What follows belongs to an exercise in optimizing a design on an open flow for small area and a short achievable clock period; a production flow would make more cautious choices. RTL that was checked went through simulation tests only; none was proved equivalent to the original. Not every run is shown, and edits may drop behaviour that the tests do not exercise. For runs 2 to 6, only the layout was checked, not whether the RTL still works.

$ cat flow/run.sh
#!/bin/bash
# synth_recipe.tcl (not shown) runs the flow's synth.tcl, then flattens the netlist and writes it again
# the make line also repeats each setting of config.mk as NAME=value (left out here)
make -C /OpenROAD-flow-scripts/flow DESIGN_CONFIG=/design/flow/config.mk WORK_HOME=/design/flow/orfs CLKGATE_MAP_FILE= SYNTH_SCRIPT=/design/flow/synth_recipe.tcl finish
$ cat flow/config.mk
export PLATFORM = sky130hd
export DESIGN_NAME = ALU_TOP
export DESIGN_NICKNAME = ALU_TOP
export VERILOG_FILES = /design/flow/design.v
export SDC_FILE = /design/flow/constraint.sdc
export NUM_CORES = 4
export LEC_CHECK = 0
export CAP_MARGIN = 20
export CORE_MARGIN = 2
export CORE_UTILIZATION = 40
export SLEW_MARGIN = 20
$ cat flow/constraint.sdc
create_clock -name core_clock -period 90.0 [get_ports {CLK}]
set_input_delay 18.0000 -clock core_clock [delete_from_list [all_inputs] [get_ports {CLK}]]
set_output_delay 18.0000 -clock core_clock [all_outputs]
set_load 0.01 [all_outputs]
$ cat flow/design.v
module Decoder (
input  wire [1:0] IN ,
output reg  [3:0] OUT
);
always @(*)
  begin
  OUT = 4'b0000 ;
    case (IN)
     2'b00 : OUT = 4'b0001 ;
     2'b01 : OUT = 4'b0010 ;          
     2'b10 : OUT = 4'b0100 ;     
     2'b11 : OUT = 4'b1000 ;     
   endcase
 end 
 endmodule
module ARITHMETIC_UNIT  
#( parameter  IN_DATA_WIDTH =16 , OUT_DATA_WIDTH =32  )
(
input  wire  signed [IN_DATA_WIDTH-1:0]   A   ,
input  wire  signed [IN_DATA_WIDTH-1:0]   B   ,
input  wire         [1:0]      		      ALU_FUNC ,
input  wire                       		  CLK ,
input  wire                      		  RST ,
input  wire                       		  Arith_enable ,
output reg          [OUT_DATA_WIDTH-1:0]  Arith_OUT,
output reg                        		  Arith_Flag
);
reg  [OUT_DATA_WIDTH-1:0]  Arith_OUT_comb  ;
reg                        Arith_Flag_comb ;
   always @ (posedge CLK or negedge RST)
 begin 
   if (!RST)
     begin
      Arith_OUT  <= 'b0 ;
      Arith_Flag <= 'b0 ;		  
	 end
   else
     begin   
      Arith_OUT  <= Arith_OUT_comb ;
      Arith_Flag <= Arith_Flag_comb ;
	 end
 end
always @(*) begin
     Arith_OUT_comb = 1'b0 ;
    Arith_Flag_comb = 1'b0 ;
if(Arith_enable)
      case (ALU_FUNC)
      2'b00 : begin
              Arith_OUT_comb = A + B ;
              Arith_Flag_comb = 1'b1 ;              
		      end
      2'b01 : begin
              Arith_OUT_comb = A - B ;
              Arith_Flag_comb = 1'b1 ;           
		      end
      2'b10 : begin
              Arith_OUT_comb = A * B ;
              Arith_Flag_comb = 1'b1 ;           
		      end
      2'b11 : begin
            if (B != 0) Arith_OUT_comb = A / B ;
              Arith_Flag_comb = 1'b1 ;           
		      end
      endcase
    else 
    begin
Arith_OUT_comb = 'b0 ; 
Arith_Flag_comb = 1'b0 ;
    end
end
endmodule
module LOGIC_UNIT 
#( parameter IN_DATA_WIDTH = 16 , OUT_DATA_WIDTH = 16 )
 (
  input  wire [IN_DATA_WIDTH-1:0]  A   ,
input  wire [IN_DATA_WIDTH-1:0]  B   ,
input  wire [1:0]                ALU_FUNC ,
input  wire                      CLK ,
input  wire                      RST ,
input  wire                      Logic_enable ,
output reg [OUT_DATA_WIDTH-1:0]  Logic_OUT,
output reg                       Logic_Flag
);
reg [OUT_DATA_WIDTH-1:0]  Logic_OUT_comb  ;
reg                       Logic_Flag_comb ;
always @ (posedge CLK or negedge RST)
 begin 
   if (!RST)
     begin
      Logic_OUT  <= 'b0 ;
      Logic_Flag <= 'b0 ;	
	 end
   else
     begin   
      Logic_OUT  <= Logic_OUT_comb ;
      Logic_Flag <= Logic_Flag_comb ;
	 end
 end	 
 always @ (*)
 begin 
    Logic_OUT_comb = 1'b0 ;
    Logic_Flag_comb = 1'b0 ;
	if(Logic_enable)
      case (ALU_FUNC)
      2'b00 : begin
              Logic_OUT_comb = A & B ;
              Logic_Flag_comb = 1'b1 ;              
		      end
      2'b01 : begin
              Logic_OUT_comb = A | B ;
              Logic_Flag_comb = 1'b1 ;           
		      end
      2'b10 : begin
              Logic_OUT_comb = ~(A & B) ;
              Logic_Flag_comb = 1'b1 ;           
		      end
      2'b11 : begin
              Logic_OUT_comb = ~(A | B) ;
              Logic_Flag_comb = 1'b1 ;           
		      end
      endcase
	else
	 begin
      Logic_OUT_comb = 1'b0 ;
      Logic_Flag_comb = 1'b0 ;
     end
 end
endmodule
module SHIFT_UNIT 
#( parameter IN_DATA_WIDTH = 16 , OUT_DATA_WIDTH = 17)
(
input  wire [IN_DATA_WIDTH-1:0]  A   ,
input  wire [IN_DATA_WIDTH-1:0]  B   ,
input  wire [1:0]                ALU_FUNC ,
input  wire                      CLK ,
input  wire                      RST ,
input  wire                      Shift_enable ,
output reg  [OUT_DATA_WIDTH-1:0] Shift_OUT,
output reg                       Shift_Flag
);
reg [OUT_DATA_WIDTH-1:0]  Shift_OUT_comb  ;
reg                       Shift_Flag_comb ;
always @ (posedge CLK or negedge RST)
 begin 
   if (!RST)
     begin
      Shift_OUT  <= 'b0 ;
      Shift_Flag <= 'b0 ;	
	 end
   else
     begin   
      Shift_OUT  <= Shift_OUT_comb ;
      Shift_Flag <= Shift_Flag_comb ;
	 end
 end	
always @ (*)
 begin 
    Shift_OUT_comb = 1'b0 ;
    Shift_Flag_comb = 1'b0 ;
	if(Shift_enable)
      case (ALU_FUNC)
      2'b00 : begin
              Shift_OUT_comb = A >> 1  ;
              Shift_Flag_comb = 1'b1 ;              
		      end
      2'b01 : begin
              Shift_OUT_comb = A << 1 ;
              Shift_Flag_comb = 1'b1 ;           
		      end
      2'b10 : begin
              Shift_OUT_comb = B >> 1 ;
              Shift_Flag_comb = 1'b1 ;           
		      end
      2'b11 : begin
              Shift_OUT_comb = B << 1 ;
              Shift_Flag_comb = 1'b1 ;           
		      end
      endcase
	else
	 begin
      Shift_OUT_comb = 'b0 ;
      Shift_Flag_comb = 1'b0 ;
     end
 end
 endmodule
module CMP_UNIT 
#(parameter IN_DATA_WIDTH = 16 , OUT_DATA_WIDTH = 2)
(
input  wire [IN_DATA_WIDTH-1:0]   A   ,
input  wire [IN_DATA_WIDTH-1:0]   B   ,
input  wire [1:0]                 ALU_FUNC ,
input  wire                       CLK ,
input  wire                       RST ,
input  wire                       CMP_enable ,
output reg  [OUT_DATA_WIDTH-1:0]  CMP_OUT ,
output reg                        CMP_Flag
);
reg [OUT_DATA_WIDTH-1:0]  CMP_OUT_comb  ;
reg                       CMP_Flag_comb ;
always @ (posedge CLK or negedge RST)
 begin 
   if (!RST)
     begin
      CMP_OUT  <= 'b0 ;
      CMP_Flag <= 'b0 ;	
	 end
   else
     begin   
      CMP_OUT  <= CMP_OUT_comb ;
      CMP_Flag <= CMP_Flag_comb ;
	 end
 end	
 always @(*) begin
    CMP_OUT_comb = 1'b0 ;
    CMP_Flag_comb = 1'b0 ;
    if(CMP_enable)
      case (ALU_FUNC)
      2'b00 : begin
              CMP_OUT_comb = 'b0  ;
              CMP_Flag_comb = 1'b1 ;              
		      end
      2'b01 : begin
              CMP_Flag_comb = 1'b1 ;  
              if (A==B)
                CMP_OUT_comb = 'b1;
              else
                CMP_OUT_comb = 'b0;			  
		      end
      2'b10 : begin
              CMP_Flag_comb = 1'b1 ;  
              if (A>B)
                CMP_OUT_comb = 'b10;
              else
                CMP_OUT_comb = 'b0;			  
		      end
      2'b11 : begin
              CMP_Flag_comb = 1'b1 ; 
              if (A<B)
                CMP_OUT_comb = 'b11;
              else
                CMP_OUT_comb = 'b0;			  
		      end
      endcase
	else
	 begin
      CMP_OUT_comb = 'b0 ;
      CMP_Flag_comb = 1'b0 ;
     end
 end
endmodule
module ALU_TOP
#( parameter OP_DATA_WIDTH = 16 ,
             Arith_OUT_WIDTH = OP_DATA_WIDTH + OP_DATA_WIDTH ,
             Logic_OUT_WIDTH = OP_DATA_WIDTH ,
             Shift_OUT_WIDTH = OP_DATA_WIDTH + 1 ,
             CMP_OUT_WIDTH = 2 
)
 (
    input  wire [OP_DATA_WIDTH-1:0]    A   ,
input  wire [OP_DATA_WIDTH-1:0]    B   ,
input  wire [3:0]                  ALU_FUNC ,
input  wire                        CLK ,
input  wire                        RST ,
output wire [Arith_OUT_WIDTH-1:0]  Arith_OUT,
output wire                        Arith_Flag,
output wire [Logic_OUT_WIDTH-1:0]  Logic_OUT,
output wire                        Logic_Flag,
output wire [Shift_OUT_WIDTH-1:0]  Shift_OUT,
output wire                        Shift_Flag,
output wire [CMP_OUT_WIDTH-1:0]    CMP_OUT,
output wire                        CMP_Flag
);
wire                  CMP_enable ;
wire                  Shift_enable ;
wire                  Logic_enable ;
wire                  Arith_enable ;
Decoder U0 (
.IN(ALU_FUNC[3:2]), 
.OUT({Shift_enable,CMP_enable,Logic_enable,Arith_enable})
);
ARITHMETIC_UNIT # ( .IN_DATA_WIDTH(OP_DATA_WIDTH), .OUT_DATA_WIDTH(Arith_OUT_WIDTH)) U0_ARITHMETIC_UNIT (
.A(A),
.B(B),
.ALU_FUNC(ALU_FUNC[1:0]),
.CLK(CLK),
.RST(RST),
.Arith_enable(Arith_enable),
.Arith_OUT(Arith_OUT),
.Arith_Flag(Arith_Flag)
);
LOGIC_UNIT # ( .IN_DATA_WIDTH(OP_DATA_WIDTH), .OUT_DATA_WIDTH(Logic_OUT_WIDTH)) U0_LOGIC_UNIT (
.A(A),
.B(B),
.ALU_FUNC(ALU_FUNC[1:0]),
.CLK(CLK),
.RST(RST),
.Logic_enable(Logic_enable),
.Logic_OUT(Logic_OUT),
.Logic_Flag(Logic_Flag)
);
SHIFT_UNIT # ( .IN_DATA_WIDTH(OP_DATA_WIDTH), .OUT_DATA_WIDTH(Shift_OUT_WIDTH)) U0_SHIFT_UNIT (
.A(A),
.B(B),
.ALU_FUNC(ALU_FUNC[1:0]),
.CLK(CLK),
.RST(RST),
.Shift_enable(Shift_enable),
.Shift_OUT(Shift_OUT),
.Shift_Flag(Shift_Flag)
);
CMP_UNIT # ( .IN_DATA_WIDTH(OP_DATA_WIDTH), .OUT_DATA_WIDTH(CMP_OUT_WIDTH)) U0_CMP_UNIT (
.A(A),
.B(B),
.ALU_FUNC(ALU_FUNC[1:0]),
.CLK(CLK),
.RST(RST),
.CMP_enable(CMP_enable),
.CMP_OUT(CMP_OUT),
.CMP_Flag(CMP_Flag)
);
endmodule
==> impl_metrics.tcl, run 1 <==
set metrics [dict create \
    maxCapViolCount 0 \
    finalHoldViolations 0 \
    clkCellAreaFrac_pct 0.623 \
    path_buf_inv 38 \
    die_h_um 336 \
    gr-usage-met1_pct 44.0 \
    hold_path.class "in2async" \
    setup_slack_ps 3230 \
    viasPerCell 6.00 \
    synth_seq_area_share_pct 4.03 \
    via_count 47000 \
    grtUsageTotal_pct 31.5 \
    num-clock-buffers 12 \
    dominant-cell-class "multi-input gates" \
    top_layer_used "met4" \
    dp_hpwl_mm 146 \
    required_ps 90260 \
    synthAdderAreaFrac_pct 30.8 \
    synthArstFlopShare_pct 100 \
    die-area_mm2 0.113 \
    ys_warn_count 5 \
    dp_slack_ps -2370 \
    final.setup.tns_ps 0 \
    multi_input_cells 5324 \
    crit_family "compound AO/OA/AOI/OAI gates" \
    seq_share_pct 3.48 \
    tap_cells 1476 \
    grt_most_used_layer "met2" \
    first_pass_iters 6 \
    grt_pass1_vias 44700 \
    layout.nets 7320 \
    start_util_pct 40.4 \
    yosys.area_share.simple_pct 20.7 \
    regArea_mm2 0.00178 \
    n_fill_cell 11100 \
    grtUsageMet3_pct 3.04 \
    met2_length_mm 80.6 \
    cp_common_cell "ha_1" \
    end_kind "flop" \
    dominantRegCellSynth "dfrtp_1" \
    synth_top_family_by_area "adder cells" \
    drtIter0Drc 4703 \
    status "no timing/DRC/antenna violations" \
    multi_input_area_mm2 0.0414 \
    wl_met3_mm 13.6 \
    multi_input_area_share_pct 81.1 \
    period_minus_slack_ps 86770 \
    tightestPinTransition_ps 1140 \
    drc 0 \
    slowest_delay_ps 660 \
    ys_types 116 \
    drive_gt1_share_pct 11.6 \
    grt_pass1_wl_mm 275 \
    cts_hold_buf 0 \
    placed_area_mm2 0.0494 \
    clk_pin_slew_worst_paths_ps 70 \
]
run 1: Yosys cell counts (127+ instances only):
cell type	instances	area share (%)
nand2_1	577	4.9
xor2_1	145	2.9
inv_1	473	4.0
a21oi_1	464	5.3
clkbuf_1	161	1.4
ha_1	662	19
fa_1	264	12
xnor2_1	310	6.2
o21ai_0	276	3.1
nand3_1	127	1.4
a21o_1	174	3.0
nor3_1	141	1.6
nor2_1	605	5.2
o21a_1	133	2.3
run 1: flip-flops by register name, summed over array words and instances (netlist names):
name,cells
U0_CMP_UNIT.CMP_Flag,1
U0_SHIFT_UNIT.Shift_Flag,1
U0_LOGIC_UNIT.Logic_Flag,1
U0_LOGIC_UNIT.Logic_OUT,16
U0_CMP_UNIT.CMP_OUT,2
U0_ARITHMETIC_UNIT.Arith_Flag,1
U0_SHIFT_UNIT.Shift_OUT,17
U0_ARITHMETIC_UNIT.Arith_OUT,32
run 1: repair_timing:
action                                  4_1_cts  5_1_grt
setup buffers                                 5       27
cloned                                        0        1
gates resized for setup                      28      193
endpoints found under the setup margin       32       32
pin swaps                                     2       27
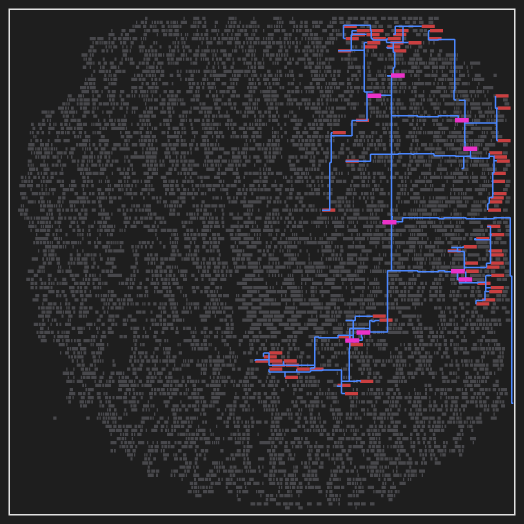
*Clock network drawn from the DEF, run 1*
Scale: 1.5 px per µm.
Blue stands for clock wires, length 1700 µm. Magenta stands for clock drivers, count 9. Red stands for flip-flops, count 71.
There are 10 routed clock nets.

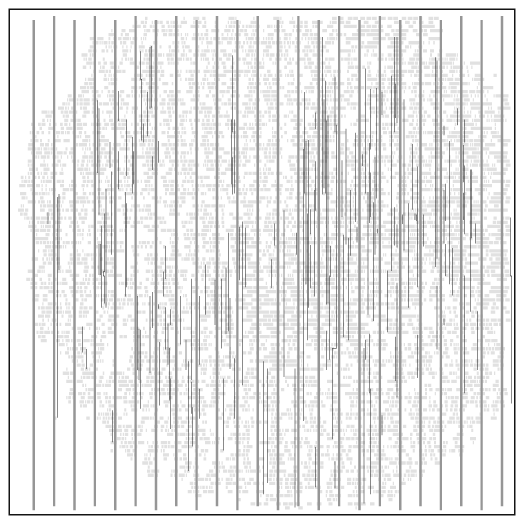
*Signal wires on met4, run 1*
Scale: 1.5 px per µm. Supply wires on this layer in grey. Cells faint in the background.
The wires run mostly vertical. The longest straight run is 181 µm. The layer carries 7570 µm of wire. The layer holds 4.2% of the routed length. 127 nets have wire on it.

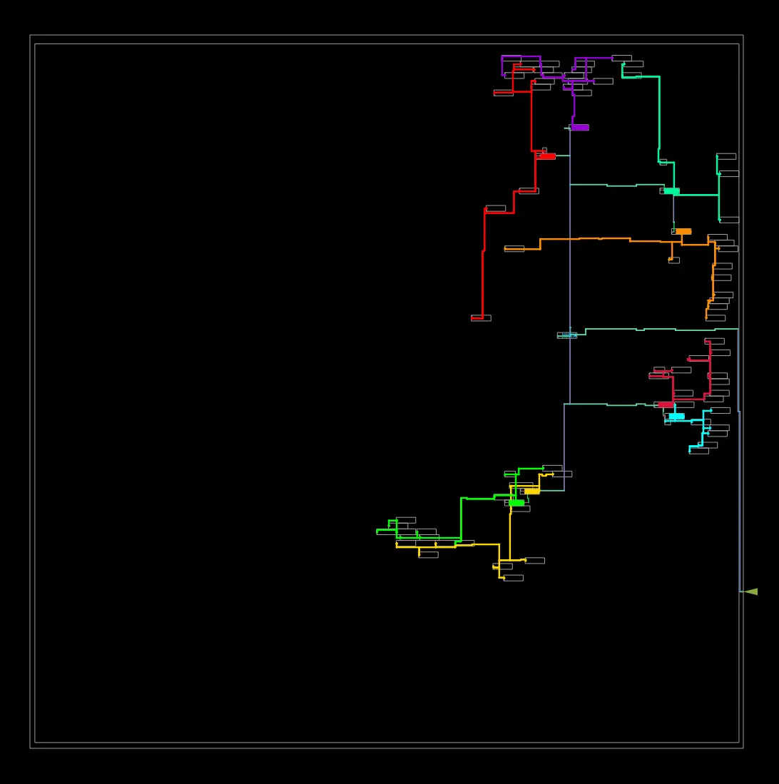
*Clock tree branches, run 1*
CTS H-tree lvls: 3
Clock Sinks: 71
Clock Tree Root: clkbuf_16
seq_cells: 71

### Where the registers sit, run 1

Scale: 1 px per µm. Other sequential cells in the stronger grey, the rest of the logic in the fainter grey.
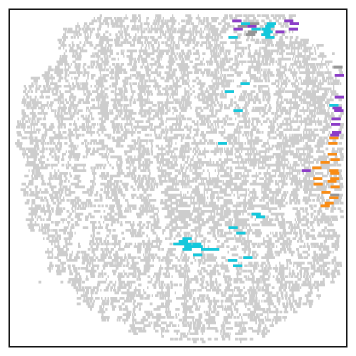

## Run 2: files that changed since run 1, shown whole
==> flow/design.v <==
module Decoder (
  input  wire [1:0] IN,
  output wire [3:0] OUT
);
assign OUT = {IN[1] & IN[0], IN[1] & ~IN[0], ~IN[1] & IN[0], ~IN[1] & ~IN[0]};
endmodule
module ARITHMETIC_UNIT (
  input  wire [15:0] A,
  input  wire [15:0] B,
  input  wire [1:0]  ALU_FUNC,
  input  wire        CLK,
  input  wire        RST,
  input  wire        Arith_enable,
  output reg  [31:0] Arith_OUT,
  output reg         Arith_Flag
);
wire        sub = ALU_FUNC[0];
wire [16:0] sum = {A[15], A} + ({B[15], B} ^ {17{sub}}) + {16'b0, sub};
wire [31:0] prod;
MUL16 u_mul (.A(A), .B(B), .P(prod));
wire        sa = A[15];
wire        sb = B[15];
wire [15:0] ua = sa ? -A : A;
wire [15:0] bx = sb ? B : ~B;
wire        ci = ~sb;
wire [15:0] uq;
wire [16*16-1:0] rem;    
genvar k;
generate
  for (k = 15; k >= 0; k = k - 1) begin : row
    localparam W = 16 - k;
    wire [W-1:0] p;
    if (k == 15) begin : first
      assign p = ua[15];
    end else begin : next
      assign p = {rem[16*(k+1) +: W-1], ua[k]};
    end
    wire [W:0] s = {1'b0, p} + {1'b0, bx[W-1:0]} + {{W{1'b0}}, ci};
    wire hi;
    if (k == 0) begin : nohi
      assign hi = 1'b1;
    end else begin : yeshi
      assign hi = &bx[15:W];
    end
    assign uq[k] = s[W] & hi;
    assign rem[16*k +: W] = uq[k] ? s[W-1:0] : p;
    if (W < 16) begin : pad
      assign rem[16*k+W +: 16-W] = {16-W{1'b0}};
    end
  end
endgenerate
wire [16:0] q  = (sa ^ sb) ? -{1'b0, uq} : {1'b0, uq};
wire        bz = (B == 16'b0);
reg  [31:0] r;
always @(*)
  case (ALU_FUNC)
    2'b00, 2'b01: r = {{15{sum[16]}}, sum};
    2'b10:        r = prod;
    2'b11:        r = bz ? 32'b0 : {{15{q[16]}}, q};
  endcase
always @(posedge CLK or negedge RST)
  if (!RST) begin
    Arith_OUT  <= 32'b0;
    Arith_Flag <= 1'b0;
  end else begin
    Arith_OUT  <= Arith_enable ? r : 32'b0;
    Arith_Flag <= Arith_enable;
  end
endmodule
module MUL16 (
  input  wire [15:0] A,
  input  wire [15:0] B,
  output wire [31:0] P
);
wire pp_0_0 = ~(A[0] & B[0]);
wire pp_0_1 = ~(A[0] & B[1]);
wire pp_0_2 = ~(A[0] & B[2]);
wire pp_0_3 = ~(A[0] & B[3]);
wire pp_0_4 = ~(A[0] & B[4]);
wire pp_0_5 = ~(A[0] & B[5]);
wire pp_0_6 = ~(A[0] & B[6]);
wire pp_0_7 = ~(A[0] & B[7]);
wire pp_0_8 = ~(A[0] & B[8]);
wire pp_0_9 = ~(A[0] & B[9]);
wire pp_0_10 = ~(A[0] & B[10]);
wire pp_0_11 = ~(A[0] & B[11]);
wire pp_0_12 = ~(A[0] & B[12]);
wire pp_0_13 = ~(A[0] & B[13]);
wire pp_0_14 = ~(A[0] & B[14]);
wire pp_0_15 = A[0] & B[15];
wire pp_1_0 = ~(A[1] & B[0]);
wire pp_1_1 = ~(A[1] & B[1]);
wire pp_1_2 = ~(A[1] & B[2]);
wire pp_1_3 = ~(A[1] & B[3]);
wire pp_1_4 = ~(A[1] & B[4]);
wire pp_1_5 = ~(A[1] & B[5]);
wire pp_1_6 = ~(A[1] & B[6]);
wire pp_1_7 = ~(A[1] & B[7]);
wire pp_1_8 = ~(A[1] & B[8]);
wire pp_1_9 = ~(A[1] & B[9]);
wire pp_1_10 = ~(A[1] & B[10]);
wire pp_1_11 = ~(A[1] & B[11]);
wire pp_1_12 = ~(A[1] & B[12]);
wire pp_1_13 = ~(A[1] & B[13]);
wire pp_1_14 = ~(A[1] & B[14]);
wire pp_1_15 = A[1] & B[15];
wire pp_2_0 = ~(A[2] & B[0]);
wire pp_2_1 = ~(A[2] & B[1]);
wire pp_2_2 = ~(A[2] & B[2]);
wire pp_2_3 = ~(A[2] & B[3]);
wire pp_2_4 = ~(A[2] & B[4]);
wire pp_2_5 = ~(A[2] & B[5]);
wire pp_2_6 = ~(A[2] & B[6]);
wire pp_2_7 = ~(A[2] & B[7]);
wire pp_2_8 = ~(A[2] & B[8]);
wire pp_2_9 = ~(A[2] & B[9]);
wire pp_2_10 = ~(A[2] & B[10]);
wire pp_2_11 = ~(A[2] & B[11]);
wire pp_2_12 = ~(A[2] & B[12]);
wire pp_2_13 = ~(A[2] & B[13]);
wire pp_2_14 = ~(A[2] & B[14]);
wire pp_2_15 = A[2] & B[15];
wire pp_3_0 = ~(A[3] & B[0]);
wire pp_3_1 = ~(A[3] & B[1]);
wire pp_3_2 = ~(A[3] & B[2]);
wire pp_3_3 = ~(A[3] & B[3]);
wire pp_3_4 = ~(A[3] & B[4]);
wire pp_3_5 = ~(A[3] & B[5]);
wire pp_3_6 = ~(A[3] & B[6]);
wire pp_3_7 = ~(A[3] & B[7]);
wire pp_3_8 = ~(A[3] & B[8]);
wire pp_3_9 = ~(A[3] & B[9]);
wire pp_3_10 = ~(A[3] & B[10]);
wire pp_3_11 = ~(A[3] & B[11]);
wire pp_3_12 = ~(A[3] & B[12]);
wire pp_3_13 = ~(A[3] & B[13]);
wire pp_3_14 = ~(A[3] & B[14]);
wire pp_3_15 = A[3] & B[15];
wire pp_4_0 = ~(A[4] & B[0]);
wire pp_4_1 = ~(A[4] & B[1]);
wire pp_4_2 = ~(A[4] & B[2]);
wire pp_4_3 = ~(A[4] & B[3]);
wire pp_4_4 = ~(A[4] & B[4]);
wire pp_4_5 = ~(A[4] & B[5]);
wire pp_4_6 = ~(A[4] & B[6]);
wire pp_4_7 = ~(A[4] & B[7]);
wire pp_4_8 = ~(A[4] & B[8]);
wire pp_4_9 = ~(A[4] & B[9]);
wire pp_4_10 = ~(A[4] & B[10]);
wire pp_4_11 = ~(A[4] & B[11]);
wire pp_4_12 = ~(A[4] & B[12]);
wire pp_4_13 = ~(A[4] & B[13]);
wire pp_4_14 = ~(A[4] & B[14]);
wire pp_4_15 = A[4] & B[15];
wire pp_5_0 = ~(A[5] & B[0]);
wire pp_5_1 = ~(A[5] & B[1]);
wire pp_5_2 = ~(A[5] & B[2]);
wire pp_5_3 = ~(A[5] & B[3]);
wire pp_5_4 = ~(A[5] & B[4]);
wire pp_5_5 = ~(A[5] & B[5]);
wire pp_5_6 = ~(A[5] & B[6]);
wire pp_5_7 = ~(A[5] & B[7]);
wire pp_5_8 = ~(A[5] & B[8]);
wire pp_5_9 = ~(A[5] & B[9]);
wire pp_5_10 = ~(A[5] & B[10]);
wire pp_5_11 = ~(A[5] & B[11]);
wire pp_5_12 = ~(A[5] & B[12]);
wire pp_5_13 = ~(A[5] & B[13]);
wire pp_5_14 = ~(A[5] & B[14]);
wire pp_5_15 = A[5] & B[15];
wire pp_6_0 = ~(A[6] & B[0]);
wire pp_6_1 = ~(A[6] & B[1]);
wire pp_6_2 = ~(A[6] & B[2]);
wire pp_6_3 = ~(A[6] & B[3]);
wire pp_6_4 = ~(A[6] & B[4]);
wire pp_6_5 = ~(A[6] & B[5]);
wire pp_6_6 = ~(A[6] & B[6]);
wire pp_6_7 = ~(A[6] & B[7]);
wire pp_6_8 = ~(A[6] & B[8]);
wire pp_6_9 = ~(A[6] & B[9]);
wire pp_6_10 = ~(A[6] & B[10]);
wire pp_6_11 = ~(A[6] & B[11]);
wire pp_6_12 = ~(A[6] & B[12]);
wire pp_6_13 = ~(A[6] & B[13]);
wire pp_6_14 = ~(A[6] & B[14]);
wire pp_6_15 = A[6] & B[15];
wire pp_7_0 = ~(A[7] & B[0]);
wire pp_7_1 = ~(A[7] & B[1]);
wire pp_7_2 = ~(A[7] & B[2]);
wire pp_7_3 = ~(A[7] & B[3]);
wire pp_7_4 = ~(A[7] & B[4]);
wire pp_7_5 = ~(A[7] & B[5]);
wire pp_7_6 = ~(A[7] & B[6]);
wire pp_7_7 = ~(A[7] & B[7]);
wire pp_7_8 = ~(A[7] & B[8]);
wire pp_7_9 = ~(A[7] & B[9]);
wire pp_7_10 = ~(A[7] & B[10]);
wire pp_7_11 = ~(A[7] & B[11]);
wire pp_7_12 = ~(A[7] & B[12]);
wire pp_7_13 = ~(A[7] & B[13]);
wire pp_7_14 = ~(A[7] & B[14]);
wire pp_7_15 = A[7] & B[15];
wire pp_8_0 = ~(A[8] & B[0]);
wire pp_8_1 = ~(A[8] & B[1]);
wire pp_8_2 = ~(A[8] & B[2]);
wire pp_8_3 = ~(A[8] & B[3]);
wire pp_8_4 = ~(A[8] & B[4]);
wire pp_8_5 = ~(A[8] & B[5]);
wire pp_8_6 = ~(A[8] & B[6]);
wire pp_8_7 = ~(A[8] & B[7]);
wire pp_8_8 = ~(A[8] & B[8]);
wire pp_8_9 = ~(A[8] & B[9]);
wire pp_8_10 = ~(A[8] & B[10]);
wire pp_8_11 = ~(A[8] & B[11]);
wire pp_8_12 = ~(A[8] & B[12]);
wire pp_8_13 = ~(A[8] & B[13]);
wire pp_8_14 = ~(A[8] & B[14]);
wire pp_8_15 = A[8] & B[15];
wire pp_9_0 = ~(A[9] & B[0]);
wire pp_9_1 = ~(A[9] & B[1]);
wire pp_9_2 = ~(A[9] & B[2]);
wire pp_9_3 = ~(A[9] & B[3]);
wire pp_9_4 = ~(A[9] & B[4]);
wire pp_9_5 = ~(A[9] & B[5]);
wire pp_9_6 = ~(A[9] & B[6]);
wire pp_9_7 = ~(A[9] & B[7]);
wire pp_9_8 = ~(A[9] & B[8]);
wire pp_9_9 = ~(A[9] & B[9]);
wire pp_9_10 = ~(A[9] & B[10]);
wire pp_9_11 = ~(A[9] & B[11]);
wire pp_9_12 = ~(A[9] & B[12]);
wire pp_9_13 = ~(A[9] & B[13]);
wire pp_9_14 = ~(A[9] & B[14]);
wire pp_9_15 = A[9] & B[15];
wire pp_10_0 = ~(A[10] & B[0]);
wire pp_10_1 = ~(A[10] & B[1]);
wire pp_10_2 = ~(A[10] & B[2]);
wire pp_10_3 = ~(A[10] & B[3]);
wire pp_10_4 = ~(A[10] & B[4]);
wire pp_10_5 = ~(A[10] & B[5]);
wire pp_10_6 = ~(A[10] & B[6]);
wire pp_10_7 = ~(A[10] & B[7]);
wire pp_10_8 = ~(A[10] & B[8]);
wire pp_10_9 = ~(A[10] & B[9]);
wire pp_10_10 = ~(A[10] & B[10]);
wire pp_10_11 = ~(A[10] & B[11]);
wire pp_10_12 = ~(A[10] & B[12]);
wire pp_10_13 = ~(A[10] & B[13]);
wire pp_10_14 = ~(A[10] & B[14]);
wire pp_10_15 = A[10] & B[15];
wire pp_11_0 = ~(A[11] & B[0]);
wire pp_11_1 = ~(A[11] & B[1]);
wire pp_11_2 = ~(A[11] & B[2]);
wire pp_11_3 = ~(A[11] & B[3]);
wire pp_11_4 = ~(A[11] & B[4]);
wire pp_11_5 = ~(A[11] & B[5]);
wire pp_11_6 = ~(A[11] & B[6]);
wire pp_11_7 = ~(A[11] & B[7]);
wire pp_11_8 = ~(A[11] & B[8]);
wire pp_11_9 = ~(A[11] & B[9]);
wire pp_11_10 = ~(A[11] & B[10]);
wire pp_11_11 = ~(A[11] & B[11]);
wire pp_11_12 = ~(A[11] & B[12]);
wire pp_11_13 = ~(A[11] & B[13]);
wire pp_11_14 = ~(A[11] & B[14]);
wire pp_11_15 = A[11] & B[15];
wire pp_12_0 = ~(A[12] & B[0]);
wire pp_12_1 = ~(A[12] & B[1]);
wire pp_12_2 = ~(A[12] & B[2]);
wire pp_12_3 = ~(A[12] & B[3]);
wire pp_12_4 = ~(A[12] & B[4]);
wire pp_12_5 = ~(A[12] & B[5]);
wire pp_12_6 = ~(A[12] & B[6]);
wire pp_12_7 = ~(A[12] & B[7]);
wire pp_12_8 = ~(A[12] & B[8]);
wire pp_12_9 = ~(A[12] & B[9]);
wire pp_12_10 = ~(A[12] & B[10]);
wire pp_12_11 = ~(A[12] & B[11]);
wire pp_12_12 = ~(A[12] & B[12]);
wire pp_12_13 = ~(A[12] & B[13]);
wire pp_12_14 = ~(A[12] & B[14]);
wire pp_12_15 = A[12] & B[15];
wire pp_13_0 = ~(A[13] & B[0]);
wire pp_13_1 = ~(A[13] & B[1]);
wire pp_13_2 = ~(A[13] & B[2]);
wire pp_13_3 = ~(A[13] & B[3]);
wire pp_13_4 = ~(A[13] & B[4]);
wire pp_13_5 = ~(A[13] & B[5]);
wire pp_13_6 = ~(A[13] & B[6]);
wire pp_13_7 = ~(A[13] & B[7]);
wire pp_13_8 = ~(A[13] & B[8]);
wire pp_13_9 = ~(A[13] & B[9]);
wire pp_13_10 = ~(A[13] & B[10]);
wire pp_13_11 = ~(A[13] & B[11]);
wire pp_13_12 = ~(A[13] & B[12]);
wire pp_13_13 = ~(A[13] & B[13]);
wire pp_13_14 = ~(A[13] & B[14]);
wire pp_13_15 = A[13] & B[15];
wire pp_14_0 = ~(A[14] & B[0]);
wire pp_14_1 = ~(A[14] & B[1]);
wire pp_14_2 = ~(A[14] & B[2]);
wire pp_14_3 = ~(A[14] & B[3]);
wire pp_14_4 = ~(A[14] & B[4]);
wire pp_14_5 = ~(A[14] & B[5]);
wire pp_14_6 = ~(A[14] & B[6]);
wire pp_14_7 = ~(A[14] & B[7]);
wire pp_14_8 = ~(A[14] & B[8]);
wire pp_14_9 = ~(A[14] & B[9]);
wire pp_14_10 = ~(A[14] & B[10]);
wire pp_14_11 = ~(A[14] & B[11]);
wire pp_14_12 = ~(A[14] & B[12]);
wire pp_14_13 = ~(A[14] & B[13]);
wire pp_14_14 = ~(A[14] & B[14]);
wire pp_14_15 = A[14] & B[15];
wire pp_15_0 = A[15] & B[0];
wire pp_15_1 = A[15] & B[1];
wire pp_15_2 = A[15] & B[2];
wire pp_15_3 = A[15] & B[3];
wire pp_15_4 = A[15] & B[4];
wire pp_15_5 = A[15] & B[5];
wire pp_15_6 = A[15] & B[6];
wire pp_15_7 = A[15] & B[7];
wire pp_15_8 = A[15] & B[8];
wire pp_15_9 = A[15] & B[9];
wire pp_15_10 = A[15] & B[10];
wire pp_15_11 = A[15] & B[11];
wire pp_15_12 = A[15] & B[12];
wire pp_15_13 = A[15] & B[13];
wire pp_15_14 = A[15] & B[14];
wire pp_15_15 = ~(A[15] & B[15]);
wire hs0 = ~(pp_0_13 ^ pp_1_12);
wire hc0 = pp_0_13 | pp_1_12;
wire fs1 = pp_0_14 ^ pp_1_13 ^ pp_2_12;
wire fc1 = (pp_0_14 & pp_1_13) | (pp_0_14 & pp_2_12) | (pp_1_13 & pp_2_12);
wire hs2 = ~(pp_3_11 ^ pp_4_10);
wire hc2 = pp_3_11 | pp_4_10;
wire fs3 = pp_0_15 ^ pp_1_14 ^ pp_2_13;
wire fc3 = (pp_0_15 & pp_1_14) | (pp_0_15 & pp_2_13) | (pp_1_14 & pp_2_13);
wire fs4 = pp_3_12 ^ pp_4_11 ^ pp_5_10;
wire fc4 = (pp_3_12 & pp_4_11) | (pp_3_12 & pp_5_10) | (pp_4_11 & pp_5_10);
wire hs5 = ~(pp_6_9 ^ pp_7_8);
wire hc5 = pp_6_9 | pp_7_8;
wire fs6 = pp_1_15 ^ pp_2_14 ^ pp_3_13;
wire fc6 = (pp_1_15 & pp_2_14) | (pp_1_15 & pp_3_13) | (pp_2_14 & pp_3_13);
wire fs7 = pp_4_12 ^ pp_5_11 ^ pp_6_10;
wire fc7 = (pp_4_12 & pp_5_11) | (pp_4_12 & pp_6_10) | (pp_5_11 & pp_6_10);
wire fs8 = pp_7_9 ^ pp_8_8 ^ pp_9_7;
wire fc8 = (pp_7_9 & pp_8_8) | (pp_7_9 & pp_9_7) | (pp_8_8 & pp_9_7);
wire fs9 = pp_2_15 ^ pp_3_14 ^ pp_4_13;
wire fc9 = (pp_2_15 & pp_3_14) | (pp_2_15 & pp_4_13) | (pp_3_14 & pp_4_13);
wire fs10 = pp_5_12 ^ pp_6_11 ^ pp_7_10;
wire fc10 = (pp_5_12 & pp_6_11) | (pp_5_12 & pp_7_10) | (pp_6_11 & pp_7_10);
wire fs11 = pp_3_15 ^ pp_4_14 ^ pp_5_13;
wire fc11 = (pp_3_15 & pp_4_14) | (pp_3_15 & pp_5_13) | (pp_4_14 & pp_5_13);
wire hs12 = ~(pp_0_9 ^ pp_1_8);
wire hc12 = pp_0_9 | pp_1_8;
wire fs13 = pp_0_10 ^ pp_1_9 ^ pp_2_8;
wire fc13 = (pp_0_10 & pp_1_9) | (pp_0_10 & pp_2_8) | (pp_1_9 & pp_2_8);
wire hs14 = ~(pp_3_7 ^ pp_4_6);
wire hc14 = pp_3_7 | pp_4_6;
wire fs15 = pp_0_11 ^ pp_1_10 ^ pp_2_9;
wire fc15 = (pp_0_11 & pp_1_10) | (pp_0_11 & pp_2_9) | (pp_1_10 & pp_2_9);
wire fs16 = pp_3_8 ^ pp_4_7 ^ pp_5_6;
wire fc16 = (pp_3_8 & pp_4_7) | (pp_3_8 & pp_5_6) | (pp_4_7 & pp_5_6);
wire hs17 = ~(pp_6_5 ^ pp_7_4);
wire hc17 = pp_6_5 | pp_7_4;
wire fs18 = pp_0_12 ^ pp_1_11 ^ pp_2_10;
wire fc18 = (pp_0_12 & pp_1_11) | (pp_0_12 & pp_2_10) | (pp_1_11 & pp_2_10);
wire fs19 = pp_3_9 ^ pp_4_8 ^ pp_5_7;
wire fc19 = (pp_3_9 & pp_4_8) | (pp_3_9 & pp_5_7) | (pp_4_8 & pp_5_7);
wire fs20 = pp_6_6 ^ pp_7_5 ^ pp_8_4;
wire fc20 = (pp_6_6 & pp_7_5) | (pp_6_6 & pp_8_4) | (pp_7_5 & pp_8_4);
wire hs21 = ~(pp_9_3 ^ pp_10_2);
wire hc21 = pp_9_3 | pp_10_2;
wire fs22 = pp_2_11 ^ pp_3_10 ^ pp_4_9;
wire fc22 = (pp_2_11 & pp_3_10) | (pp_2_11 & pp_4_9) | (pp_3_10 & pp_4_9);
wire fs23 = pp_5_8 ^ pp_6_7 ^ pp_7_6;
wire fc23 = (pp_5_8 & pp_6_7) | (pp_5_8 & pp_7_6) | (pp_6_7 & pp_7_6);
wire fs24 = pp_8_5 ^ pp_9_4 ^ pp_10_3;
wire fc24 = (pp_8_5 & pp_9_4) | (pp_8_5 & pp_10_3) | (pp_9_4 & pp_10_3);
wire fs25 = pp_11_2 ^ pp_12_1 ^ pp_13_0;
wire fc25 = (pp_11_2 & pp_12_1) | (pp_11_2 & pp_13_0) | (pp_12_1 & pp_13_0);
wire fs26 = pp_5_9 ^ pp_6_8 ^ pp_7_7;
wire fc26 = (pp_5_9 & pp_6_8) | (pp_5_9 & pp_7_7) | (pp_6_8 & pp_7_7);
wire fs27 = pp_8_6 ^ pp_9_5 ^ pp_10_4;
wire fc27 = (pp_8_6 & pp_9_5) | (pp_8_6 & pp_10_4) | (pp_9_5 & pp_10_4);
wire fs28 = pp_11_3 ^ pp_12_2 ^ pp_13_1;
wire fc28 = (pp_11_3 & pp_12_2) | (pp_11_3 & pp_13_1) | (pp_12_2 & pp_13_1);
wire fs29 = pp_14_0 ^ fs1 ^ hs2;
wire fc29 = (pp_14_0 & fs1) | (pp_14_0 & hs2) | (fs1 & hs2);
wire fs30 = pp_8_7 ^ pp_9_6 ^ pp_10_5;
wire fc30 = (pp_8_7 & pp_9_6) | (pp_8_7 & pp_10_5) | (pp_9_6 & pp_10_5);
wire fs31 = pp_11_4 ^ pp_12_3 ^ pp_13_2;
wire fc31 = (pp_11_4 & pp_12_3) | (pp_11_4 & pp_13_2) | (pp_12_3 & pp_13_2);
wire fs32 = pp_14_1 ^ pp_15_0 ^ fs3;
wire fc32 = (pp_14_1 & pp_15_0) | (pp_14_1 & fs3) | (pp_15_0 & fs3);
wire fs33 = fs4 ^ hs5 ^ fc1;
wire fc33 = (fs4 & hs5) | (fs4 & fc1) | (hs5 & fc1);
wire fs34 = pp_10_6 ^ pp_11_5 ^ pp_12_4;
wire fc34 = (pp_10_6 & pp_11_5) | (pp_10_6 & pp_12_4) | (pp_11_5 & pp_12_4);
wire fs35 = pp_13_3 ^ pp_14_2 ^ pp_15_1;
wire fc35 = (pp_13_3 & pp_14_2) | (pp_13_3 & pp_15_1) | (pp_14_2 & pp_15_1);
wire fs36 = 1'b0 ^ fs6 ^ fs7;
wire fc36 = (1'b0 & fs6) | (1'b0 & fs7) | (fs6 & fs7);
wire fs37 = fs8 ^ fc3 ^ fc4;
wire fc37 = (fs8 & fc3) | (fs8 & fc4) | (fc3 & fc4);
wire fs38 = pp_8_9 ^ pp_9_8 ^ pp_10_7;
wire fc38 = (pp_8_9 & pp_9_8) | (pp_8_9 & pp_10_7) | (pp_9_8 & pp_10_7);
wire fs39 = pp_11_6 ^ pp_12_5 ^ pp_13_4;
wire fc39 = (pp_11_6 & pp_12_5) | (pp_11_6 & pp_13_4) | (pp_12_5 & pp_13_4);
wire fs40 = pp_14_3 ^ pp_15_2 ^ fs9;
wire fc40 = (pp_14_3 & pp_15_2) | (pp_14_3 & fs9) | (pp_15_2 & fs9);
wire fs41 = fs10 ^ fc6 ^ fc7;
wire fc41 = (fs10 & fc6) | (fs10 & fc7) | (fc6 & fc7);
wire fs42 = pp_6_12 ^ pp_7_11 ^ pp_8_10;
wire fc42 = (pp_6_12 & pp_7_11) | (pp_6_12 & pp_8_10) | (pp_7_11 & pp_8_10);
wire fs43 = pp_9_9 ^ pp_10_8 ^ pp_11_7;
wire fc43 = (pp_9_9 & pp_10_8) | (pp_9_9 & pp_11_7) | (pp_10_8 & pp_11_7);
wire fs44 = pp_12_6 ^ pp_13_5 ^ pp_14_4;
wire fc44 = (pp_12_6 & pp_13_5) | (pp_12_6 & pp_14_4) | (pp_13_5 & pp_14_4);
wire fs45 = pp_15_3 ^ fs11 ^ fc9;
wire fc45 = (pp_15_3 & fs11) | (pp_15_3 & fc9) | (fs11 & fc9);
wire fs46 = pp_4_15 ^ pp_5_14 ^ pp_6_13;
wire fc46 = (pp_4_15 & pp_5_14) | (pp_4_15 & pp_6_13) | (pp_5_14 & pp_6_13);
wire fs47 = pp_7_12 ^ pp_8_11 ^ pp_9_10;
wire fc47 = (pp_7_12 & pp_8_11) | (pp_7_12 & pp_9_10) | (pp_8_11 & pp_9_10);
wire fs48 = pp_10_9 ^ pp_11_8 ^ pp_12_7;
wire fc48 = (pp_10_9 & pp_11_8) | (pp_10_9 & pp_12_7) | (pp_11_8 & pp_12_7);
wire fs49 = pp_13_6 ^ pp_14_5 ^ pp_15_4;
wire fc49 = (pp_13_6 & pp_14_5) | (pp_13_6 & pp_15_4) | (pp_14_5 & pp_15_4);
wire fs50 = pp_5_15 ^ pp_6_14 ^ pp_7_13;
wire fc50 = (pp_5_15 & pp_6_14) | (pp_5_15 & pp_7_13) | (pp_6_14 & pp_7_13);
wire fs51 = pp_8_12 ^ pp_9_11 ^ pp_10_10;
wire fc51 = (pp_8_12 & pp_9_11) | (pp_8_12 & pp_10_10) | (pp_9_11 & pp_10_10);
wire fs52 = pp_11_9 ^ pp_12_8 ^ pp_13_7;
wire fc52 = (pp_11_9 & pp_12_8) | (pp_11_9 & pp_13_7) | (pp_12_8 & pp_13_7);
wire fs53 = pp_6_15 ^ pp_7_14 ^ pp_8_13;
wire fc53 = (pp_6_15 & pp_7_14) | (pp_6_15 & pp_8_13) | (pp_7_14 & pp_8_13);
wire fs54 = pp_9_12 ^ pp_10_11 ^ pp_11_10;
wire fc54 = (pp_9_12 & pp_10_11) | (pp_9_12 & pp_11_10) | (pp_10_11 & pp_11_10);
wire fs55 = pp_7_15 ^ pp_8_14 ^ pp_9_13;
wire fc55 = (pp_7_15 & pp_8_14) | (pp_7_15 & pp_9_13) | (pp_8_14 & pp_9_13);
wire hs56 = ~(pp_0_6 ^ pp_1_5);
wire hc56 = pp_0_6 | pp_1_5;
wire fs57 = pp_0_7 ^ pp_1_6 ^ pp_2_5;
wire fc57 = (pp_0_7 & pp_1_6) | (pp_0_7 & pp_2_5) | (pp_1_6 & pp_2_5);
wire hs58 = ~(pp_3_4 ^ pp_4_3);
wire hc58 = pp_3_4 | pp_4_3;
wire fs59 = pp_0_8 ^ pp_1_7 ^ pp_2_6;
wire fc59 = (pp_0_8 & pp_1_7) | (pp_0_8 & pp_2_6) | (pp_1_7 & pp_2_6);
wire fs60 = pp_3_5 ^ pp_4_4 ^ pp_5_3;
wire fc60 = (pp_3_5 & pp_4_4) | (pp_3_5 & pp_5_3) | (pp_4_4 & pp_5_3);
wire hs61 = ~(pp_6_2 ^ pp_7_1);
wire hc61 = pp_6_2 | pp_7_1;
wire fs62 = pp_2_7 ^ pp_3_6 ^ pp_4_5;
wire fc62 = (pp_2_7 & pp_3_6) | (pp_2_7 & pp_4_5) | (pp_3_6 & pp_4_5);
wire fs63 = pp_5_4 ^ pp_6_3 ^ pp_7_2;
wire fc63 = (pp_5_4 & pp_6_3) | (pp_5_4 & pp_7_2) | (pp_6_3 & pp_7_2);
wire fs64 = pp_8_1 ^ pp_9_0 ^ hs12;
wire fc64 = (pp_8_1 & pp_9_0) | (pp_8_1 & hs12) | (pp_9_0 & hs12);
wire fs65 = pp_5_5 ^ pp_6_4 ^ pp_7_3;
wire fc65 = (pp_5_5 & pp_6_4) | (pp_5_5 & pp_7_3) | (pp_6_4 & pp_7_3);
wire fs66 = pp_8_2 ^ pp_9_1 ^ pp_10_0;
wire fc66 = (pp_8_2 & pp_9_1) | (pp_8_2 & pp_10_0) | (pp_9_1 & pp_10_0);
wire fs67 = fs13 ^ hs14 ^ hc12;
wire fc67 = (fs13 & hs14) | (fs13 & hc12) | (hs14 & hc12);
wire fs68 = pp_8_3 ^ pp_9_2 ^ pp_10_1;
wire fc68 = (pp_8_3 & pp_9_2) | (pp_8_3 & pp_10_1) | (pp_9_2 & pp_10_1);
wire fs69 = pp_11_0 ^ fs15 ^ fs16;
wire fc69 = (pp_11_0 & fs15) | (pp_11_0 & fs16) | (fs15 & fs16);
wire fs70 = hs17 ^ fc13 ^ hc14;
wire fc70 = (hs17 & fc13) | (hs17 & hc14) | (fc13 & hc14);
wire fs71 = pp_11_1 ^ pp_12_0 ^ fs18;
wire fc71 = (pp_11_1 & pp_12_0) | (pp_11_1 & fs18) | (pp_12_0 & fs18);
wire fs72 = fs19 ^ fs20 ^ hs21;
wire fc72 = (fs19 & fs20) | (fs19 & hs21) | (fs20 & hs21);
wire fs73 = fc15 ^ fc16 ^ hc17;
wire fc73 = (fc15 & fc16) | (fc15 & hc17) | (fc16 & hc17);
wire fs74 = hs0 ^ fs22 ^ fs23;
wire fc74 = (hs0 & fs22) | (hs0 & fs23) | (fs22 & fs23);
wire fs75 = fs24 ^ fs25 ^ fc18;
wire fc75 = (fs24 & fs25) | (fs24 & fc18) | (fs25 & fc18);
wire fs76 = fc19 ^ fc20 ^ hc21;
wire fc76 = (fc19 & fc20) | (fc19 & hc21) | (fc20 & hc21);
wire fs77 = hc0 ^ fs26 ^ fs27;
wire fc77 = (hc0 & fs26) | (hc0 & fs27) | (fs26 & fs27);
wire fs78 = fs28 ^ fs29 ^ fc22;
wire fc78 = (fs28 & fs29) | (fs28 & fc22) | (fs29 & fc22);
wire fs79 = fc23 ^ fc24 ^ fc25;
wire fc79 = (fc23 & fc24) | (fc23 & fc25) | (fc24 & fc25);
wire fs80 = hc2 ^ fs30 ^ fs31;
wire fc80 = (hc2 & fs30) | (hc2 & fs31) | (fs30 & fs31);
wire fs81 = fs32 ^ fs33 ^ fc26;
wire fc81 = (fs32 & fs33) | (fs32 & fc26) | (fs33 & fc26);
wire fs82 = fc27 ^ fc28 ^ fc29;
wire fc82 = (fc27 & fc28) | (fc27 & fc29) | (fc28 & fc29);
wire fs83 = hc5 ^ fs34 ^ fs35;
wire fc83 = (hc5 & fs34) | (hc5 & fs35) | (fs34 & fs35);
wire fs84 = fs36 ^ fs37 ^ fc30;
wire fc84 = (fs36 & fs37) | (fs36 & fc30) | (fs37 & fc30);
wire fs85 = fc31 ^ fc32 ^ fc33;
wire fc85 = (fc31 & fc32) | (fc31 & fc33) | (fc32 & fc33);
wire fs86 = fc8 ^ fs38 ^ fs39;
wire fc86 = (fc8 & fs38) | (fc8 & fs39) | (fs38 & fs39);
wire fs87 = fs40 ^ fs41 ^ fc34;
wire fc87 = (fs40 & fs41) | (fs40 & fc34) | (fs41 & fc34);
wire fs88 = fc35 ^ fc36 ^ fc37;
wire fc88 = (fc35 & fc36) | (fc35 & fc37) | (fc36 & fc37);
wire fs89 = fc10 ^ fs42 ^ fs43;
wire fc89 = (fc10 & fs42) | (fc10 & fs43) | (fs42 & fs43);
wire fs90 = fs44 ^ fs45 ^ fc38;
wire fc90 = (fs44 & fs45) | (fs44 & fc38) | (fs45 & fc38);
wire fs91 = fc39 ^ fc40 ^ fc41;
wire fc91 = (fc39 & fc40) | (fc39 & fc41) | (fc40 & fc41);
wire fs92 = fc11 ^ fs46 ^ fs47;
wire fc92 = (fc11 & fs46) | (fc11 & fs47) | (fs46 & fs47);
wire fs93 = fs48 ^ fs49 ^ fc42;
wire fc93 = (fs48 & fs49) | (fs48 & fc42) | (fs49 & fc42);
wire fs94 = fc43 ^ fc44 ^ fc45;
wire fc94 = (fc43 & fc44) | (fc43 & fc45) | (fc44 & fc45);
wire fs95 = pp_14_6 ^ pp_15_5 ^ fs50;
wire fc95 = (pp_14_6 & pp_15_5) | (pp_14_6 & fs50) | (pp_15_5 & fs50);
wire fs96 = fs51 ^ fs52 ^ fc46;
wire fc96 = (fs51 & fs52) | (fs51 & fc46) | (fs52 & fc46);
wire fs97 = fc47 ^ fc48 ^ fc49;
wire fc97 = (fc47 & fc48) | (fc47 & fc49) | (fc48 & fc49);
wire fs98 = pp_12_9 ^ pp_13_8 ^ pp_14_7;
wire fc98 = (pp_12_9 & pp_13_8) | (pp_12_9 & pp_14_7) | (pp_13_8 & pp_14_7);
wire fs99 = pp_15_6 ^ fs53 ^ fs54;
wire fc99 = (pp_15_6 & fs53) | (pp_15_6 & fs54) | (fs53 & fs54);
wire fs100 = fc50 ^ fc51 ^ fc52;
wire fc100 = (fc50 & fc51) | (fc50 & fc52) | (fc51 & fc52);
wire fs101 = pp_10_12 ^ pp_11_11 ^ pp_12_10;
wire fc101 = (pp_10_12 & pp_11_11) | (pp_10_12 & pp_12_10) | (pp_11_11 & pp_12_10);
wire fs102 = pp_13_9 ^ pp_14_8 ^ pp_15_7;
wire fc102 = (pp_13_9 & pp_14_8) | (pp_13_9 & pp_15_7) | (pp_14_8 & pp_15_7);
wire fs103 = fs55 ^ fc53 ^ fc54;
wire fc103 = (fs55 & fc53) | (fs55 & fc54) | (fc53 & fc54);
wire fs104 = pp_8_15 ^ pp_9_14 ^ pp_10_13;
wire fc104 = (pp_8_15 & pp_9_14) | (pp_8_15 & pp_10_13) | (pp_9_14 & pp_10_13);
wire fs105 = pp_11_12 ^ pp_12_11 ^ pp_13_10;
wire fc105 = (pp_11_12 & pp_12_11) | (pp_11_12 & pp_13_10) | (pp_12_11 & pp_13_10);
wire fs106 = pp_14_9 ^ pp_15_8 ^ fc55;
wire fc106 = (pp_14_9 & pp_15_8) | (pp_14_9 & fc55) | (pp_15_8 & fc55);
wire fs107 = pp_9_15 ^ pp_10_14 ^ pp_11_13;
wire fc107 = (pp_9_15 & pp_10_14) | (pp_9_15 & pp_11_13) | (pp_10_14 & pp_11_13);
wire fs108 = pp_12_12 ^ pp_13_11 ^ pp_14_10;
wire fc108 = (pp_12_12 & pp_13_11) | (pp_12_12 & pp_14_10) | (pp_13_11 & pp_14_10);
wire fs109 = pp_10_15 ^ pp_11_14 ^ pp_12_13;
wire fc109 = (pp_10_15 & pp_11_14) | (pp_10_15 & pp_12_13) | (pp_11_14 & pp_12_13);
wire hs110 = ~(pp_0_4 ^ pp_1_3);
wire hc110 = pp_0_4 | pp_1_3;
wire fs111 = pp_0_5 ^ pp_1_4 ^ pp_2_3;
wire fc111 = (pp_0_5 & pp_1_4) | (pp_0_5 & pp_2_3) | (pp_1_4 & pp_2_3);
wire hs112 = ~(pp_3_2 ^ pp_4_1);
wire hc112 = pp_3_2 | pp_4_1;
wire fs113 = pp_2_4 ^ pp_3_3 ^ pp_4_2;
wire fc113 = (pp_2_4 & pp_3_3) | (pp_2_4 & pp_4_2) | (pp_3_3 & pp_4_2);
wire fs114 = pp_5_1 ^ pp_6_0 ^ hs56;
wire fc114 = (pp_5_1 & pp_6_0) | (pp_5_1 & hs56) | (pp_6_0 & hs56);
wire fs115 = pp_5_2 ^ pp_6_1 ^ pp_7_0;
wire fc115 = (pp_5_2 & pp_6_1) | (pp_5_2 & pp_7_0) | (pp_6_1 & pp_7_0);
wire fs116 = fs57 ^ hs58 ^ hc56;
wire fc116 = (fs57 & hs58) | (fs57 & hc56) | (hs58 & hc56);
wire fs117 = pp_8_0 ^ fs59 ^ fs60;
wire fc117 = (pp_8_0 & fs59) | (pp_8_0 & fs60) | (fs59 & fs60);
wire fs118 = hs61 ^ fc57 ^ hc58;
wire fc118 = (hs61 & fc57) | (hs61 & hc58) | (fc57 & hc58);
wire fs119 = fs62 ^ fs63 ^ fs64;
wire fc119 = (fs62 & fs63) | (fs62 & fs64) | (fs63 & fs64);
wire fs120 = fc59 ^ fc60 ^ hc61;
wire fc120 = (fc59 & fc60) | (fc59 & hc61) | (fc60 & hc61);
wire fs121 = fs65 ^ fs66 ^ fs67;
wire fc121 = (fs65 & fs66) | (fs65 & fs67) | (fs66 & fs67);
wire fs122 = fc62 ^ fc63 ^ fc64;
wire fc122 = (fc62 & fc63) | (fc62 & fc64) | (fc63 & fc64);
wire fs123 = fs68 ^ fs69 ^ fs70;
wire fc123 = (fs68 & fs69) | (fs68 & fs70) | (fs69 & fs70);
wire fs124 = fc65 ^ fc66 ^ fc67;
wire fc124 = (fc65 & fc66) | (fc65 & fc67) | (fc66 & fc67);
wire fs125 = fs71 ^ fs72 ^ fs73;
wire fc125 = (fs71 & fs72) | (fs71 & fs73) | (fs72 & fs73);
wire fs126 = fc68 ^ fc69 ^ fc70;
wire fc126 = (fc68 & fc69) | (fc68 & fc70) | (fc69 & fc70);
wire fs127 = fs74 ^ fs75 ^ fs76;
wire fc127 = (fs74 & fs75) | (fs74 & fs76) | (fs75 & fs76);
wire fs128 = fc71 ^ fc72 ^ fc73;
wire fc128 = (fc71 & fc72) | (fc71 & fc73) | (fc72 & fc73);
wire fs129 = fs77 ^ fs78 ^ fs79;
wire fc129 = (fs77 & fs78) | (fs77 & fs79) | (fs78 & fs79);
wire fs130 = fc74 ^ fc75 ^ fc76;
wire fc130 = (fc74 & fc75) | (fc74 & fc76) | (fc75 & fc76);
wire fs131 = fs80 ^ fs81 ^ fs82;
wire fc131 = (fs80 & fs81) | (fs80 & fs82) | (fs81 & fs82);
wire fs132 = fc77 ^ fc78 ^ fc79;
wire fc132 = (fc77 & fc78) | (fc77 & fc79) | (fc78 & fc79);
wire fs133 = fs83 ^ fs84 ^ fs85;
wire fc133 = (fs83 & fs84) | (fs83 & fs85) | (fs84 & fs85);
wire fs134 = fc80 ^ fc81 ^ fc82;
wire fc134 = (fc80 & fc81) | (fc80 & fc82) | (fc81 & fc82);
wire fs135 = fs86 ^ fs87 ^ fs88;
wire fc135 = (fs86 & fs87) | (fs86 & fs88) | (fs87 & fs88);
wire fs136 = fc83 ^ fc84 ^ fc85;
wire fc136 = (fc83 & fc84) | (fc83 & fc85) | (fc84 & fc85);
wire fs137 = fs89 ^ fs90 ^ fs91;
wire fc137 = (fs89 & fs90) | (fs89 & fs91) | (fs90 & fs91);
wire fs138 = fc86 ^ fc87 ^ fc88;
wire fc138 = (fc86 & fc87) | (fc86 & fc88) | (fc87 & fc88);
wire fs139 = fs92 ^ fs93 ^ fs94;
wire fc139 = (fs92 & fs93) | (fs92 & fs94) | (fs93 & fs94);
wire fs140 = fc89 ^ fc90 ^ fc91;
wire fc140 = (fc89 & fc90) | (fc89 & fc91) | (fc90 & fc91);
wire fs141 = fs95 ^ fs96 ^ fs97;
wire fc141 = (fs95 & fs96) | (fs95 & fs97) | (fs96 & fs97);
wire fs142 = fc92 ^ fc93 ^ fc94;
wire fc142 = (fc92 & fc93) | (fc92 & fc94) | (fc93 & fc94);
wire fs143 = fs98 ^ fs99 ^ fs100;
wire fc143 = (fs98 & fs99) | (fs98 & fs100) | (fs99 & fs100);
wire fs144 = fc95 ^ fc96 ^ fc97;
wire fc144 = (fc95 & fc96) | (fc95 & fc97) | (fc96 & fc97);
wire fs145 = fs101 ^ fs102 ^ fs103;
wire fc145 = (fs101 & fs102) | (fs101 & fs103) | (fs102 & fs103);
wire fs146 = fc98 ^ fc99 ^ fc100;
wire fc146 = (fc98 & fc99) | (fc98 & fc100) | (fc99 & fc100);
wire fs147 = fs104 ^ fs105 ^ fs106;
wire fc147 = (fs104 & fs105) | (fs104 & fs106) | (fs105 & fs106);
wire fs148 = fc101 ^ fc102 ^ fc103;
wire fc148 = (fc101 & fc102) | (fc101 & fc103) | (fc102 & fc103);
wire fs149 = pp_15_9 ^ fs107 ^ fs108;
wire fc149 = (pp_15_9 & fs107) | (pp_15_9 & fs108) | (fs107 & fs108);
wire fs150 = fc104 ^ fc105 ^ fc106;
wire fc150 = (fc104 & fc105) | (fc104 & fc106) | (fc105 & fc106);
wire fs151 = pp_13_12 ^ pp_14_11 ^ pp_15_10;
wire fc151 = (pp_13_12 & pp_14_11) | (pp_13_12 & pp_15_10) | (pp_14_11 & pp_15_10);
wire fs152 = fs109 ^ fc107 ^ fc108;
wire fc152 = (fs109 & fc107) | (fs109 & fc108) | (fc107 & fc108);
wire fs153 = pp_11_15 ^ pp_12_14 ^ pp_13_13;
wire fc153 = (pp_11_15 & pp_12_14) | (pp_11_15 & pp_13_13) | (pp_12_14 & pp_13_13);
wire fs154 = pp_14_12 ^ pp_15_11 ^ fc109;
wire fc154 = (pp_14_12 & pp_15_11) | (pp_14_12 & fc109) | (pp_15_11 & fc109);
wire fs155 = pp_12_15 ^ pp_13_14 ^ pp_14_13;
wire fc155 = (pp_12_15 & pp_13_14) | (pp_12_15 & pp_14_13) | (pp_13_14 & pp_14_13);
wire hs156 = ~(pp_0_3 ^ pp_1_2);
wire hc156 = pp_0_3 | pp_1_2;
wire fs157 = pp_2_2 ^ pp_3_1 ^ pp_4_0;
wire fc157 = (pp_2_2 & pp_3_1) | (pp_2_2 & pp_4_0) | (pp_3_1 & pp_4_0);
wire fs158 = pp_5_0 ^ fs111 ^ hs112;
wire fc158 = (pp_5_0 & fs111) | (pp_5_0 & hs112) | (fs111 & hs112);
wire fs159 = fs113 ^ fs114 ^ fc111;
wire fc159 = (fs113 & fs114) | (fs113 & fc111) | (fs114 & fc111);
wire fs160 = fs115 ^ fs116 ^ fc113;
wire fc160 = (fs115 & fs116) | (fs115 & fc113) | (fs116 & fc113);
wire fs161 = fs117 ^ fs118 ^ fc115;
wire fc161 = (fs117 & fs118) | (fs117 & fc115) | (fs118 & fc115);
wire fs162 = fs119 ^ fs120 ^ fc117;
wire fc162 = (fs119 & fs120) | (fs119 & fc117) | (fs120 & fc117);
wire fs163 = fs121 ^ fs122 ^ fc119;
wire fc163 = (fs121 & fs122) | (fs121 & fc119) | (fs122 & fc119);
wire fs164 = fs123 ^ fs124 ^ fc121;
wire fc164 = (fs123 & fs124) | (fs123 & fc121) | (fs124 & fc121);
wire fs165 = fs125 ^ fs126 ^ fc123;
wire fc165 = (fs125 & fs126) | (fs125 & fc123) | (fs126 & fc123);
wire fs166 = fs127 ^ fs128 ^ fc125;
wire fc166 = (fs127 & fs128) | (fs127 & fc125) | (fs128 & fc125);
wire fs167 = fs129 ^ fs130 ^ fc127;
wire fc167 = (fs129 & fs130) | (fs129 & fc127) | (fs130 & fc127);
wire fs168 = fs131 ^ fs132 ^ fc129;
wire fc168 = (fs131 & fs132) | (fs131 & fc129) | (fs132 & fc129);
wire fs169 = fs133 ^ fs134 ^ fc131;
wire fc169 = (fs133 & fs134) | (fs133 & fc131) | (fs134 & fc131);
wire fs170 = fs135 ^ fs136 ^ fc133;
wire fc170 = (fs135 & fs136) | (fs135 & fc133) | (fs136 & fc133);
wire fs171 = fs137 ^ fs138 ^ fc135;
wire fc171 = (fs137 & fs138) | (fs137 & fc135) | (fs138 & fc135);
wire fs172 = fs139 ^ fs140 ^ fc137;
wire fc172 = (fs139 & fs140) | (fs139 & fc137) | (fs140 & fc137);
wire fs173 = fs141 ^ fs142 ^ fc139;
wire fc173 = (fs141 & fs142) | (fs141 & fc139) | (fs142 & fc139);
wire fs174 = fs143 ^ fs144 ^ fc141;
wire fc174 = (fs143 & fs144) | (fs143 & fc141) | (fs144 & fc141);
wire fs175 = fs145 ^ fs146 ^ fc143;
wire fc175 = (fs145 & fs146) | (fs145 & fc143) | (fs146 & fc143);
wire fs176 = fs147 ^ fs148 ^ fc145;
wire fc176 = (fs147 & fs148) | (fs147 & fc145) | (fs148 & fc145);
wire fs177 = fs149 ^ fs150 ^ fc147;
wire fc177 = (fs149 & fs150) | (fs149 & fc147) | (fs150 & fc147);
wire fs178 = fs151 ^ fs152 ^ fc149;
wire fc178 = (fs151 & fs152) | (fs151 & fc149) | (fs152 & fc149);
wire fs179 = fs153 ^ fs154 ^ fc151;
wire fc179 = (fs153 & fs154) | (fs153 & fc151) | (fs154 & fc151);
wire fs180 = pp_15_12 ^ fs155 ^ fc153;
wire fc180 = (pp_15_12 & fs155) | (pp_15_12 & fc153) | (fs155 & fc153);
wire fs181 = pp_13_15 ^ pp_14_14 ^ pp_15_13;
wire fc181 = (pp_13_15 & pp_14_14) | (pp_13_15 & pp_15_13) | (pp_14_14 & pp_15_13);
wire hs182 = ~(pp_0_2 ^ pp_1_1);
wire hc182 = pp_0_2 | pp_1_1;
wire fs183 = pp_2_1 ^ pp_3_0 ^ hs156;
wire fc183 = (pp_2_1 & pp_3_0) | (pp_2_1 & hs156) | (pp_3_0 & hs156);
wire fs184 = hs110 ^ fs157 ^ hc156;
wire fc184 = (hs110 & fs157) | (hs110 & hc156) | (fs157 & hc156);
wire fs185 = hc110 ^ fs158 ^ fc157;
wire fc185 = (hc110 & fs158) | (hc110 & fc157) | (fs158 & fc157);
wire fs186 = hc112 ^ fs159 ^ fc158;
wire fc186 = (hc112 & fs159) | (hc112 & fc158) | (fs159 & fc158);
wire fs187 = fc114 ^ fs160 ^ fc159;
wire fc187 = (fc114 & fs160) | (fc114 & fc159) | (fs160 & fc159);
wire fs188 = fc116 ^ fs161 ^ fc160;
wire fc188 = (fc116 & fs161) | (fc116 & fc160) | (fs161 & fc160);
wire fs189 = fc118 ^ fs162 ^ fc161;
wire fc189 = (fc118 & fs162) | (fc118 & fc161) | (fs162 & fc161);
wire fs190 = fc120 ^ fs163 ^ fc162;
wire fc190 = (fc120 & fs163) | (fc120 & fc162) | (fs163 & fc162);
wire fs191 = fc122 ^ fs164 ^ fc163;
wire fc191 = (fc122 & fs164) | (fc122 & fc163) | (fs164 & fc163);
wire fs192 = fc124 ^ fs165 ^ fc164;
wire fc192 = (fc124 & fs165) | (fc124 & fc164) | (fs165 & fc164);
wire fs193 = fc126 ^ fs166 ^ fc165;
wire fc193 = (fc126 & fs166) | (fc126 & fc165) | (fs166 & fc165);
wire fs194 = fc128 ^ fs167 ^ fc166;
wire fc194 = (fc128 & fs167) | (fc128 & fc166) | (fs167 & fc166);
wire fs195 = fc130 ^ fs168 ^ fc167;
wire fc195 = (fc130 & fs168) | (fc130 & fc167) | (fs168 & fc167);
wire fs196 = fc132 ^ fs169 ^ fc168;
wire fc196 = (fc132 & fs169) | (fc132 & fc168) | (fs169 & fc168);
wire fs197 = fc134 ^ fs170 ^ fc169;
wire fc197 = (fc134 & fs170) | (fc134 & fc169) | (fs170 & fc169);
wire fs198 = fc136 ^ fs171 ^ fc170;
wire fc198 = (fc136 & fs171) | (fc136 & fc170) | (fs171 & fc170);
wire fs199 = fc138 ^ fs172 ^ fc171;
wire fc199 = (fc138 & fs172) | (fc138 & fc171) | (fs172 & fc171);
wire fs200 = fc140 ^ fs173 ^ fc172;
wire fc200 = (fc140 & fs173) | (fc140 & fc172) | (fs173 & fc172);
wire fs201 = fc142 ^ fs174 ^ fc173;
wire fc201 = (fc142 & fs174) | (fc142 & fc173) | (fs174 & fc173);
wire fs202 = fc144 ^ fs175 ^ fc174;
wire fc202 = (fc144 & fs175) | (fc144 & fc174) | (fs175 & fc174);
wire fs203 = fc146 ^ fs176 ^ fc175;
wire fc203 = (fc146 & fs176) | (fc146 & fc175) | (fs176 & fc175);
wire fs204 = fc148 ^ fs177 ^ fc176;
wire fc204 = (fc148 & fs177) | (fc148 & fc176) | (fs177 & fc176);
wire fs205 = fc150 ^ fs178 ^ fc177;
wire fc205 = (fc150 & fs178) | (fc150 & fc177) | (fs178 & fc177);
wire fs206 = fc152 ^ fs179 ^ fc178;
wire fc206 = (fc152 & fs179) | (fc152 & fc178) | (fs179 & fc178);
wire fs207 = fc154 ^ fs180 ^ fc179;
wire fc207 = (fc154 & fs180) | (fc154 & fc179) | (fs180 & fc179);
wire fs208 = fc155 ^ fs181 ^ fc180;
wire fc208 = (fc155 & fs181) | (fc155 & fc180) | (fs181 & fc180);
wire fs209 = pp_14_15 ^ pp_15_14 ^ fc181;
wire fc209 = (pp_14_15 & pp_15_14) | (pp_14_15 & fc181) | (pp_15_14 & fc181);
wire [31:0] X = {1'b0, pp_15_15, fs209, fs208, fs207, fs206, fs205, fs204, fs203, fs202, fs201, fs200, fs199, fs198, fs197, fs196, fs195, fs194, fs193, fs192, fs191, fs190, fs189, fs188, fs187, fs186, fs185, fs184, fs183, pp_2_0, pp_0_1, pp_0_0};
wire [31:0] Y = {1'b1, fc209, fc208, fc207, fc206, fc205, fc204, fc203, fc202, fc201, fc200, fc199, fc198, fc197, fc196, fc195, fc194, fc193, fc192, fc191, fc190, fc189, fc188, fc187, fc186, fc185, fc184, fc183, hc182, hs182, pp_1_0, 1'b1};
wire [32:0] rc;
assign rc[0] = 1'b1;
genvar k;
generate for (k = 0; k < 32; k = k + 1) begin : rca
  assign P[k] = ~(X[k] ^ Y[k] ^ rc[k]);
  assign rc[k+1] = (X[k] & Y[k]) | (X[k] & rc[k]) | (Y[k] & rc[k]);
end endgenerate
endmodule
module LOGIC_UNIT (
  input  wire [15:0] A,
  input  wire [15:0] B,
  input  wire [1:0]  ALU_FUNC,
  input  wire        CLK,
  input  wire        RST,
  input  wire        Logic_enable,
  output reg  [15:0] Logic_OUT,
  output reg         Logic_Flag
);
wire [15:0] r = (ALU_FUNC[0] ? (A | B) : (A & B)) ^ {16{ALU_FUNC[1]}};
always @(posedge CLK or negedge RST)
  if (!RST) begin
    Logic_OUT  <= 16'b0;
    Logic_Flag <= 1'b0;
  end else begin
    Logic_OUT  <= Logic_enable ? r : 16'b0;
    Logic_Flag <= Logic_enable;
  end
endmodule
module SHIFT_UNIT (
  input  wire [15:0] A,
  input  wire [15:0] B,
  input  wire [1:0]  ALU_FUNC,
  input  wire        CLK,
  input  wire        RST,
  input  wire        Shift_enable,
  output reg  [16:0] Shift_OUT,
  output reg         Shift_Flag
);
wire [15:0] x = ALU_FUNC[1] ? B : A;
wire [16:0] r = ALU_FUNC[0] ? {x, 1'b0} : {2'b0, x[15:1]};
always @(posedge CLK or negedge RST)
  if (!RST) begin
    Shift_OUT  <= 17'b0;
    Shift_Flag <= 1'b0;
  end else begin
    Shift_OUT  <= Shift_enable ? r : 17'b0;
    Shift_Flag <= Shift_enable;
  end
endmodule
module CMP_UNIT (
  input  wire [15:0] A,
  input  wire [15:0] B,
  input  wire [1:0]  ALU_FUNC,
  input  wire        CLK,
  input  wire        RST,
  input  wire        CMP_enable,
  output reg  [1:0]  CMP_OUT,
  output reg         CMP_Flag
);
wire eq = (A == B);
wire lt = (A < B);
wire gt = ~eq & ~lt;
reg [1:0] r;
always @(*)
  case (ALU_FUNC)
    2'b00: r = 2'b00;
    2'b01: r = {1'b0, eq};
    2'b10: r = {gt, 1'b0};
    2'b11: r = {lt, lt};
  endcase
always @(posedge CLK or negedge RST)
  if (!RST) begin
    CMP_OUT  <= 2'b0;
    CMP_Flag <= 1'b0;
  end else begin
    CMP_OUT  <= CMP_enable ? r : 2'b0;
    CMP_Flag <= CMP_enable;
  end
endmodule
module ALU_TOP (
  input  wire [15:0] A,
  input  wire [15:0] B,
  input  wire [3:0]  ALU_FUNC,
  input  wire        CLK,
  input  wire        RST,
  output wire [31:0] Arith_OUT,
  output wire        Arith_Flag,
  output wire [15:0] Logic_OUT,
  output wire        Logic_Flag,
  output wire [16:0] Shift_OUT,
  output wire        Shift_Flag,
  output wire [1:0]  CMP_OUT,
  output wire        CMP_Flag
);
wire Arith_enable, Logic_enable, CMP_enable, Shift_enable;
Decoder U0 (.IN(ALU_FUNC[3:2]), .OUT({Shift_enable, CMP_enable, Logic_enable, Arith_enable}));
ARITHMETIC_UNIT U0_ARITHMETIC_UNIT (.A(A), .B(B), .ALU_FUNC(ALU_FUNC[1:0]), .CLK(CLK), .RST(RST),
  .Arith_enable(Arith_enable), .Arith_OUT(Arith_OUT), .Arith_Flag(Arith_Flag));
LOGIC_UNIT U0_LOGIC_UNIT (.A(A), .B(B), .ALU_FUNC(ALU_FUNC[1:0]), .CLK(CLK), .RST(RST),
  .Logic_enable(Logic_enable), .Logic_OUT(Logic_OUT), .Logic_Flag(Logic_Flag));
SHIFT_UNIT U0_SHIFT_UNIT (.A(A), .B(B), .ALU_FUNC(ALU_FUNC[1:0]), .CLK(CLK), .RST(RST),
  .Shift_enable(Shift_enable), .Shift_OUT(Shift_OUT), .Shift_Flag(Shift_Flag));
CMP_UNIT U0_CMP_UNIT (.A(A), .B(B), .ALU_FUNC(ALU_FUNC[1:0]), .CLK(CLK), .RST(RST),
  .CMP_enable(CMP_enable), .CMP_OUT(CMP_OUT), .CMP_Flag(CMP_Flag));
endmodule
==> flow/config.mk <==
export PLATFORM = sky130hd
export DESIGN_NAME = ALU_TOP
export DESIGN_NICKNAME = ALU_TOP
export VERILOG_FILES = /design/flow/design.v
export SDC_FILE = /design/flow/constraint.sdc
export NUM_CORES = 4
export LEC_CHECK = 0
export ABC_AREA = 1
export CAP_MARGIN = 20
export CORE_MARGIN = 2
export CORE_UTILIZATION = 40
export SLEW_MARGIN = 20
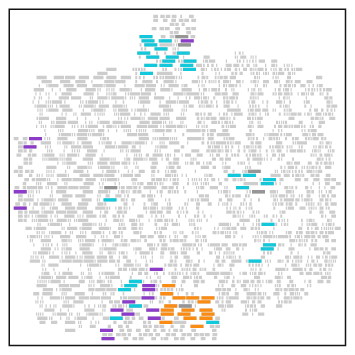
*Where the registers sit, run 2*
Scale: 1.5 px per µm. Other sequential cells in the stronger grey, the rest of the logic in the fainter grey.
Orange stands for U0_SHIFT_UNIT.Shift_OUT, sequential cells 17, where south. Cyan stands for U0_ARITHMETIC_UNIT.Arith_OUT, sequential cells 32. Purple stands for U0_LOGIC_UNIT.Logic_OUT, sequential cells 16.

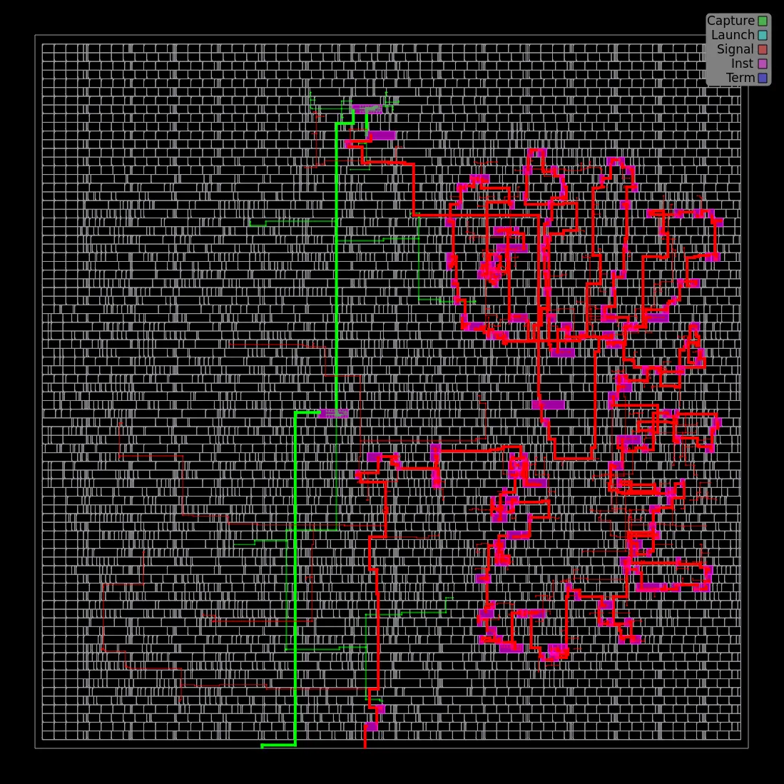
*Path with the least slack, run 2*
final std cells w/o fill: 3266
final core utilization: 44.6%
minimum clock period after layout: 52090 ps
final worst slack: 37910 ps

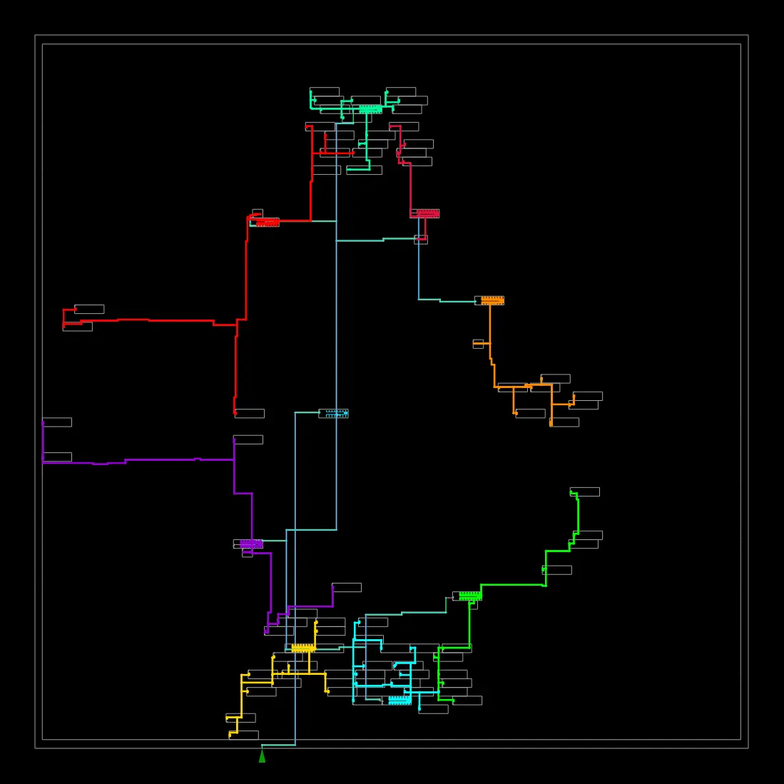
*Clock tree branches, run 2*
cts bufs inserted: 9

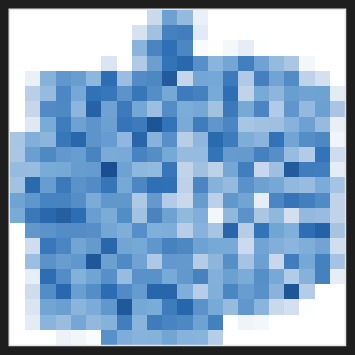
*Placement density heat map, run 2*
Scale: 1.5 px per µm. 22 x 22 tiles, from white (low) to dark blue (high), 0 to 100% covered.
19% of the tiles are nearly empty. The mean over all tiles is 41%. 5.6% of the tiles are over 75% full. The fullest tile reaches 88%. The emptiest ninth of the die: north-west.

==> impl_metrics.tcl, run 2 <==
set metrics [dict create \
    layout.nets 3123 \
    whs_ps 17800 \
    cp_common_cell "nand2_1" \
    mostFrequentLayoutCells "nand2_1 (589), inv_1 (516), fa_1 (239)" \
    synth_seq_cells 71 \
    finalHoldViolations 0 \
    ios 109 \
    cts_hold_buf 0 \
    cts_resized 0 \
    synth_top_area_share_pct 24.9 \
    setup_violations 0 \
    viasPerCell 5.31 \
    synthTopCellsByCount "nand2_1 (589), inv_1 (516), fa_1 (239)" \
    postCtsSetupRepairBufs 0 \
    ys_types 64 \
    drc 0 \
    clock_sinks 71 \
    syn2layout_area_growth_pct 10.3 \
    clock_path_buffers 2 \
    path_buf_inv 26 \
    final.setup.tns_ps 0 \
    end_kind "flop" \
    grt_pass1_wl_mm 101 \
    placed_area_mm2 0.0209 \
    dp_slack_ps 37870 \
    synthCells 2592 \
    cp_max_fo 25 \
    start_kind "primary input" \
    drt-total-wl_mm 63.8 \
    antenna_found_initial 0 \
    slew_headroom_pct 31.5 \
    largest_register_ffs 32 \
    grt_max_degree 72 \
    placed_cells 3250 \
    top_register "U0_ARITHMETIC_UNIT.Arith_OUT" \
    wire_per_inst_um 19.5 \
    grt_pass1_vias 18200 \
    status "no timing/DRC/antenna violations" \
    synth.area.top_cells "fa_1 (25%), ha_1 (13%), nand2_1 (12%)" \
    portBuffers 108 \
    core_area_mm2 0.0475 \
    clock-root-buffer "clkbuf_16" \
    grt.met2_usage_pct 45.2 \
    slowest_delay_ps 850 \
    n_fill_cell 4797 \
    post-route-period-util_pct 57.9 \
    rsz0062_at_grt "false" \
    arrival_ps 52290 \
    synth_seq_area_share_pct 9.25 \
    tightestPinTransition_ps 1030 \
    finalMaxSlewViolations 0 \
    critPathLaunch "A[0]" \
    cts_tree "yes" \
    hold_path.class "in2async" \
    start_util_pct 40.4 \
    die-area_mm2 0.0498 \
    first_pass_iters 5 \
    ys_warn_count 4 \
    via_count 17300 \
    synth_most_common_cell "nand2_1" \
    crit_family "compound AO/OA/AOI/OAI gates" \
    dp_hpwl_mm 48.1 \
    die_w_um 223 \
    path_class "in2reg" \
    layout_commonest_cell "nand2_1" \
    gp_congestion 0.943 \
    antenna_left 0 \
    dominantRegCellSynth "dfrtp_1" \
    top_regs "U0_ARITHMETIC_UNIT.Arith_OUT: 32 flops, U0_SHIFT_UNIT.Shift_OUT: 17 flops, U0_LOGIC_UNIT.Logic_OUT: 16 flops" \
    synth_enable_flop_cells 0 \
    rows 80 \
    gr-usage-met1_pct 33.4 \
    synthArstFlopShare_pct 100 \
    crit_end "U0_ARITHMETIC_UNIT.Arith_OUT[24]$_DFF_PN0_" \
    required_ps 90200 \
    critPathSlowestCell "o41ai_4" \
    overflow 0 \
    syn_area_per_cell_um2 7.41 \
    grt_most_used_layer "met2" \
    die_h_um 223 \
    antennaDiodeCount 0 \
    fmax_mhz 19.2 \
    fin_area_mm2 0.0212 \
    cts-htree-levels 3 \
    grtUsageMet3_pct 3.21 \
    drive_gt1_share_pct 7.39 \
    syn_area_mm2 0.0192 \
    path_depth 192 \
    synth_top_cell_by_area "fa_1" \
    maxCapViolCount 0 \
    grtUsageTotal_pct 26.4 \
    clk_pin_slew_worst_paths_ps 60 \
    drtIter0Drc 1361 \
]
==> run 2: logic make-up after synthesis <==
family	after synthesis	synth area share (%)
AND/OR/NAND/NOR	864	19.3
buffers and inverters	649	13.3
adder cells (fa/ha/maj)	439	37.9
AO/OA/AOI/OAI	422	13.2
XOR/XNOR	147	7.09
flip-flops	71	9.25
==> run 2: metal layers <==
layer / share of wire [%] / vias to the layer above
met3: 6.7 / 154
met5: 0 / -
met4: 4.4 / 0
li1: - / 8099
met2: 47 / 649
met1: 41 / 8436
==> run 2: cell type report <==
cell class	count	area (µm²)	area share, %
Multi-Input combinational cell	1872	14900	70.3
Inverter	537	2020	9.52
Sequential cell	71	1780	8.38
Timing Repair Buffer	155	1420	6.68
Tap cell	615	769	3.63
Clock buffer	10	239	1.13
Clock inverter	6	75.1	0.354
### Clock network drawn from the DEF, run 2

Scale: 2 px per µm.
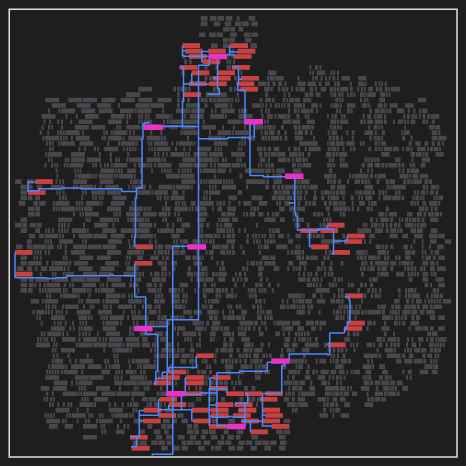

## Run 3: what changed since run 2
--- a/flow/config.mk
+++ b/flow/config.mk
@@ -8,5 +8,6 @@
 export ABC_AREA = 1
 export CAP_MARGIN = 20
 export CORE_MARGIN = 2
-export CORE_UTILIZATION = 40
+export CORE_UTILIZATION = 60
+export PLACE_DENSITY = 0.7
 export SLEW_MARGIN = 20
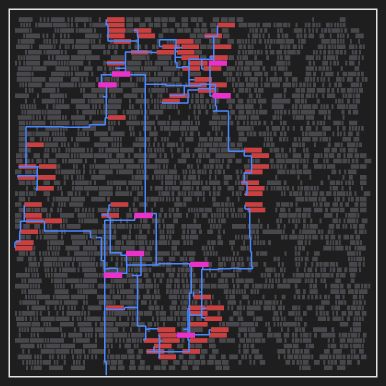
*Clock network drawn from the DEF, run 3*
Scale: 2 px per µm.
Red stands for flip-flops, count 71. Blue stands for clock wires, length 1230 µm. Magenta stands for clock drivers, count 9.
There are 10 routed clock nets.

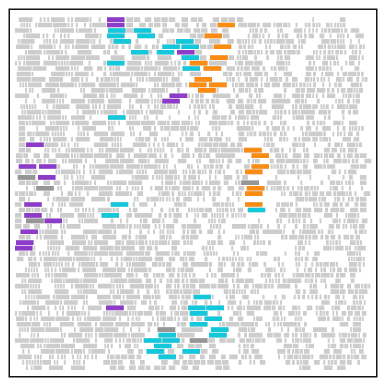
*Where the registers sit, run 3*
Scale: 2 px per µm. Other sequential cells in the stronger grey, the rest of the logic in the fainter grey.
Cyan stands for U0_ARITHMETIC_UNIT.Arith_OUT, sequential cells 32. Orange stands for U0_SHIFT_UNIT.Shift_OUT, sequential cells 17. Purple stands for U0_LOGIC_UNIT.Logic_OUT, sequential cells 16.
Another 6 sequential cells are not coloured.

==> impl_metrics.tcl, run 3 <==
set metrics [dict create \
    status "no timing/DRC/antenna violations" \
    synth_enable_flop_cells 0 \
    mostFrequentLayoutCells "nand2_1 (589), inv_1 (516), fa_1 (239)" \
    synthAdderAreaFrac_pct 37.9 \
    viasPerCell 5.70 \
    hold_path.class "in2async" \
    gr-usage-met1_pct 48.6 \
    synth_top_area_share_pct 24.9 \
    synth_top_cell_by_area "fa_1" \
    grt.met2_usage_pct 62.4 \
    syn_area_mm2 0.0192 \
    clock-root-buffer "clkbuf_16" \
    top_regs "U0_ARITHMETIC_UNIT.Arith_OUT: 32 flops, U0_SHIFT_UNIT.Shift_OUT: 17 flops, U0_LOGIC_UNIT.Logic_OUT: 16 flops" \
    ys_warn_count 4 \
    path_depth 190 \
    fin_area_mm2 0.0209 \
    clock_path_buffers 2 \
    ys_types 64 \
    period_minus_slack_ps 52090 \
    slowest_delay_ps 930 \
    cts_made_buffers 9 \
    fmax_mhz 19.2 \
    via_count 17400 \
    met2_length_mm 28.3 \
    grt_pass1_wl_mm 95.3 \
    setup_violations 0 \
    rsz0062_at_grt "false" \
    synth_most_common_cell "nand2_1" \
    cts_tree "yes" \
    postCtsSetupRepairBufs 0 \
    wl_met3_mm 4.71 \
    finalMaxSlewViolations 0 \
    start_util_pct 60.9 \
    met1_length_mm 24.0 \
    synth.area.top_cells "fa_1 (25%), ha_1 (13%), nand2_1 (12%)" \
    drive_gt1_share_pct 7.18 \
    cts_hold_buf 0 \
    drc 0 \
    required_ps 90180 \
    arrival_ps 52270 \
    synth_seq_cells 71 \
    synthCells 2592 \
    grt_most_used_layer "met2" \
    clock_sinks 71 \
    grt_max_degree 72 \
    end_kind "flop" \
    synth_top_family_by_area "adder cells" \
    yosys.area_share.simple_pct 19.3 \
    top_register "U0_ARITHMETIC_UNIT.Arith_OUT" \
    core_area_mm2 0.0316 \
    synthTopCellsByCount "nand2_1 (589), inv_1 (516), fa_1 (239)" \
    wire_per_inst_um 19.6 \
    layout.nets 3119 \
    synth_compound_area_share_pct 13.2 \
    first_pass_iters 6 \
    gp_congestion 0.933 \
    layout_commonest_cell "nand2_1" \
    die_w_um 183 \
    die_h_um 183 \
    cts_resized 0 \
    path_class "in2reg" \
    critPathSlowestCell "o41ai_4" \
    grtUsageMet3_pct 4.86 \
    cts-htree-levels 3 \
    synthArstFlopShare_pct 100 \
    maxCapViolCount 0 \
    synth_seq_area_share_pct 9.25 \
    synth_xor_area_share_pct 7.09 \
    antenna_found_initial 0 \
    grtUsageTotal_pct 37.0 \
    start_kind "primary input" \
    path_buf_inv 24 \
    dominantRegCellSynth "dfrtp_1" \
    placed_cells 3033 \
    placed_area_mm2 0.0206 \
    die-area_mm2 0.0335 \
    cp_max_fo 25 \
    tightestPinTransition_ps 1130 \
    final_cells 3049 \
    synthMuxAreaShare_pct 0 \
    syn_area_per_cell_um2 7.41 \
    antennaDiodeCount 0 \
    setup_slack_ps 37910 \
    clk_pin_slew_worst_paths_ps 70 \
    dp_slack_ps 38030 \
    post-route-period-util_pct 57.9 \
    rows 65 \
    largest_register_ffs 32 \
    finalHoldViolations 0 \
    antenna_left 0 \
    ios 109 \
    portBuffers 108 \
    dp_hpwl_mm 44.9 \
    grt_pass1_vias 17700 \
    drtIter0Drc 1470 \
    final_util_pct 66.2 \
    syn2layout_area_growth_pct 8.65 \
    overflow 0 \
    crit_family "compound AO/OA/AOI/OAI gates" \
    top_layer_used "met4" \
    cp_common_cell "nand2_1" \
    drt-total-wl_mm 59.7 \
    final.setup.tns_ps 0 \
    slew_headroom_pct 24.3 \
    whs_ps 17770 \
]
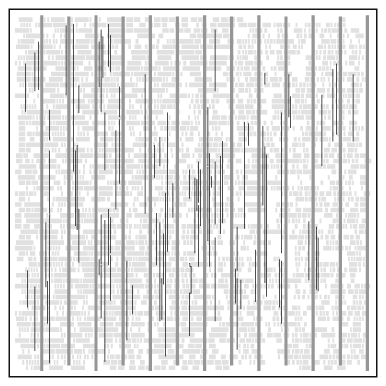
*Signal wires on met4, run 3*
Scale: 2 px per µm. Supply wires on this layer in grey. Cells faint in the background.
The layer carries 2640 µm of wire. The longest straight run is 81.6 µm. 61 nets have wire on it.

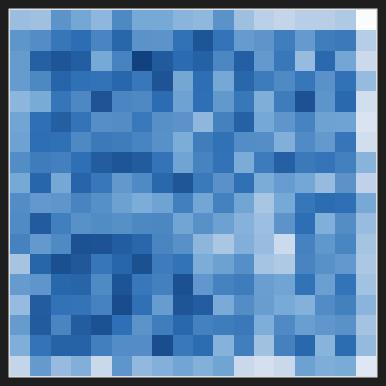
*Placement density heat map, run 3*
Scale: 2 px per µm. 18 x 18 tiles, from white (low) to dark blue (high), 0 to 100% covered.
The fullest tile reaches 93%. The mean over all tiles is 61%. 19% of the tiles are over 75% full.

## run 3: cell counts after synthesis
Identical to the previous run, type by type.
## run 3: final cells by class
cell class | count | area, µm²
multi-input combinational | 1872 | 14900
inverter | 537 | 2020
clock inverter | 7 | 85.1
timing repair buffer | 151 | 1390
clock buffer | 9 | 225
fill | 2801 | 10700
tap | 402 | 503
sequential | 71 | 1780
## run 3: cell families after synthesis
group | Yosys count
AOI/OAI and AO/OA | 422
buffers and inverters | 649
DFF | 71
xor gates and xnor gates | 147
and+or+nand+nor | 864
adders and majority gates | 439
## run 3: final timing paths
check / end / from / slack (ps)
max in group asynchronous: U0_ARITHMETIC_UNIT.Arith_OUT[0]$_DFF_PN0_ / RST / 71580
worst max-delay path: U0_ARITHMETIC_UNIT.Arith_OUT[21]$_DFF_PN0_ / A[0] / 37910
worst min-delay path: U0_ARITHMETIC_UNIT.Arith_OUT[10]$_DFF_PN0_ / RST / 17770
min in group core_clock: U0_LOGIC_UNIT.Logic_Flag$_DFF_PN0_ / ALU_FUNC[2] / 18340
### Path with the least slack, run 3

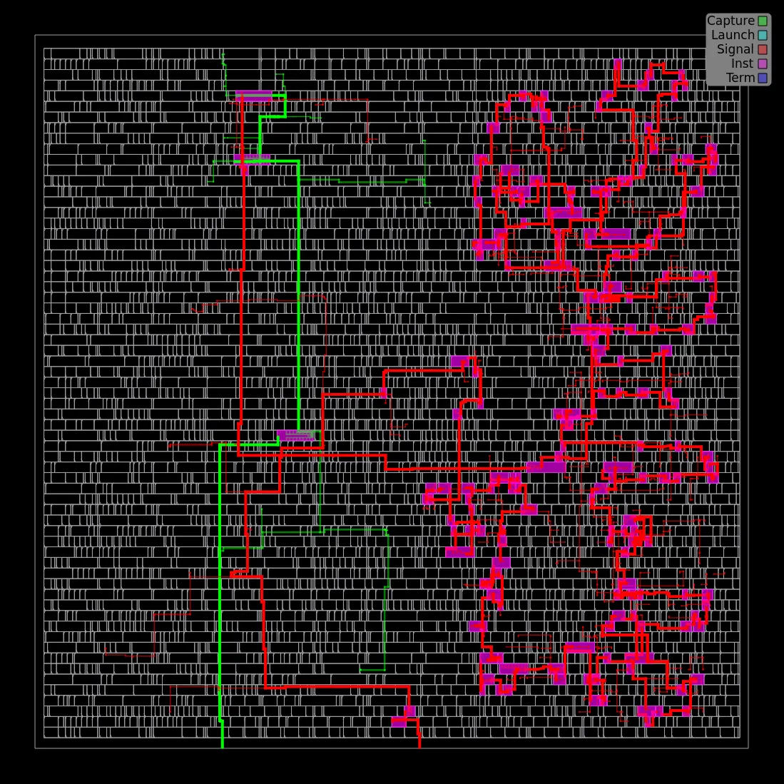

## Run 4: what changed since run 3
--- a/flow/config.mk
+++ b/flow/config.mk
@@ -8,6 +8,6 @@
 export ABC_AREA = 1
 export CAP_MARGIN = 20
 export CORE_MARGIN = 2
-export CORE_UTILIZATION = 60
-export PLACE_DENSITY = 0.7
+export CORE_UTILIZATION = 75
+export PLACE_DENSITY = 0.85
 export SLEW_MARGIN = 20
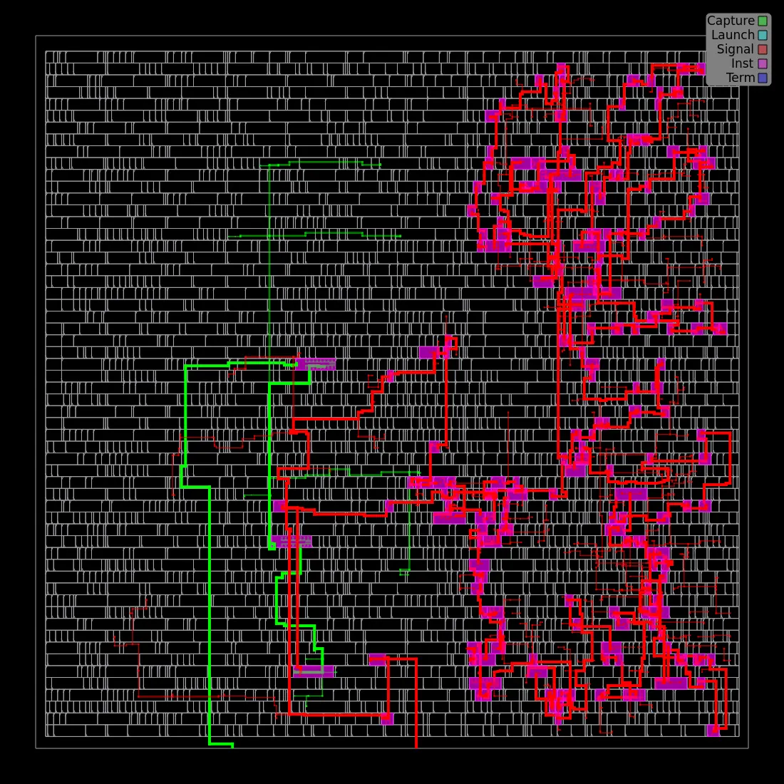
*Path with the least slack, run 4*
minimum clock period after layout: 51950 ps
final std cells w/o fill: 2977
final core utilization: 82.5%

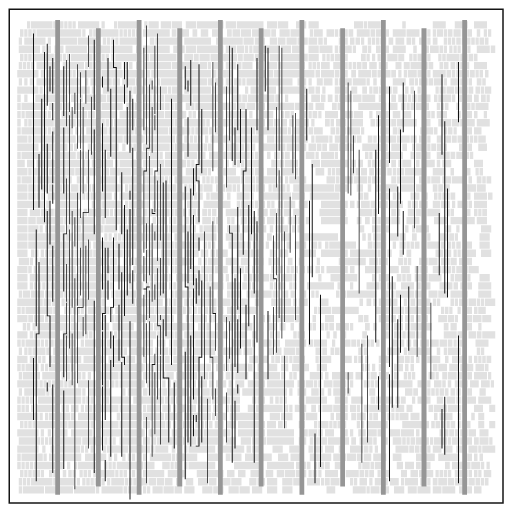
*Signal wires on met4, run 4*
Scale: 3 px per µm. Supply wires on this layer in grey. Cells faint in the background.
The wires run mostly vertical. The layer carries 6050 µm of wire. The longest straight run is 96.6 µm.

==> impl_metrics.tcl, run 4 <==
set metrics [dict create \
    status "no timing/DRC/antenna violations" \
    arrival_ps 52160 \
    drtIter0Drc 2280 \
    finalHoldViolations 0 \
    slew_headroom_pct 32.3 \
    synth.area.top_cells "fa_1 (25%), ha_1 (13%), nand2_1 (12%)" \
    grt_pass1_wl_mm 101 \
    setup_slack_ps 38050 \
    cts_hold_buf 0 \
    synth_xor_area_share_pct 7.09 \
    synthCells 2592 \
    synthMuxAreaShare_pct 0 \
    synth_top_cell_by_area "fa_1" \
    via_count 18800 \
    drive_gt1_share_pct 7.18 \
    fmax_mhz 19.2 \
    synthTopCellsByCount "nand2_1 (589), inv_1 (516), fa_1 (239)" \
    ys_types 64 \
    critPathSlowestCell "a211oi_1" \
    grt_pass1_vias 19600 \
    overflow 0 \
    ios 109 \
    maxCapViolCount 0 \
    portBuffers 108 \
    rows 58 \
    synthArstFlopShare_pct 100 \
    first_pass_iters 7 \
    synth_seq_area_share_pct 9.25 \
    synth_enable_flop_cells 0 \
    drc 0 \
    path_buf_inv 26 \
    largest_register_ffs 32 \
    syn_area_mm2 0.0192 \
    top_regs "U0_ARITHMETIC_UNIT.Arith_OUT: 32 flops, U0_SHIFT_UNIT.Shift_OUT: 17 flops, U0_LOGIC_UNIT.Logic_OUT: 16 flops" \
    clk_pin_slew_worst_paths_ps 60 \
    start_kind "primary input" \
    hold_path.class "in2async" \
    postCtsSetupRepairBufs 0 \
    wire_per_inst_um 21.7 \
    critPathLaunch "A[0]" \
    rsz0062_at_grt "false" \
    post-route-period-util_pct 57.7 \
    syn_area_per_cell_um2 7.41 \
    antenna_left 0 \
    mostFrequentLayoutCells "nand2_1 (589), inv_1 (516), fa_1 (239)" \
    synth_compound_area_share_pct 13.2 \
    grt_max_degree 72 \
    clock_path_buffers 2 \
    n_fill_cell 1634 \
    cts_made_buffers 9 \
    regArea_mm2 0.00178 \
    core_area_mm2 0.0252 \
    synth_seq_cells 71 \
    finalMaxSlewViolations 0 \
    cp_max_fo 25 \
    slowest_delay_ps 570 \
    gp_congestion 0.984 \
    crit_end "U0_ARITHMETIC_UNIT.Arith_OUT[14]$_DFF_PN0_" \
    layout_commonest_cell "nand2_1" \
    dp_slack_ps 37950 \
    die_w_um 164 \
]
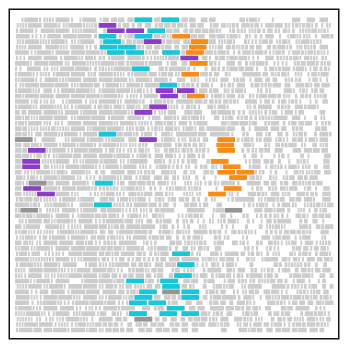
*Where the registers sit, run 4*
Scale: 2 px per µm. Other sequential cells in the stronger grey, the rest of the logic in the fainter grey.
Orange stands for U0_SHIFT_UNIT.Shift_OUT, sequential cells 17. Purple stands for U0_LOGIC_UNIT.Logic_OUT, sequential cells 16. Cyan stands for U0_ARITHMETIC_UNIT.Arith_OUT, sequential cells 32, where a column down the middle.
Another 6 sequential cells are not coloured.

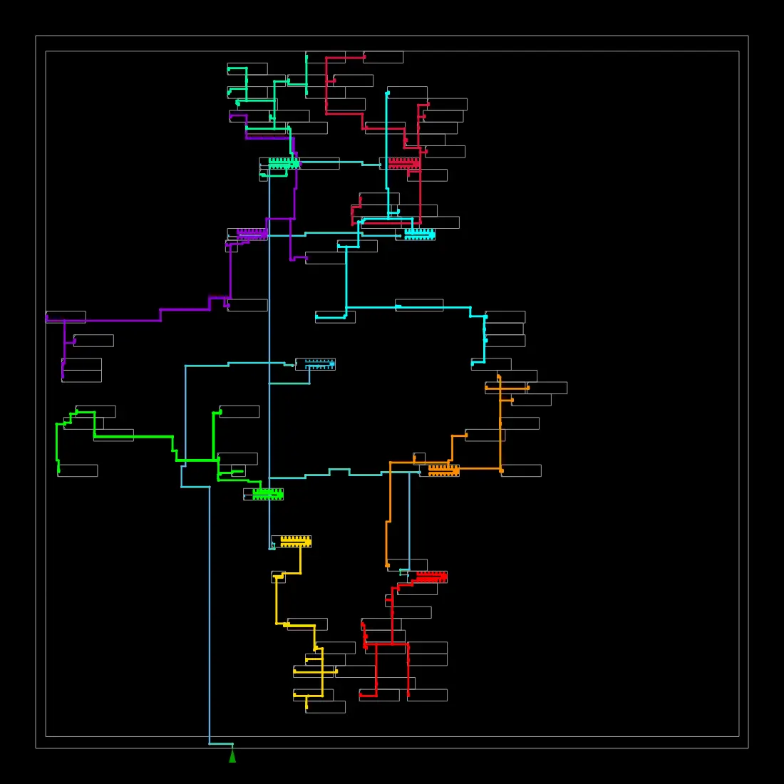
*Clock tree branches, run 4*

-- run 4: per-stage QoR --
step	hold slack [ps]	area (µm²)	instances
after global routing	17860	20800	2976
after floorplan	17700	19200	2592
after CTS	17830	20800	2975
after detailed placement	18200	20500	2959
after global placement	18180	20500	2959
final	17800	20800	2977
-- run 4: layout make-up --
type,instances,area share [%]
Antenna cell,1,0.0120
Clock buffer,9,1.08
Clock inverter,7,0.349
Inverter,537,9.71
Multi-Input combinational cell,1872,71.7
Sequential cell,71,8.55
Tap cell,330,1.99
Timing Repair Buffer,150,6.64
-- run 4: layer usage --
| layer | vias to the layer above | track usage [%] | part of all wire [%] |
|---|---|---|---|
| met3 | 545 | 12.2 | 13 |
| li1 | 8100 | - | - |
| met4 | 4 | 37.0 | 9.4 |
| met5 | - | 0 | 0.031 |
| met1 | 8638 | 56.9 | 33 |
| met2 | 1518 | 79.3 | 45 |
-- run 4: kinds of logic (layout without fill, tap and decap cells) --
| logic type | Yosys count | after routing |
|---|---|---|
| flops | 71 | 71 |
| other cells | 0 | 1 |
| fa+ha+maj | 439 | 439 |
| simple gates | 864 | 864 |
| buf+inv | 649 | 703 |
| xor+xnor | 147 | 147 |
| compound gates | 422 | 422 |
### Clock network drawn from the DEF, run 4

Scale: 3 px per µm.
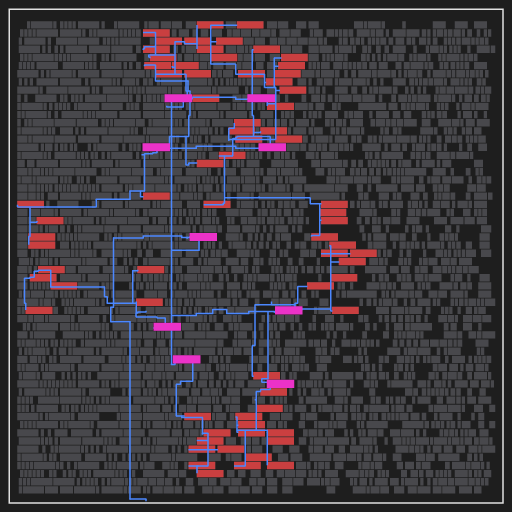

## Run 5: large edit since run 4, in outline
flow/design.v: 857 -> 565 lines; modules unchanged: 6
  MUL16: edited, 691 -> 399 lines
==> flow/flow/run.sh (new file) <==
#!/bin/bash
# Standard layout, with the timing repair asked to leave extra setup slack.
set -euo pipefail
bash standard.sh SETUP_SLACK_MARGIN=44 finish > flow_standard.log 2>&1
==> flow/standard.sh (new file) <==
#!/bin/bash
# synth_recipe.tcl (not shown) runs the flow's synth.tcl, then flattens the netlist and writes it again
# the make line also repeats each setting of config.mk as NAME=value (left out here)
make -C /OpenROAD-flow-scripts/flow DESIGN_CONFIG=/design/flow/config.mk WORK_HOME=/design/flow/orfs CLKGATE_MAP_FILE= SYNTH_SCRIPT=/design/flow/synth_recipe.tcl "${@:-finish}"
--- a/flow/config.mk
+++ b/flow/config.mk
@@ -9,5 +9,5 @@
 export CAP_MARGIN = 20
 export CORE_MARGIN = 2
-export CORE_UTILIZATION = 75
-export PLACE_DENSITY = 0.85
+export CORE_UTILIZATION = 60
+export PLACE_DENSITY = 0.7
 export SLEW_MARGIN = 20
removed: flow/run.sh
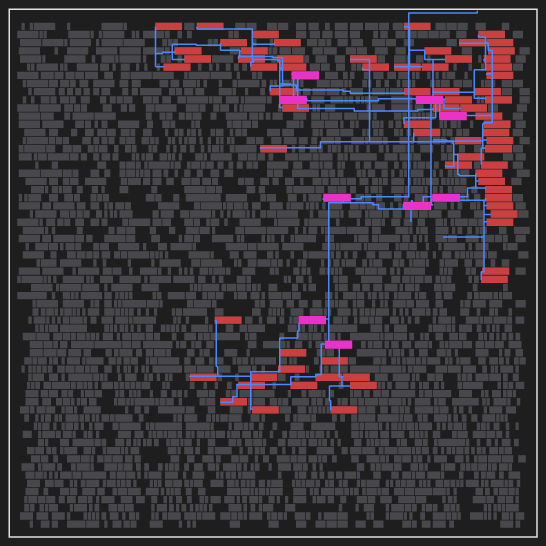
*Clock network drawn from the DEF, run 5*
Scale: 3 px per µm.
Magenta stands for clock drivers, count 9. Red stands for flip-flops, count 71. Blue stands for clock wires, length 1220 µm.
There are 10 routed clock nets.

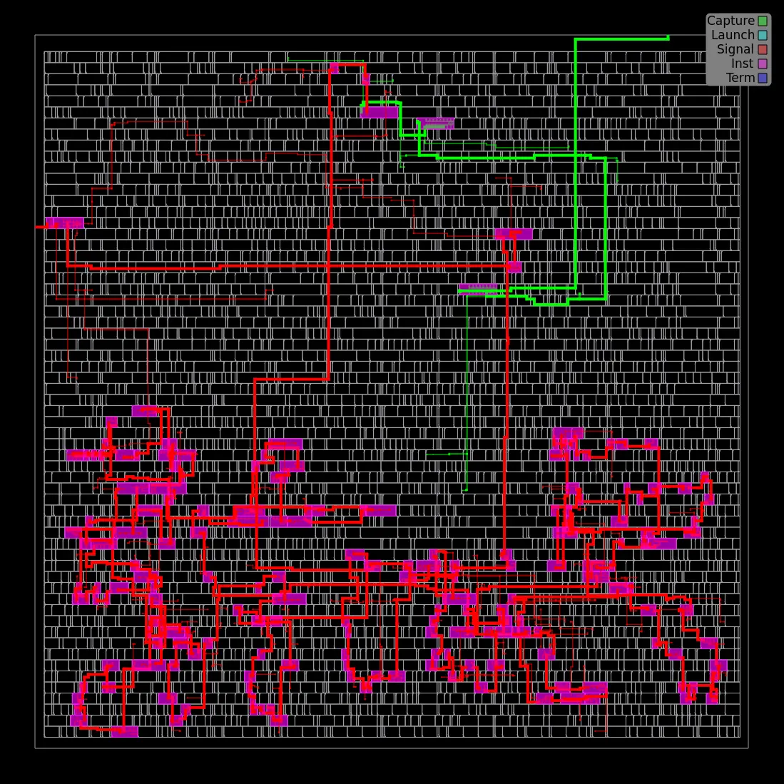
*Path with the least slack, run 5*
final std cells w/o fill: 2874
final worst slack: 45680 ps

==> impl_metrics.tcl, run 5 <==
set metrics [dict create \
    clk_pin_slew_worst_paths_ps 70 \
    final_util_pct 71.6 \
    maxCapViolCount 0 \
    multi_input_cells 1847 \
    buf_share_pct 10.4 \
    regArea_mm2 0.00178 \
    flops_and_latches 71 \
    ys_types 67 \
    status "no timing/DRC/antenna violations" \
    synthCells 2340 \
    cts_made_buffers 9 \
    synth_compound_area_share_pct 18.8 \
    gp_congestion 0.972 \
    synth_xor_area_share_pct 14.5 \
    synth_top_cell_by_area "ha_1" \
    antenna_left 0 \
    finalHoldViolations 0 \
    buffers_excl_clock 233 \
    cp_max_fo 17 \
    die_w_um 175 \
    grt_max_degree 72 \
    fmax_mhz 22.6 \
    synth_enable_flop_cells 0 \
    grt_pass1_wl_mm 92.4 \
    drtIter0Drc 1819 \
    first_pass_iters 7 \
    synthArstFlopShare_pct 100 \
    core_area_mm2 0.0289 \
    overflow 0 \
    n_fill_cell 2429 \
    fin_area_mm2 0.0207 \
    largest_register_ffs 32 \
    antennaDiodeCount 0 \
    placed_area_mm2 0.0189 \
    synth.area.top_cells "ha_1 (15%), fa_1 (14%), xor2_1 (11%)" \
    synthTopCellsByCount "nand2_1 (358), inv_1 (277), xor2_1 (220)" \
    drive_gt1_share_pct 16.3 \
    syn_area_per_cell_um2 7.54 \
    path_buf_inv 23 \
    slew_headroom_pct 31.1 \
    arrival_ps 44520 \
    post-route-period-util_pct 49.2 \
    postCtsSetupRepairBufs 33 \
    finalMaxSlewViolations 0 \
    num-clock-buffers 9 \
    dp_slack_ps 38990 \
    seq_share_pct 8.59 \
    drc 0 \
    placed_cells 2763 \
    critPathSlowestCell "fa_2" \
    synth_seq_area_share_pct 10.1 \
    grt_pass1_vias 17000 \
    cts_hold_buf 0 \
    clock_path_buffers 2 \
    hold_path.class "in2async" \
    clkCellAreaFrac_pct 1.40 \
    syn_area_mm2 0.0176 \
    rows 62 \
    multi_input_area_share_pct 71.0 \
    wire_per_inst_um 20.9 \
    inv_count 323 \
    synthMuxAreaShare_pct 0.170 \
    layout_commonest_cell "nand2_1" \
    period_minus_slack_ps 44320 \
    slowest_delay_ps 430 \
    ios 109 \
    rsz0062_at_grt "false" \
]
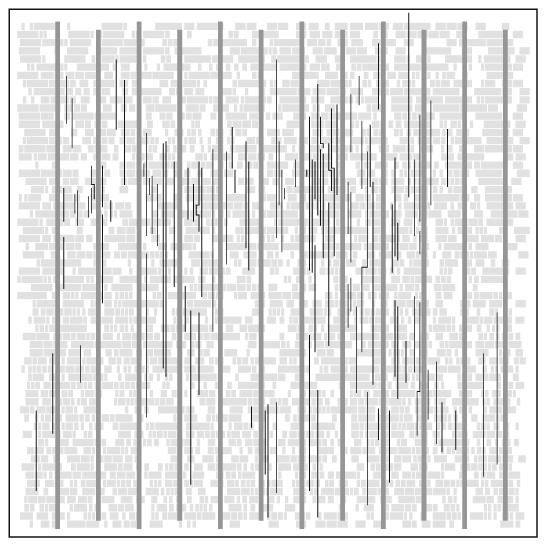
*Signal wires on met4, run 5*
Scale: 3 px per µm. Supply wires on this layer in grey. Cells faint in the background.
76 nets have wire on it. The layer holds 4.4% of the routed length. The layer carries 2650 µm of wire.

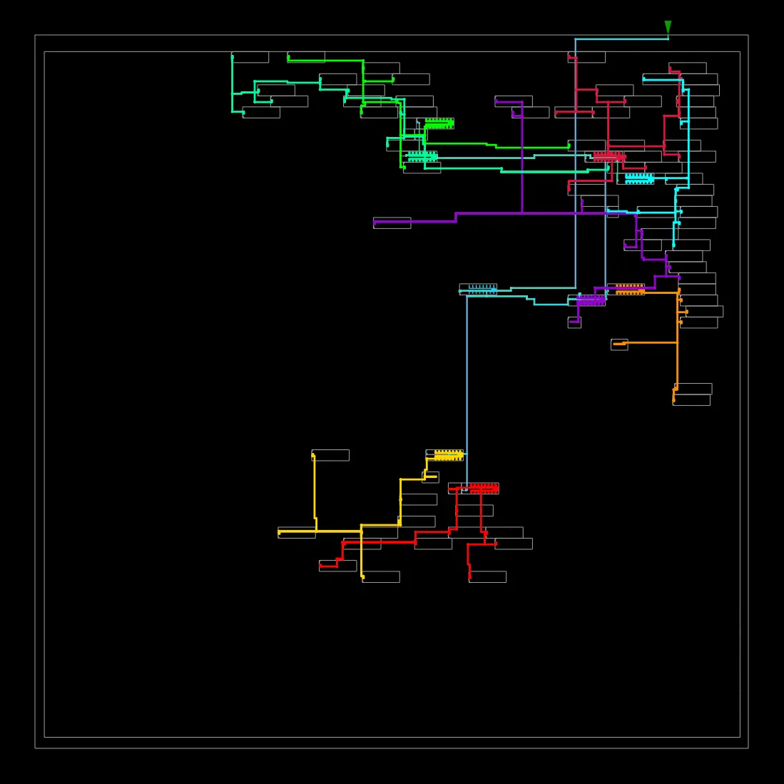
*Clock tree branches, run 5*

## run 5: changes by cell type in the layout (fill, tap and decap cells not counted), moves of 20 or more
cell             before  now
buf_4                43  111
clkdlybuf4s50_1     104   84
fa_1                239  119
inv_1               516  268
nand2_1             589  344
o22ai_1              14  133
xor2_1               92  212
## run 5: final timing paths
kind                        from                                    endpoint  slack, ps  cells after the start
max                        B[15]  U0_ARITHMETIC_UNIT.Arith_OUT[20]$_DFF_PN0_      45680                    190
min                          RST        U0_LOGIC_UNIT.Logic_OUT[7]$_DFF_PN0_      17780                      1
max in group asynchronous    RST     U0_ARITHMETIC_UNIT.Arith_Flag$_DFF_PN0_      71620                      1
min in group core_clock     A[1]        U0_SHIFT_UNIT.Shift_OUT[0]$_DFF_PN0_      18190                      3
## run 5: layer usage
layer | vias to the layer above | GRT usage [%] | share of wire (%)
met5 | - | 0.801 | 0.057
met4 | 2 | 15.6 | 4.4
met3 | 212 | 8.10 | 11
li1 | 8048 | - | -
met1 | 8273 | 52.6 | 41
met2 | 951 | 59.3 | 44
### Placement density heat map, run 5

Scale: 2 px per µm. 18 x 18 tiles, from white (low) to dark blue (high), 0 to 100% covered.
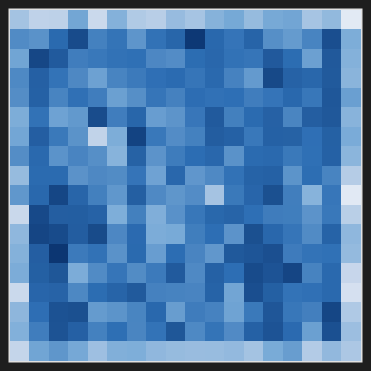

## Run 6: what changed since run 5
==> flow/run.sh (new file) <==
#!/bin/bash
# synth_recipe.tcl (not shown) runs the flow's synth.tcl, then flattens the netlist and writes it again
# the make line also repeats each setting of config.mk as NAME=value (left out here)
make -C /OpenROAD-flow-scripts/flow DESIGN_CONFIG=/design/flow/config.mk WORK_HOME=/design/flow/orfs CLKGATE_MAP_FILE= SYNTH_SCRIPT=/design/flow/synth_recipe.tcl finish
removed: flow/flow/run.sh
removed: flow/standard.sh
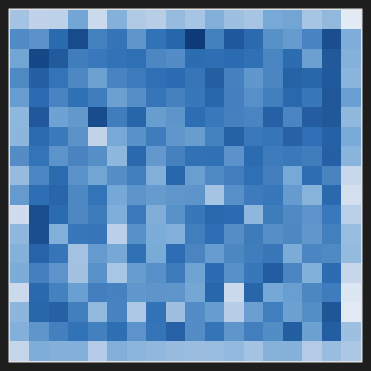
*Placement density heat map, run 6*
Scale: 2 px per µm. 18 x 18 tiles, from white (low) to dark blue (high), 0 to 100% covered.
The mean over all tiles is 61%. 19% of the tiles are over 75% full. The fullest tile reaches 95%.

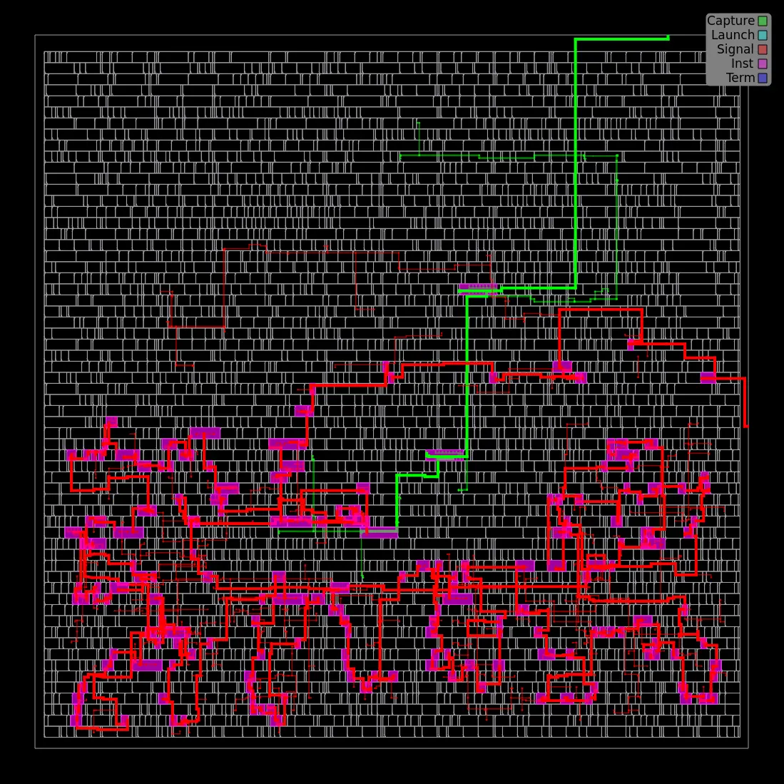
*Path with the least slack, run 6*
final worst slack: 38800 ps
minimum clock period after layout: 51200 ps
final core utilization: 66.4%

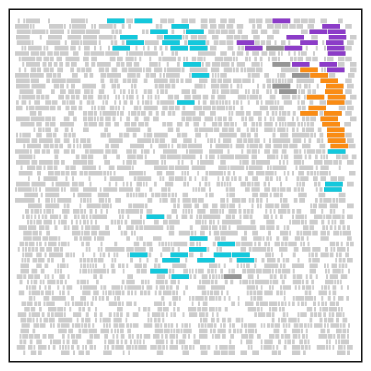
*Where the registers sit, run 6*
Scale: 2 px per µm. Other sequential cells in the stronger grey, the rest of the logic in the fainter grey.
Cyan stands for U0_ARITHMETIC_UNIT.Arith_OUT, sequential cells 32. Orange stands for U0_SHIFT_UNIT.Shift_OUT, sequential cells 17, where north-east. Purple stands for U0_LOGIC_UNIT.Logic_OUT, sequential cells 16, where north-east.

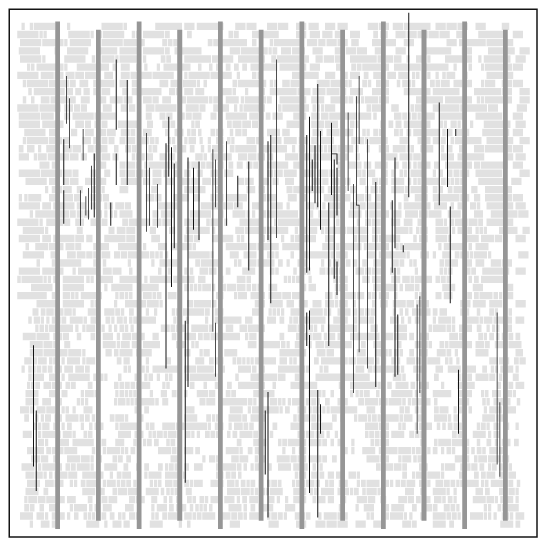
*Signal wires on met4, run 6*
Scale: 3 px per µm. Supply wires on this layer in grey. Cells faint in the background.
The layer holds 4.1% of the routed length. The wires run mostly vertical. The longest straight run is 76.2 µm.

==> impl_metrics.tcl, run 6 <==
set metrics [dict create \
    placed_area_mm2 0.0189 \
    largest_register_ffs 32 \
    ys_types 67 \
    n_fill_cell 2592 \
    cp_common_cell "nand2_1" \
    status "no timing/DRC/antenna violations" \
    synth.area.top_cells "ha_1 (15%), fa_1 (14%), xor2_1 (11%)" \
    finalHoldViolations 0 \
    path_depth 196 \
    clock_sinks 71 \
    post-route-period-util_pct 56.9 \
    drt-total-wl_mm 56.8 \
    postCtsSetupRepairBufs 0 \
    cts_resized 0 \
    overflow 0 \
    antenna_left 0 \
    arrival_ps 51440 \
    syn_area_mm2 0.0176 \
    slowest_delay_ps 750 \
    regArea_mm2 0.00178 \
    grtUsageTotal_pct 37.3 \
    grt_max_degree 72 \
    grt_pass1_wl_mm 90.0 \
    end_kind "flop" \
    layout_commonest_cell "nand2_1" \
    synth_seq_cells 71 \
    layout.nets 2765 \
    path_buf_inv 24 \
    start_util_pct 61.1 \
    synthArstFlopShare_pct 100 \
    core_area_mm2 0.0289 \
    first_pass_iters 6 \
    clock_path_buffers 2 \
    clk_pin_slew_worst_paths_ps 70 \
    multi_input_area_mm2 0.0140 \
    die_w_um 175 \
    synth_top_area_share_pct 15.0 \
    ys_warn_count 4 \
    cp_max_fo 26 \
    finalMaxSlewViolations 0 \
    whs_ps 17790 \
    synth_enable_flop_cells 0 \
    placed_cells 2763 \
    dp_slack_ps 38990 \
    gp_congestion 0.972 \
    path_class "in2reg" \
    hold_path.class "in2async" \
    ios 109 \
    critPathSlowestCell "and3_1" \
    wire_per_inst_um 20.4 \
    rsz0062_at_grt "false" \
    dominantRegCellSynth "dfrtp_1" \
    fin_area_mm2 0.0192 \
    drive_gt1_share_pct 8.23 \
    synth_seq_area_share_pct 10.1 \
    synth_top_cell_by_area "ha_1" \
    synthCells 2340 \
    antennaDiodeCount 0 \
    tightestPinTransition_ps 1110 \
    slew_headroom_pct 25.8 \
    syn_area_per_cell_um2 7.54 \
    clock-root-buffer "clkbuf_16" \
    final.setup.tns_ps 0 \
    maxCapViolCount 0 \
    die_h_um 175 \
    rows 62 \
    drtIter0Drc 1629 \
    via_count 16900 \
    fmax_mhz 19.5 \
    mostFrequentLayoutCells "nand2_1 (358), inv_1 (277), xor2_1 (220)" \
    setup_violations 0 \
    synthTopCellsByCount "nand2_1 (358), inv_1 (277), xor2_1 (220)" \
    critPathLaunch "A[1]" \
    grt_pass1_vias 16500 \
    cts_hold_buf 0 \
    cts_made_buffers 9 \
    cts_tree "yes" \
    drc 0 \
    required_ps 90240 \
    crit_end "U0_ARITHMETIC_UNIT.Arith_OUT[12]$_DFF_PN0_" \
    top_register "U0_ARITHMETIC_UNIT.Arith_OUT" \
    viasPerCell 6.08 \
    final_cells 2779 \
    crit_family "simple AND/OR/NAND/NOR gates" \
    antenna_found_initial 0 \
]
## run 6: logic make-up (layout without fill, tap and decap cells)
family / Yosys count / after routing / synth area share (%)
buf+inv: 426 / 481 / 10.3
mux: 3 / 3 / 0.170
simple gates: 665 / 665 / 16.8
compound gates: 560 / 560 / 18.8
fa+ha+maj: 337 / 337 / 29.3
xor+xnor: 278 / 278 / 14.5
flops: 71 / 71 / 10.1
## run 6: routing by layer
metal  vias to the layer above  share of wire [%]  global-route usage (%)
met2                       832                 44                    58.3
met5                         -                  0                       0
met1                      8041                 42                    51.7
met4                         0                4.1                    14.2
li1                       7841                  -                       -
met3                       172                9.9                    6.75
## run 6: cell type report
type	count	share of cell area, %
Inverter	319	6.30
Sequential cell	71	9.28
Timing Repair Buffer	146	7.07
Tap cell	384	2.51
Clock inverter	7	0.333
Multi-Input combinational cell	1843	73.3
Clock buffer	9	1.18

## port drivers added, routing unchanged
In the flow no input, the clock included, has a driving cell. The finished layouts below were timed again as built, in two steps.
Step 1: set_driving_cell puts a clkbuf_16 on CLK and a buf_2 on each other input, an assumption about the parent block.
Step 2 times the ports against the registers' clock, not the clock port: input delays grow and output delays shrink by t, the midpoint of the rising clock arrivals with the driver on.
Three values: ideal, step 1, step 2; two values: the first two.
run | t (ns) | slack for setup (ns) | pins driven straight from the clock port
run 1 | 0.430 | 3.233 / 3.259 / 2.829 | 1
run 2 | 0.420 | 37.909 / 37.932 / 37.512 | 1
run 3 | 0.396 | 37.908 / 37.922 / 37.526 | 1
run 4 | 0.403 | 38.048 / 38.061 / 37.658 | 1
run 5 | 0.393 | 45.676 / 45.700 / 45.307 | 1
run 6 | 0.390 | 38.796 / 38.810 / 38.421 | 1
After both steps setup and hold are still met in every run listed. For run 1, which loses most, drivers alone change the setup slack by +0.026 ns; drivers and shift together by -0.404 ns.
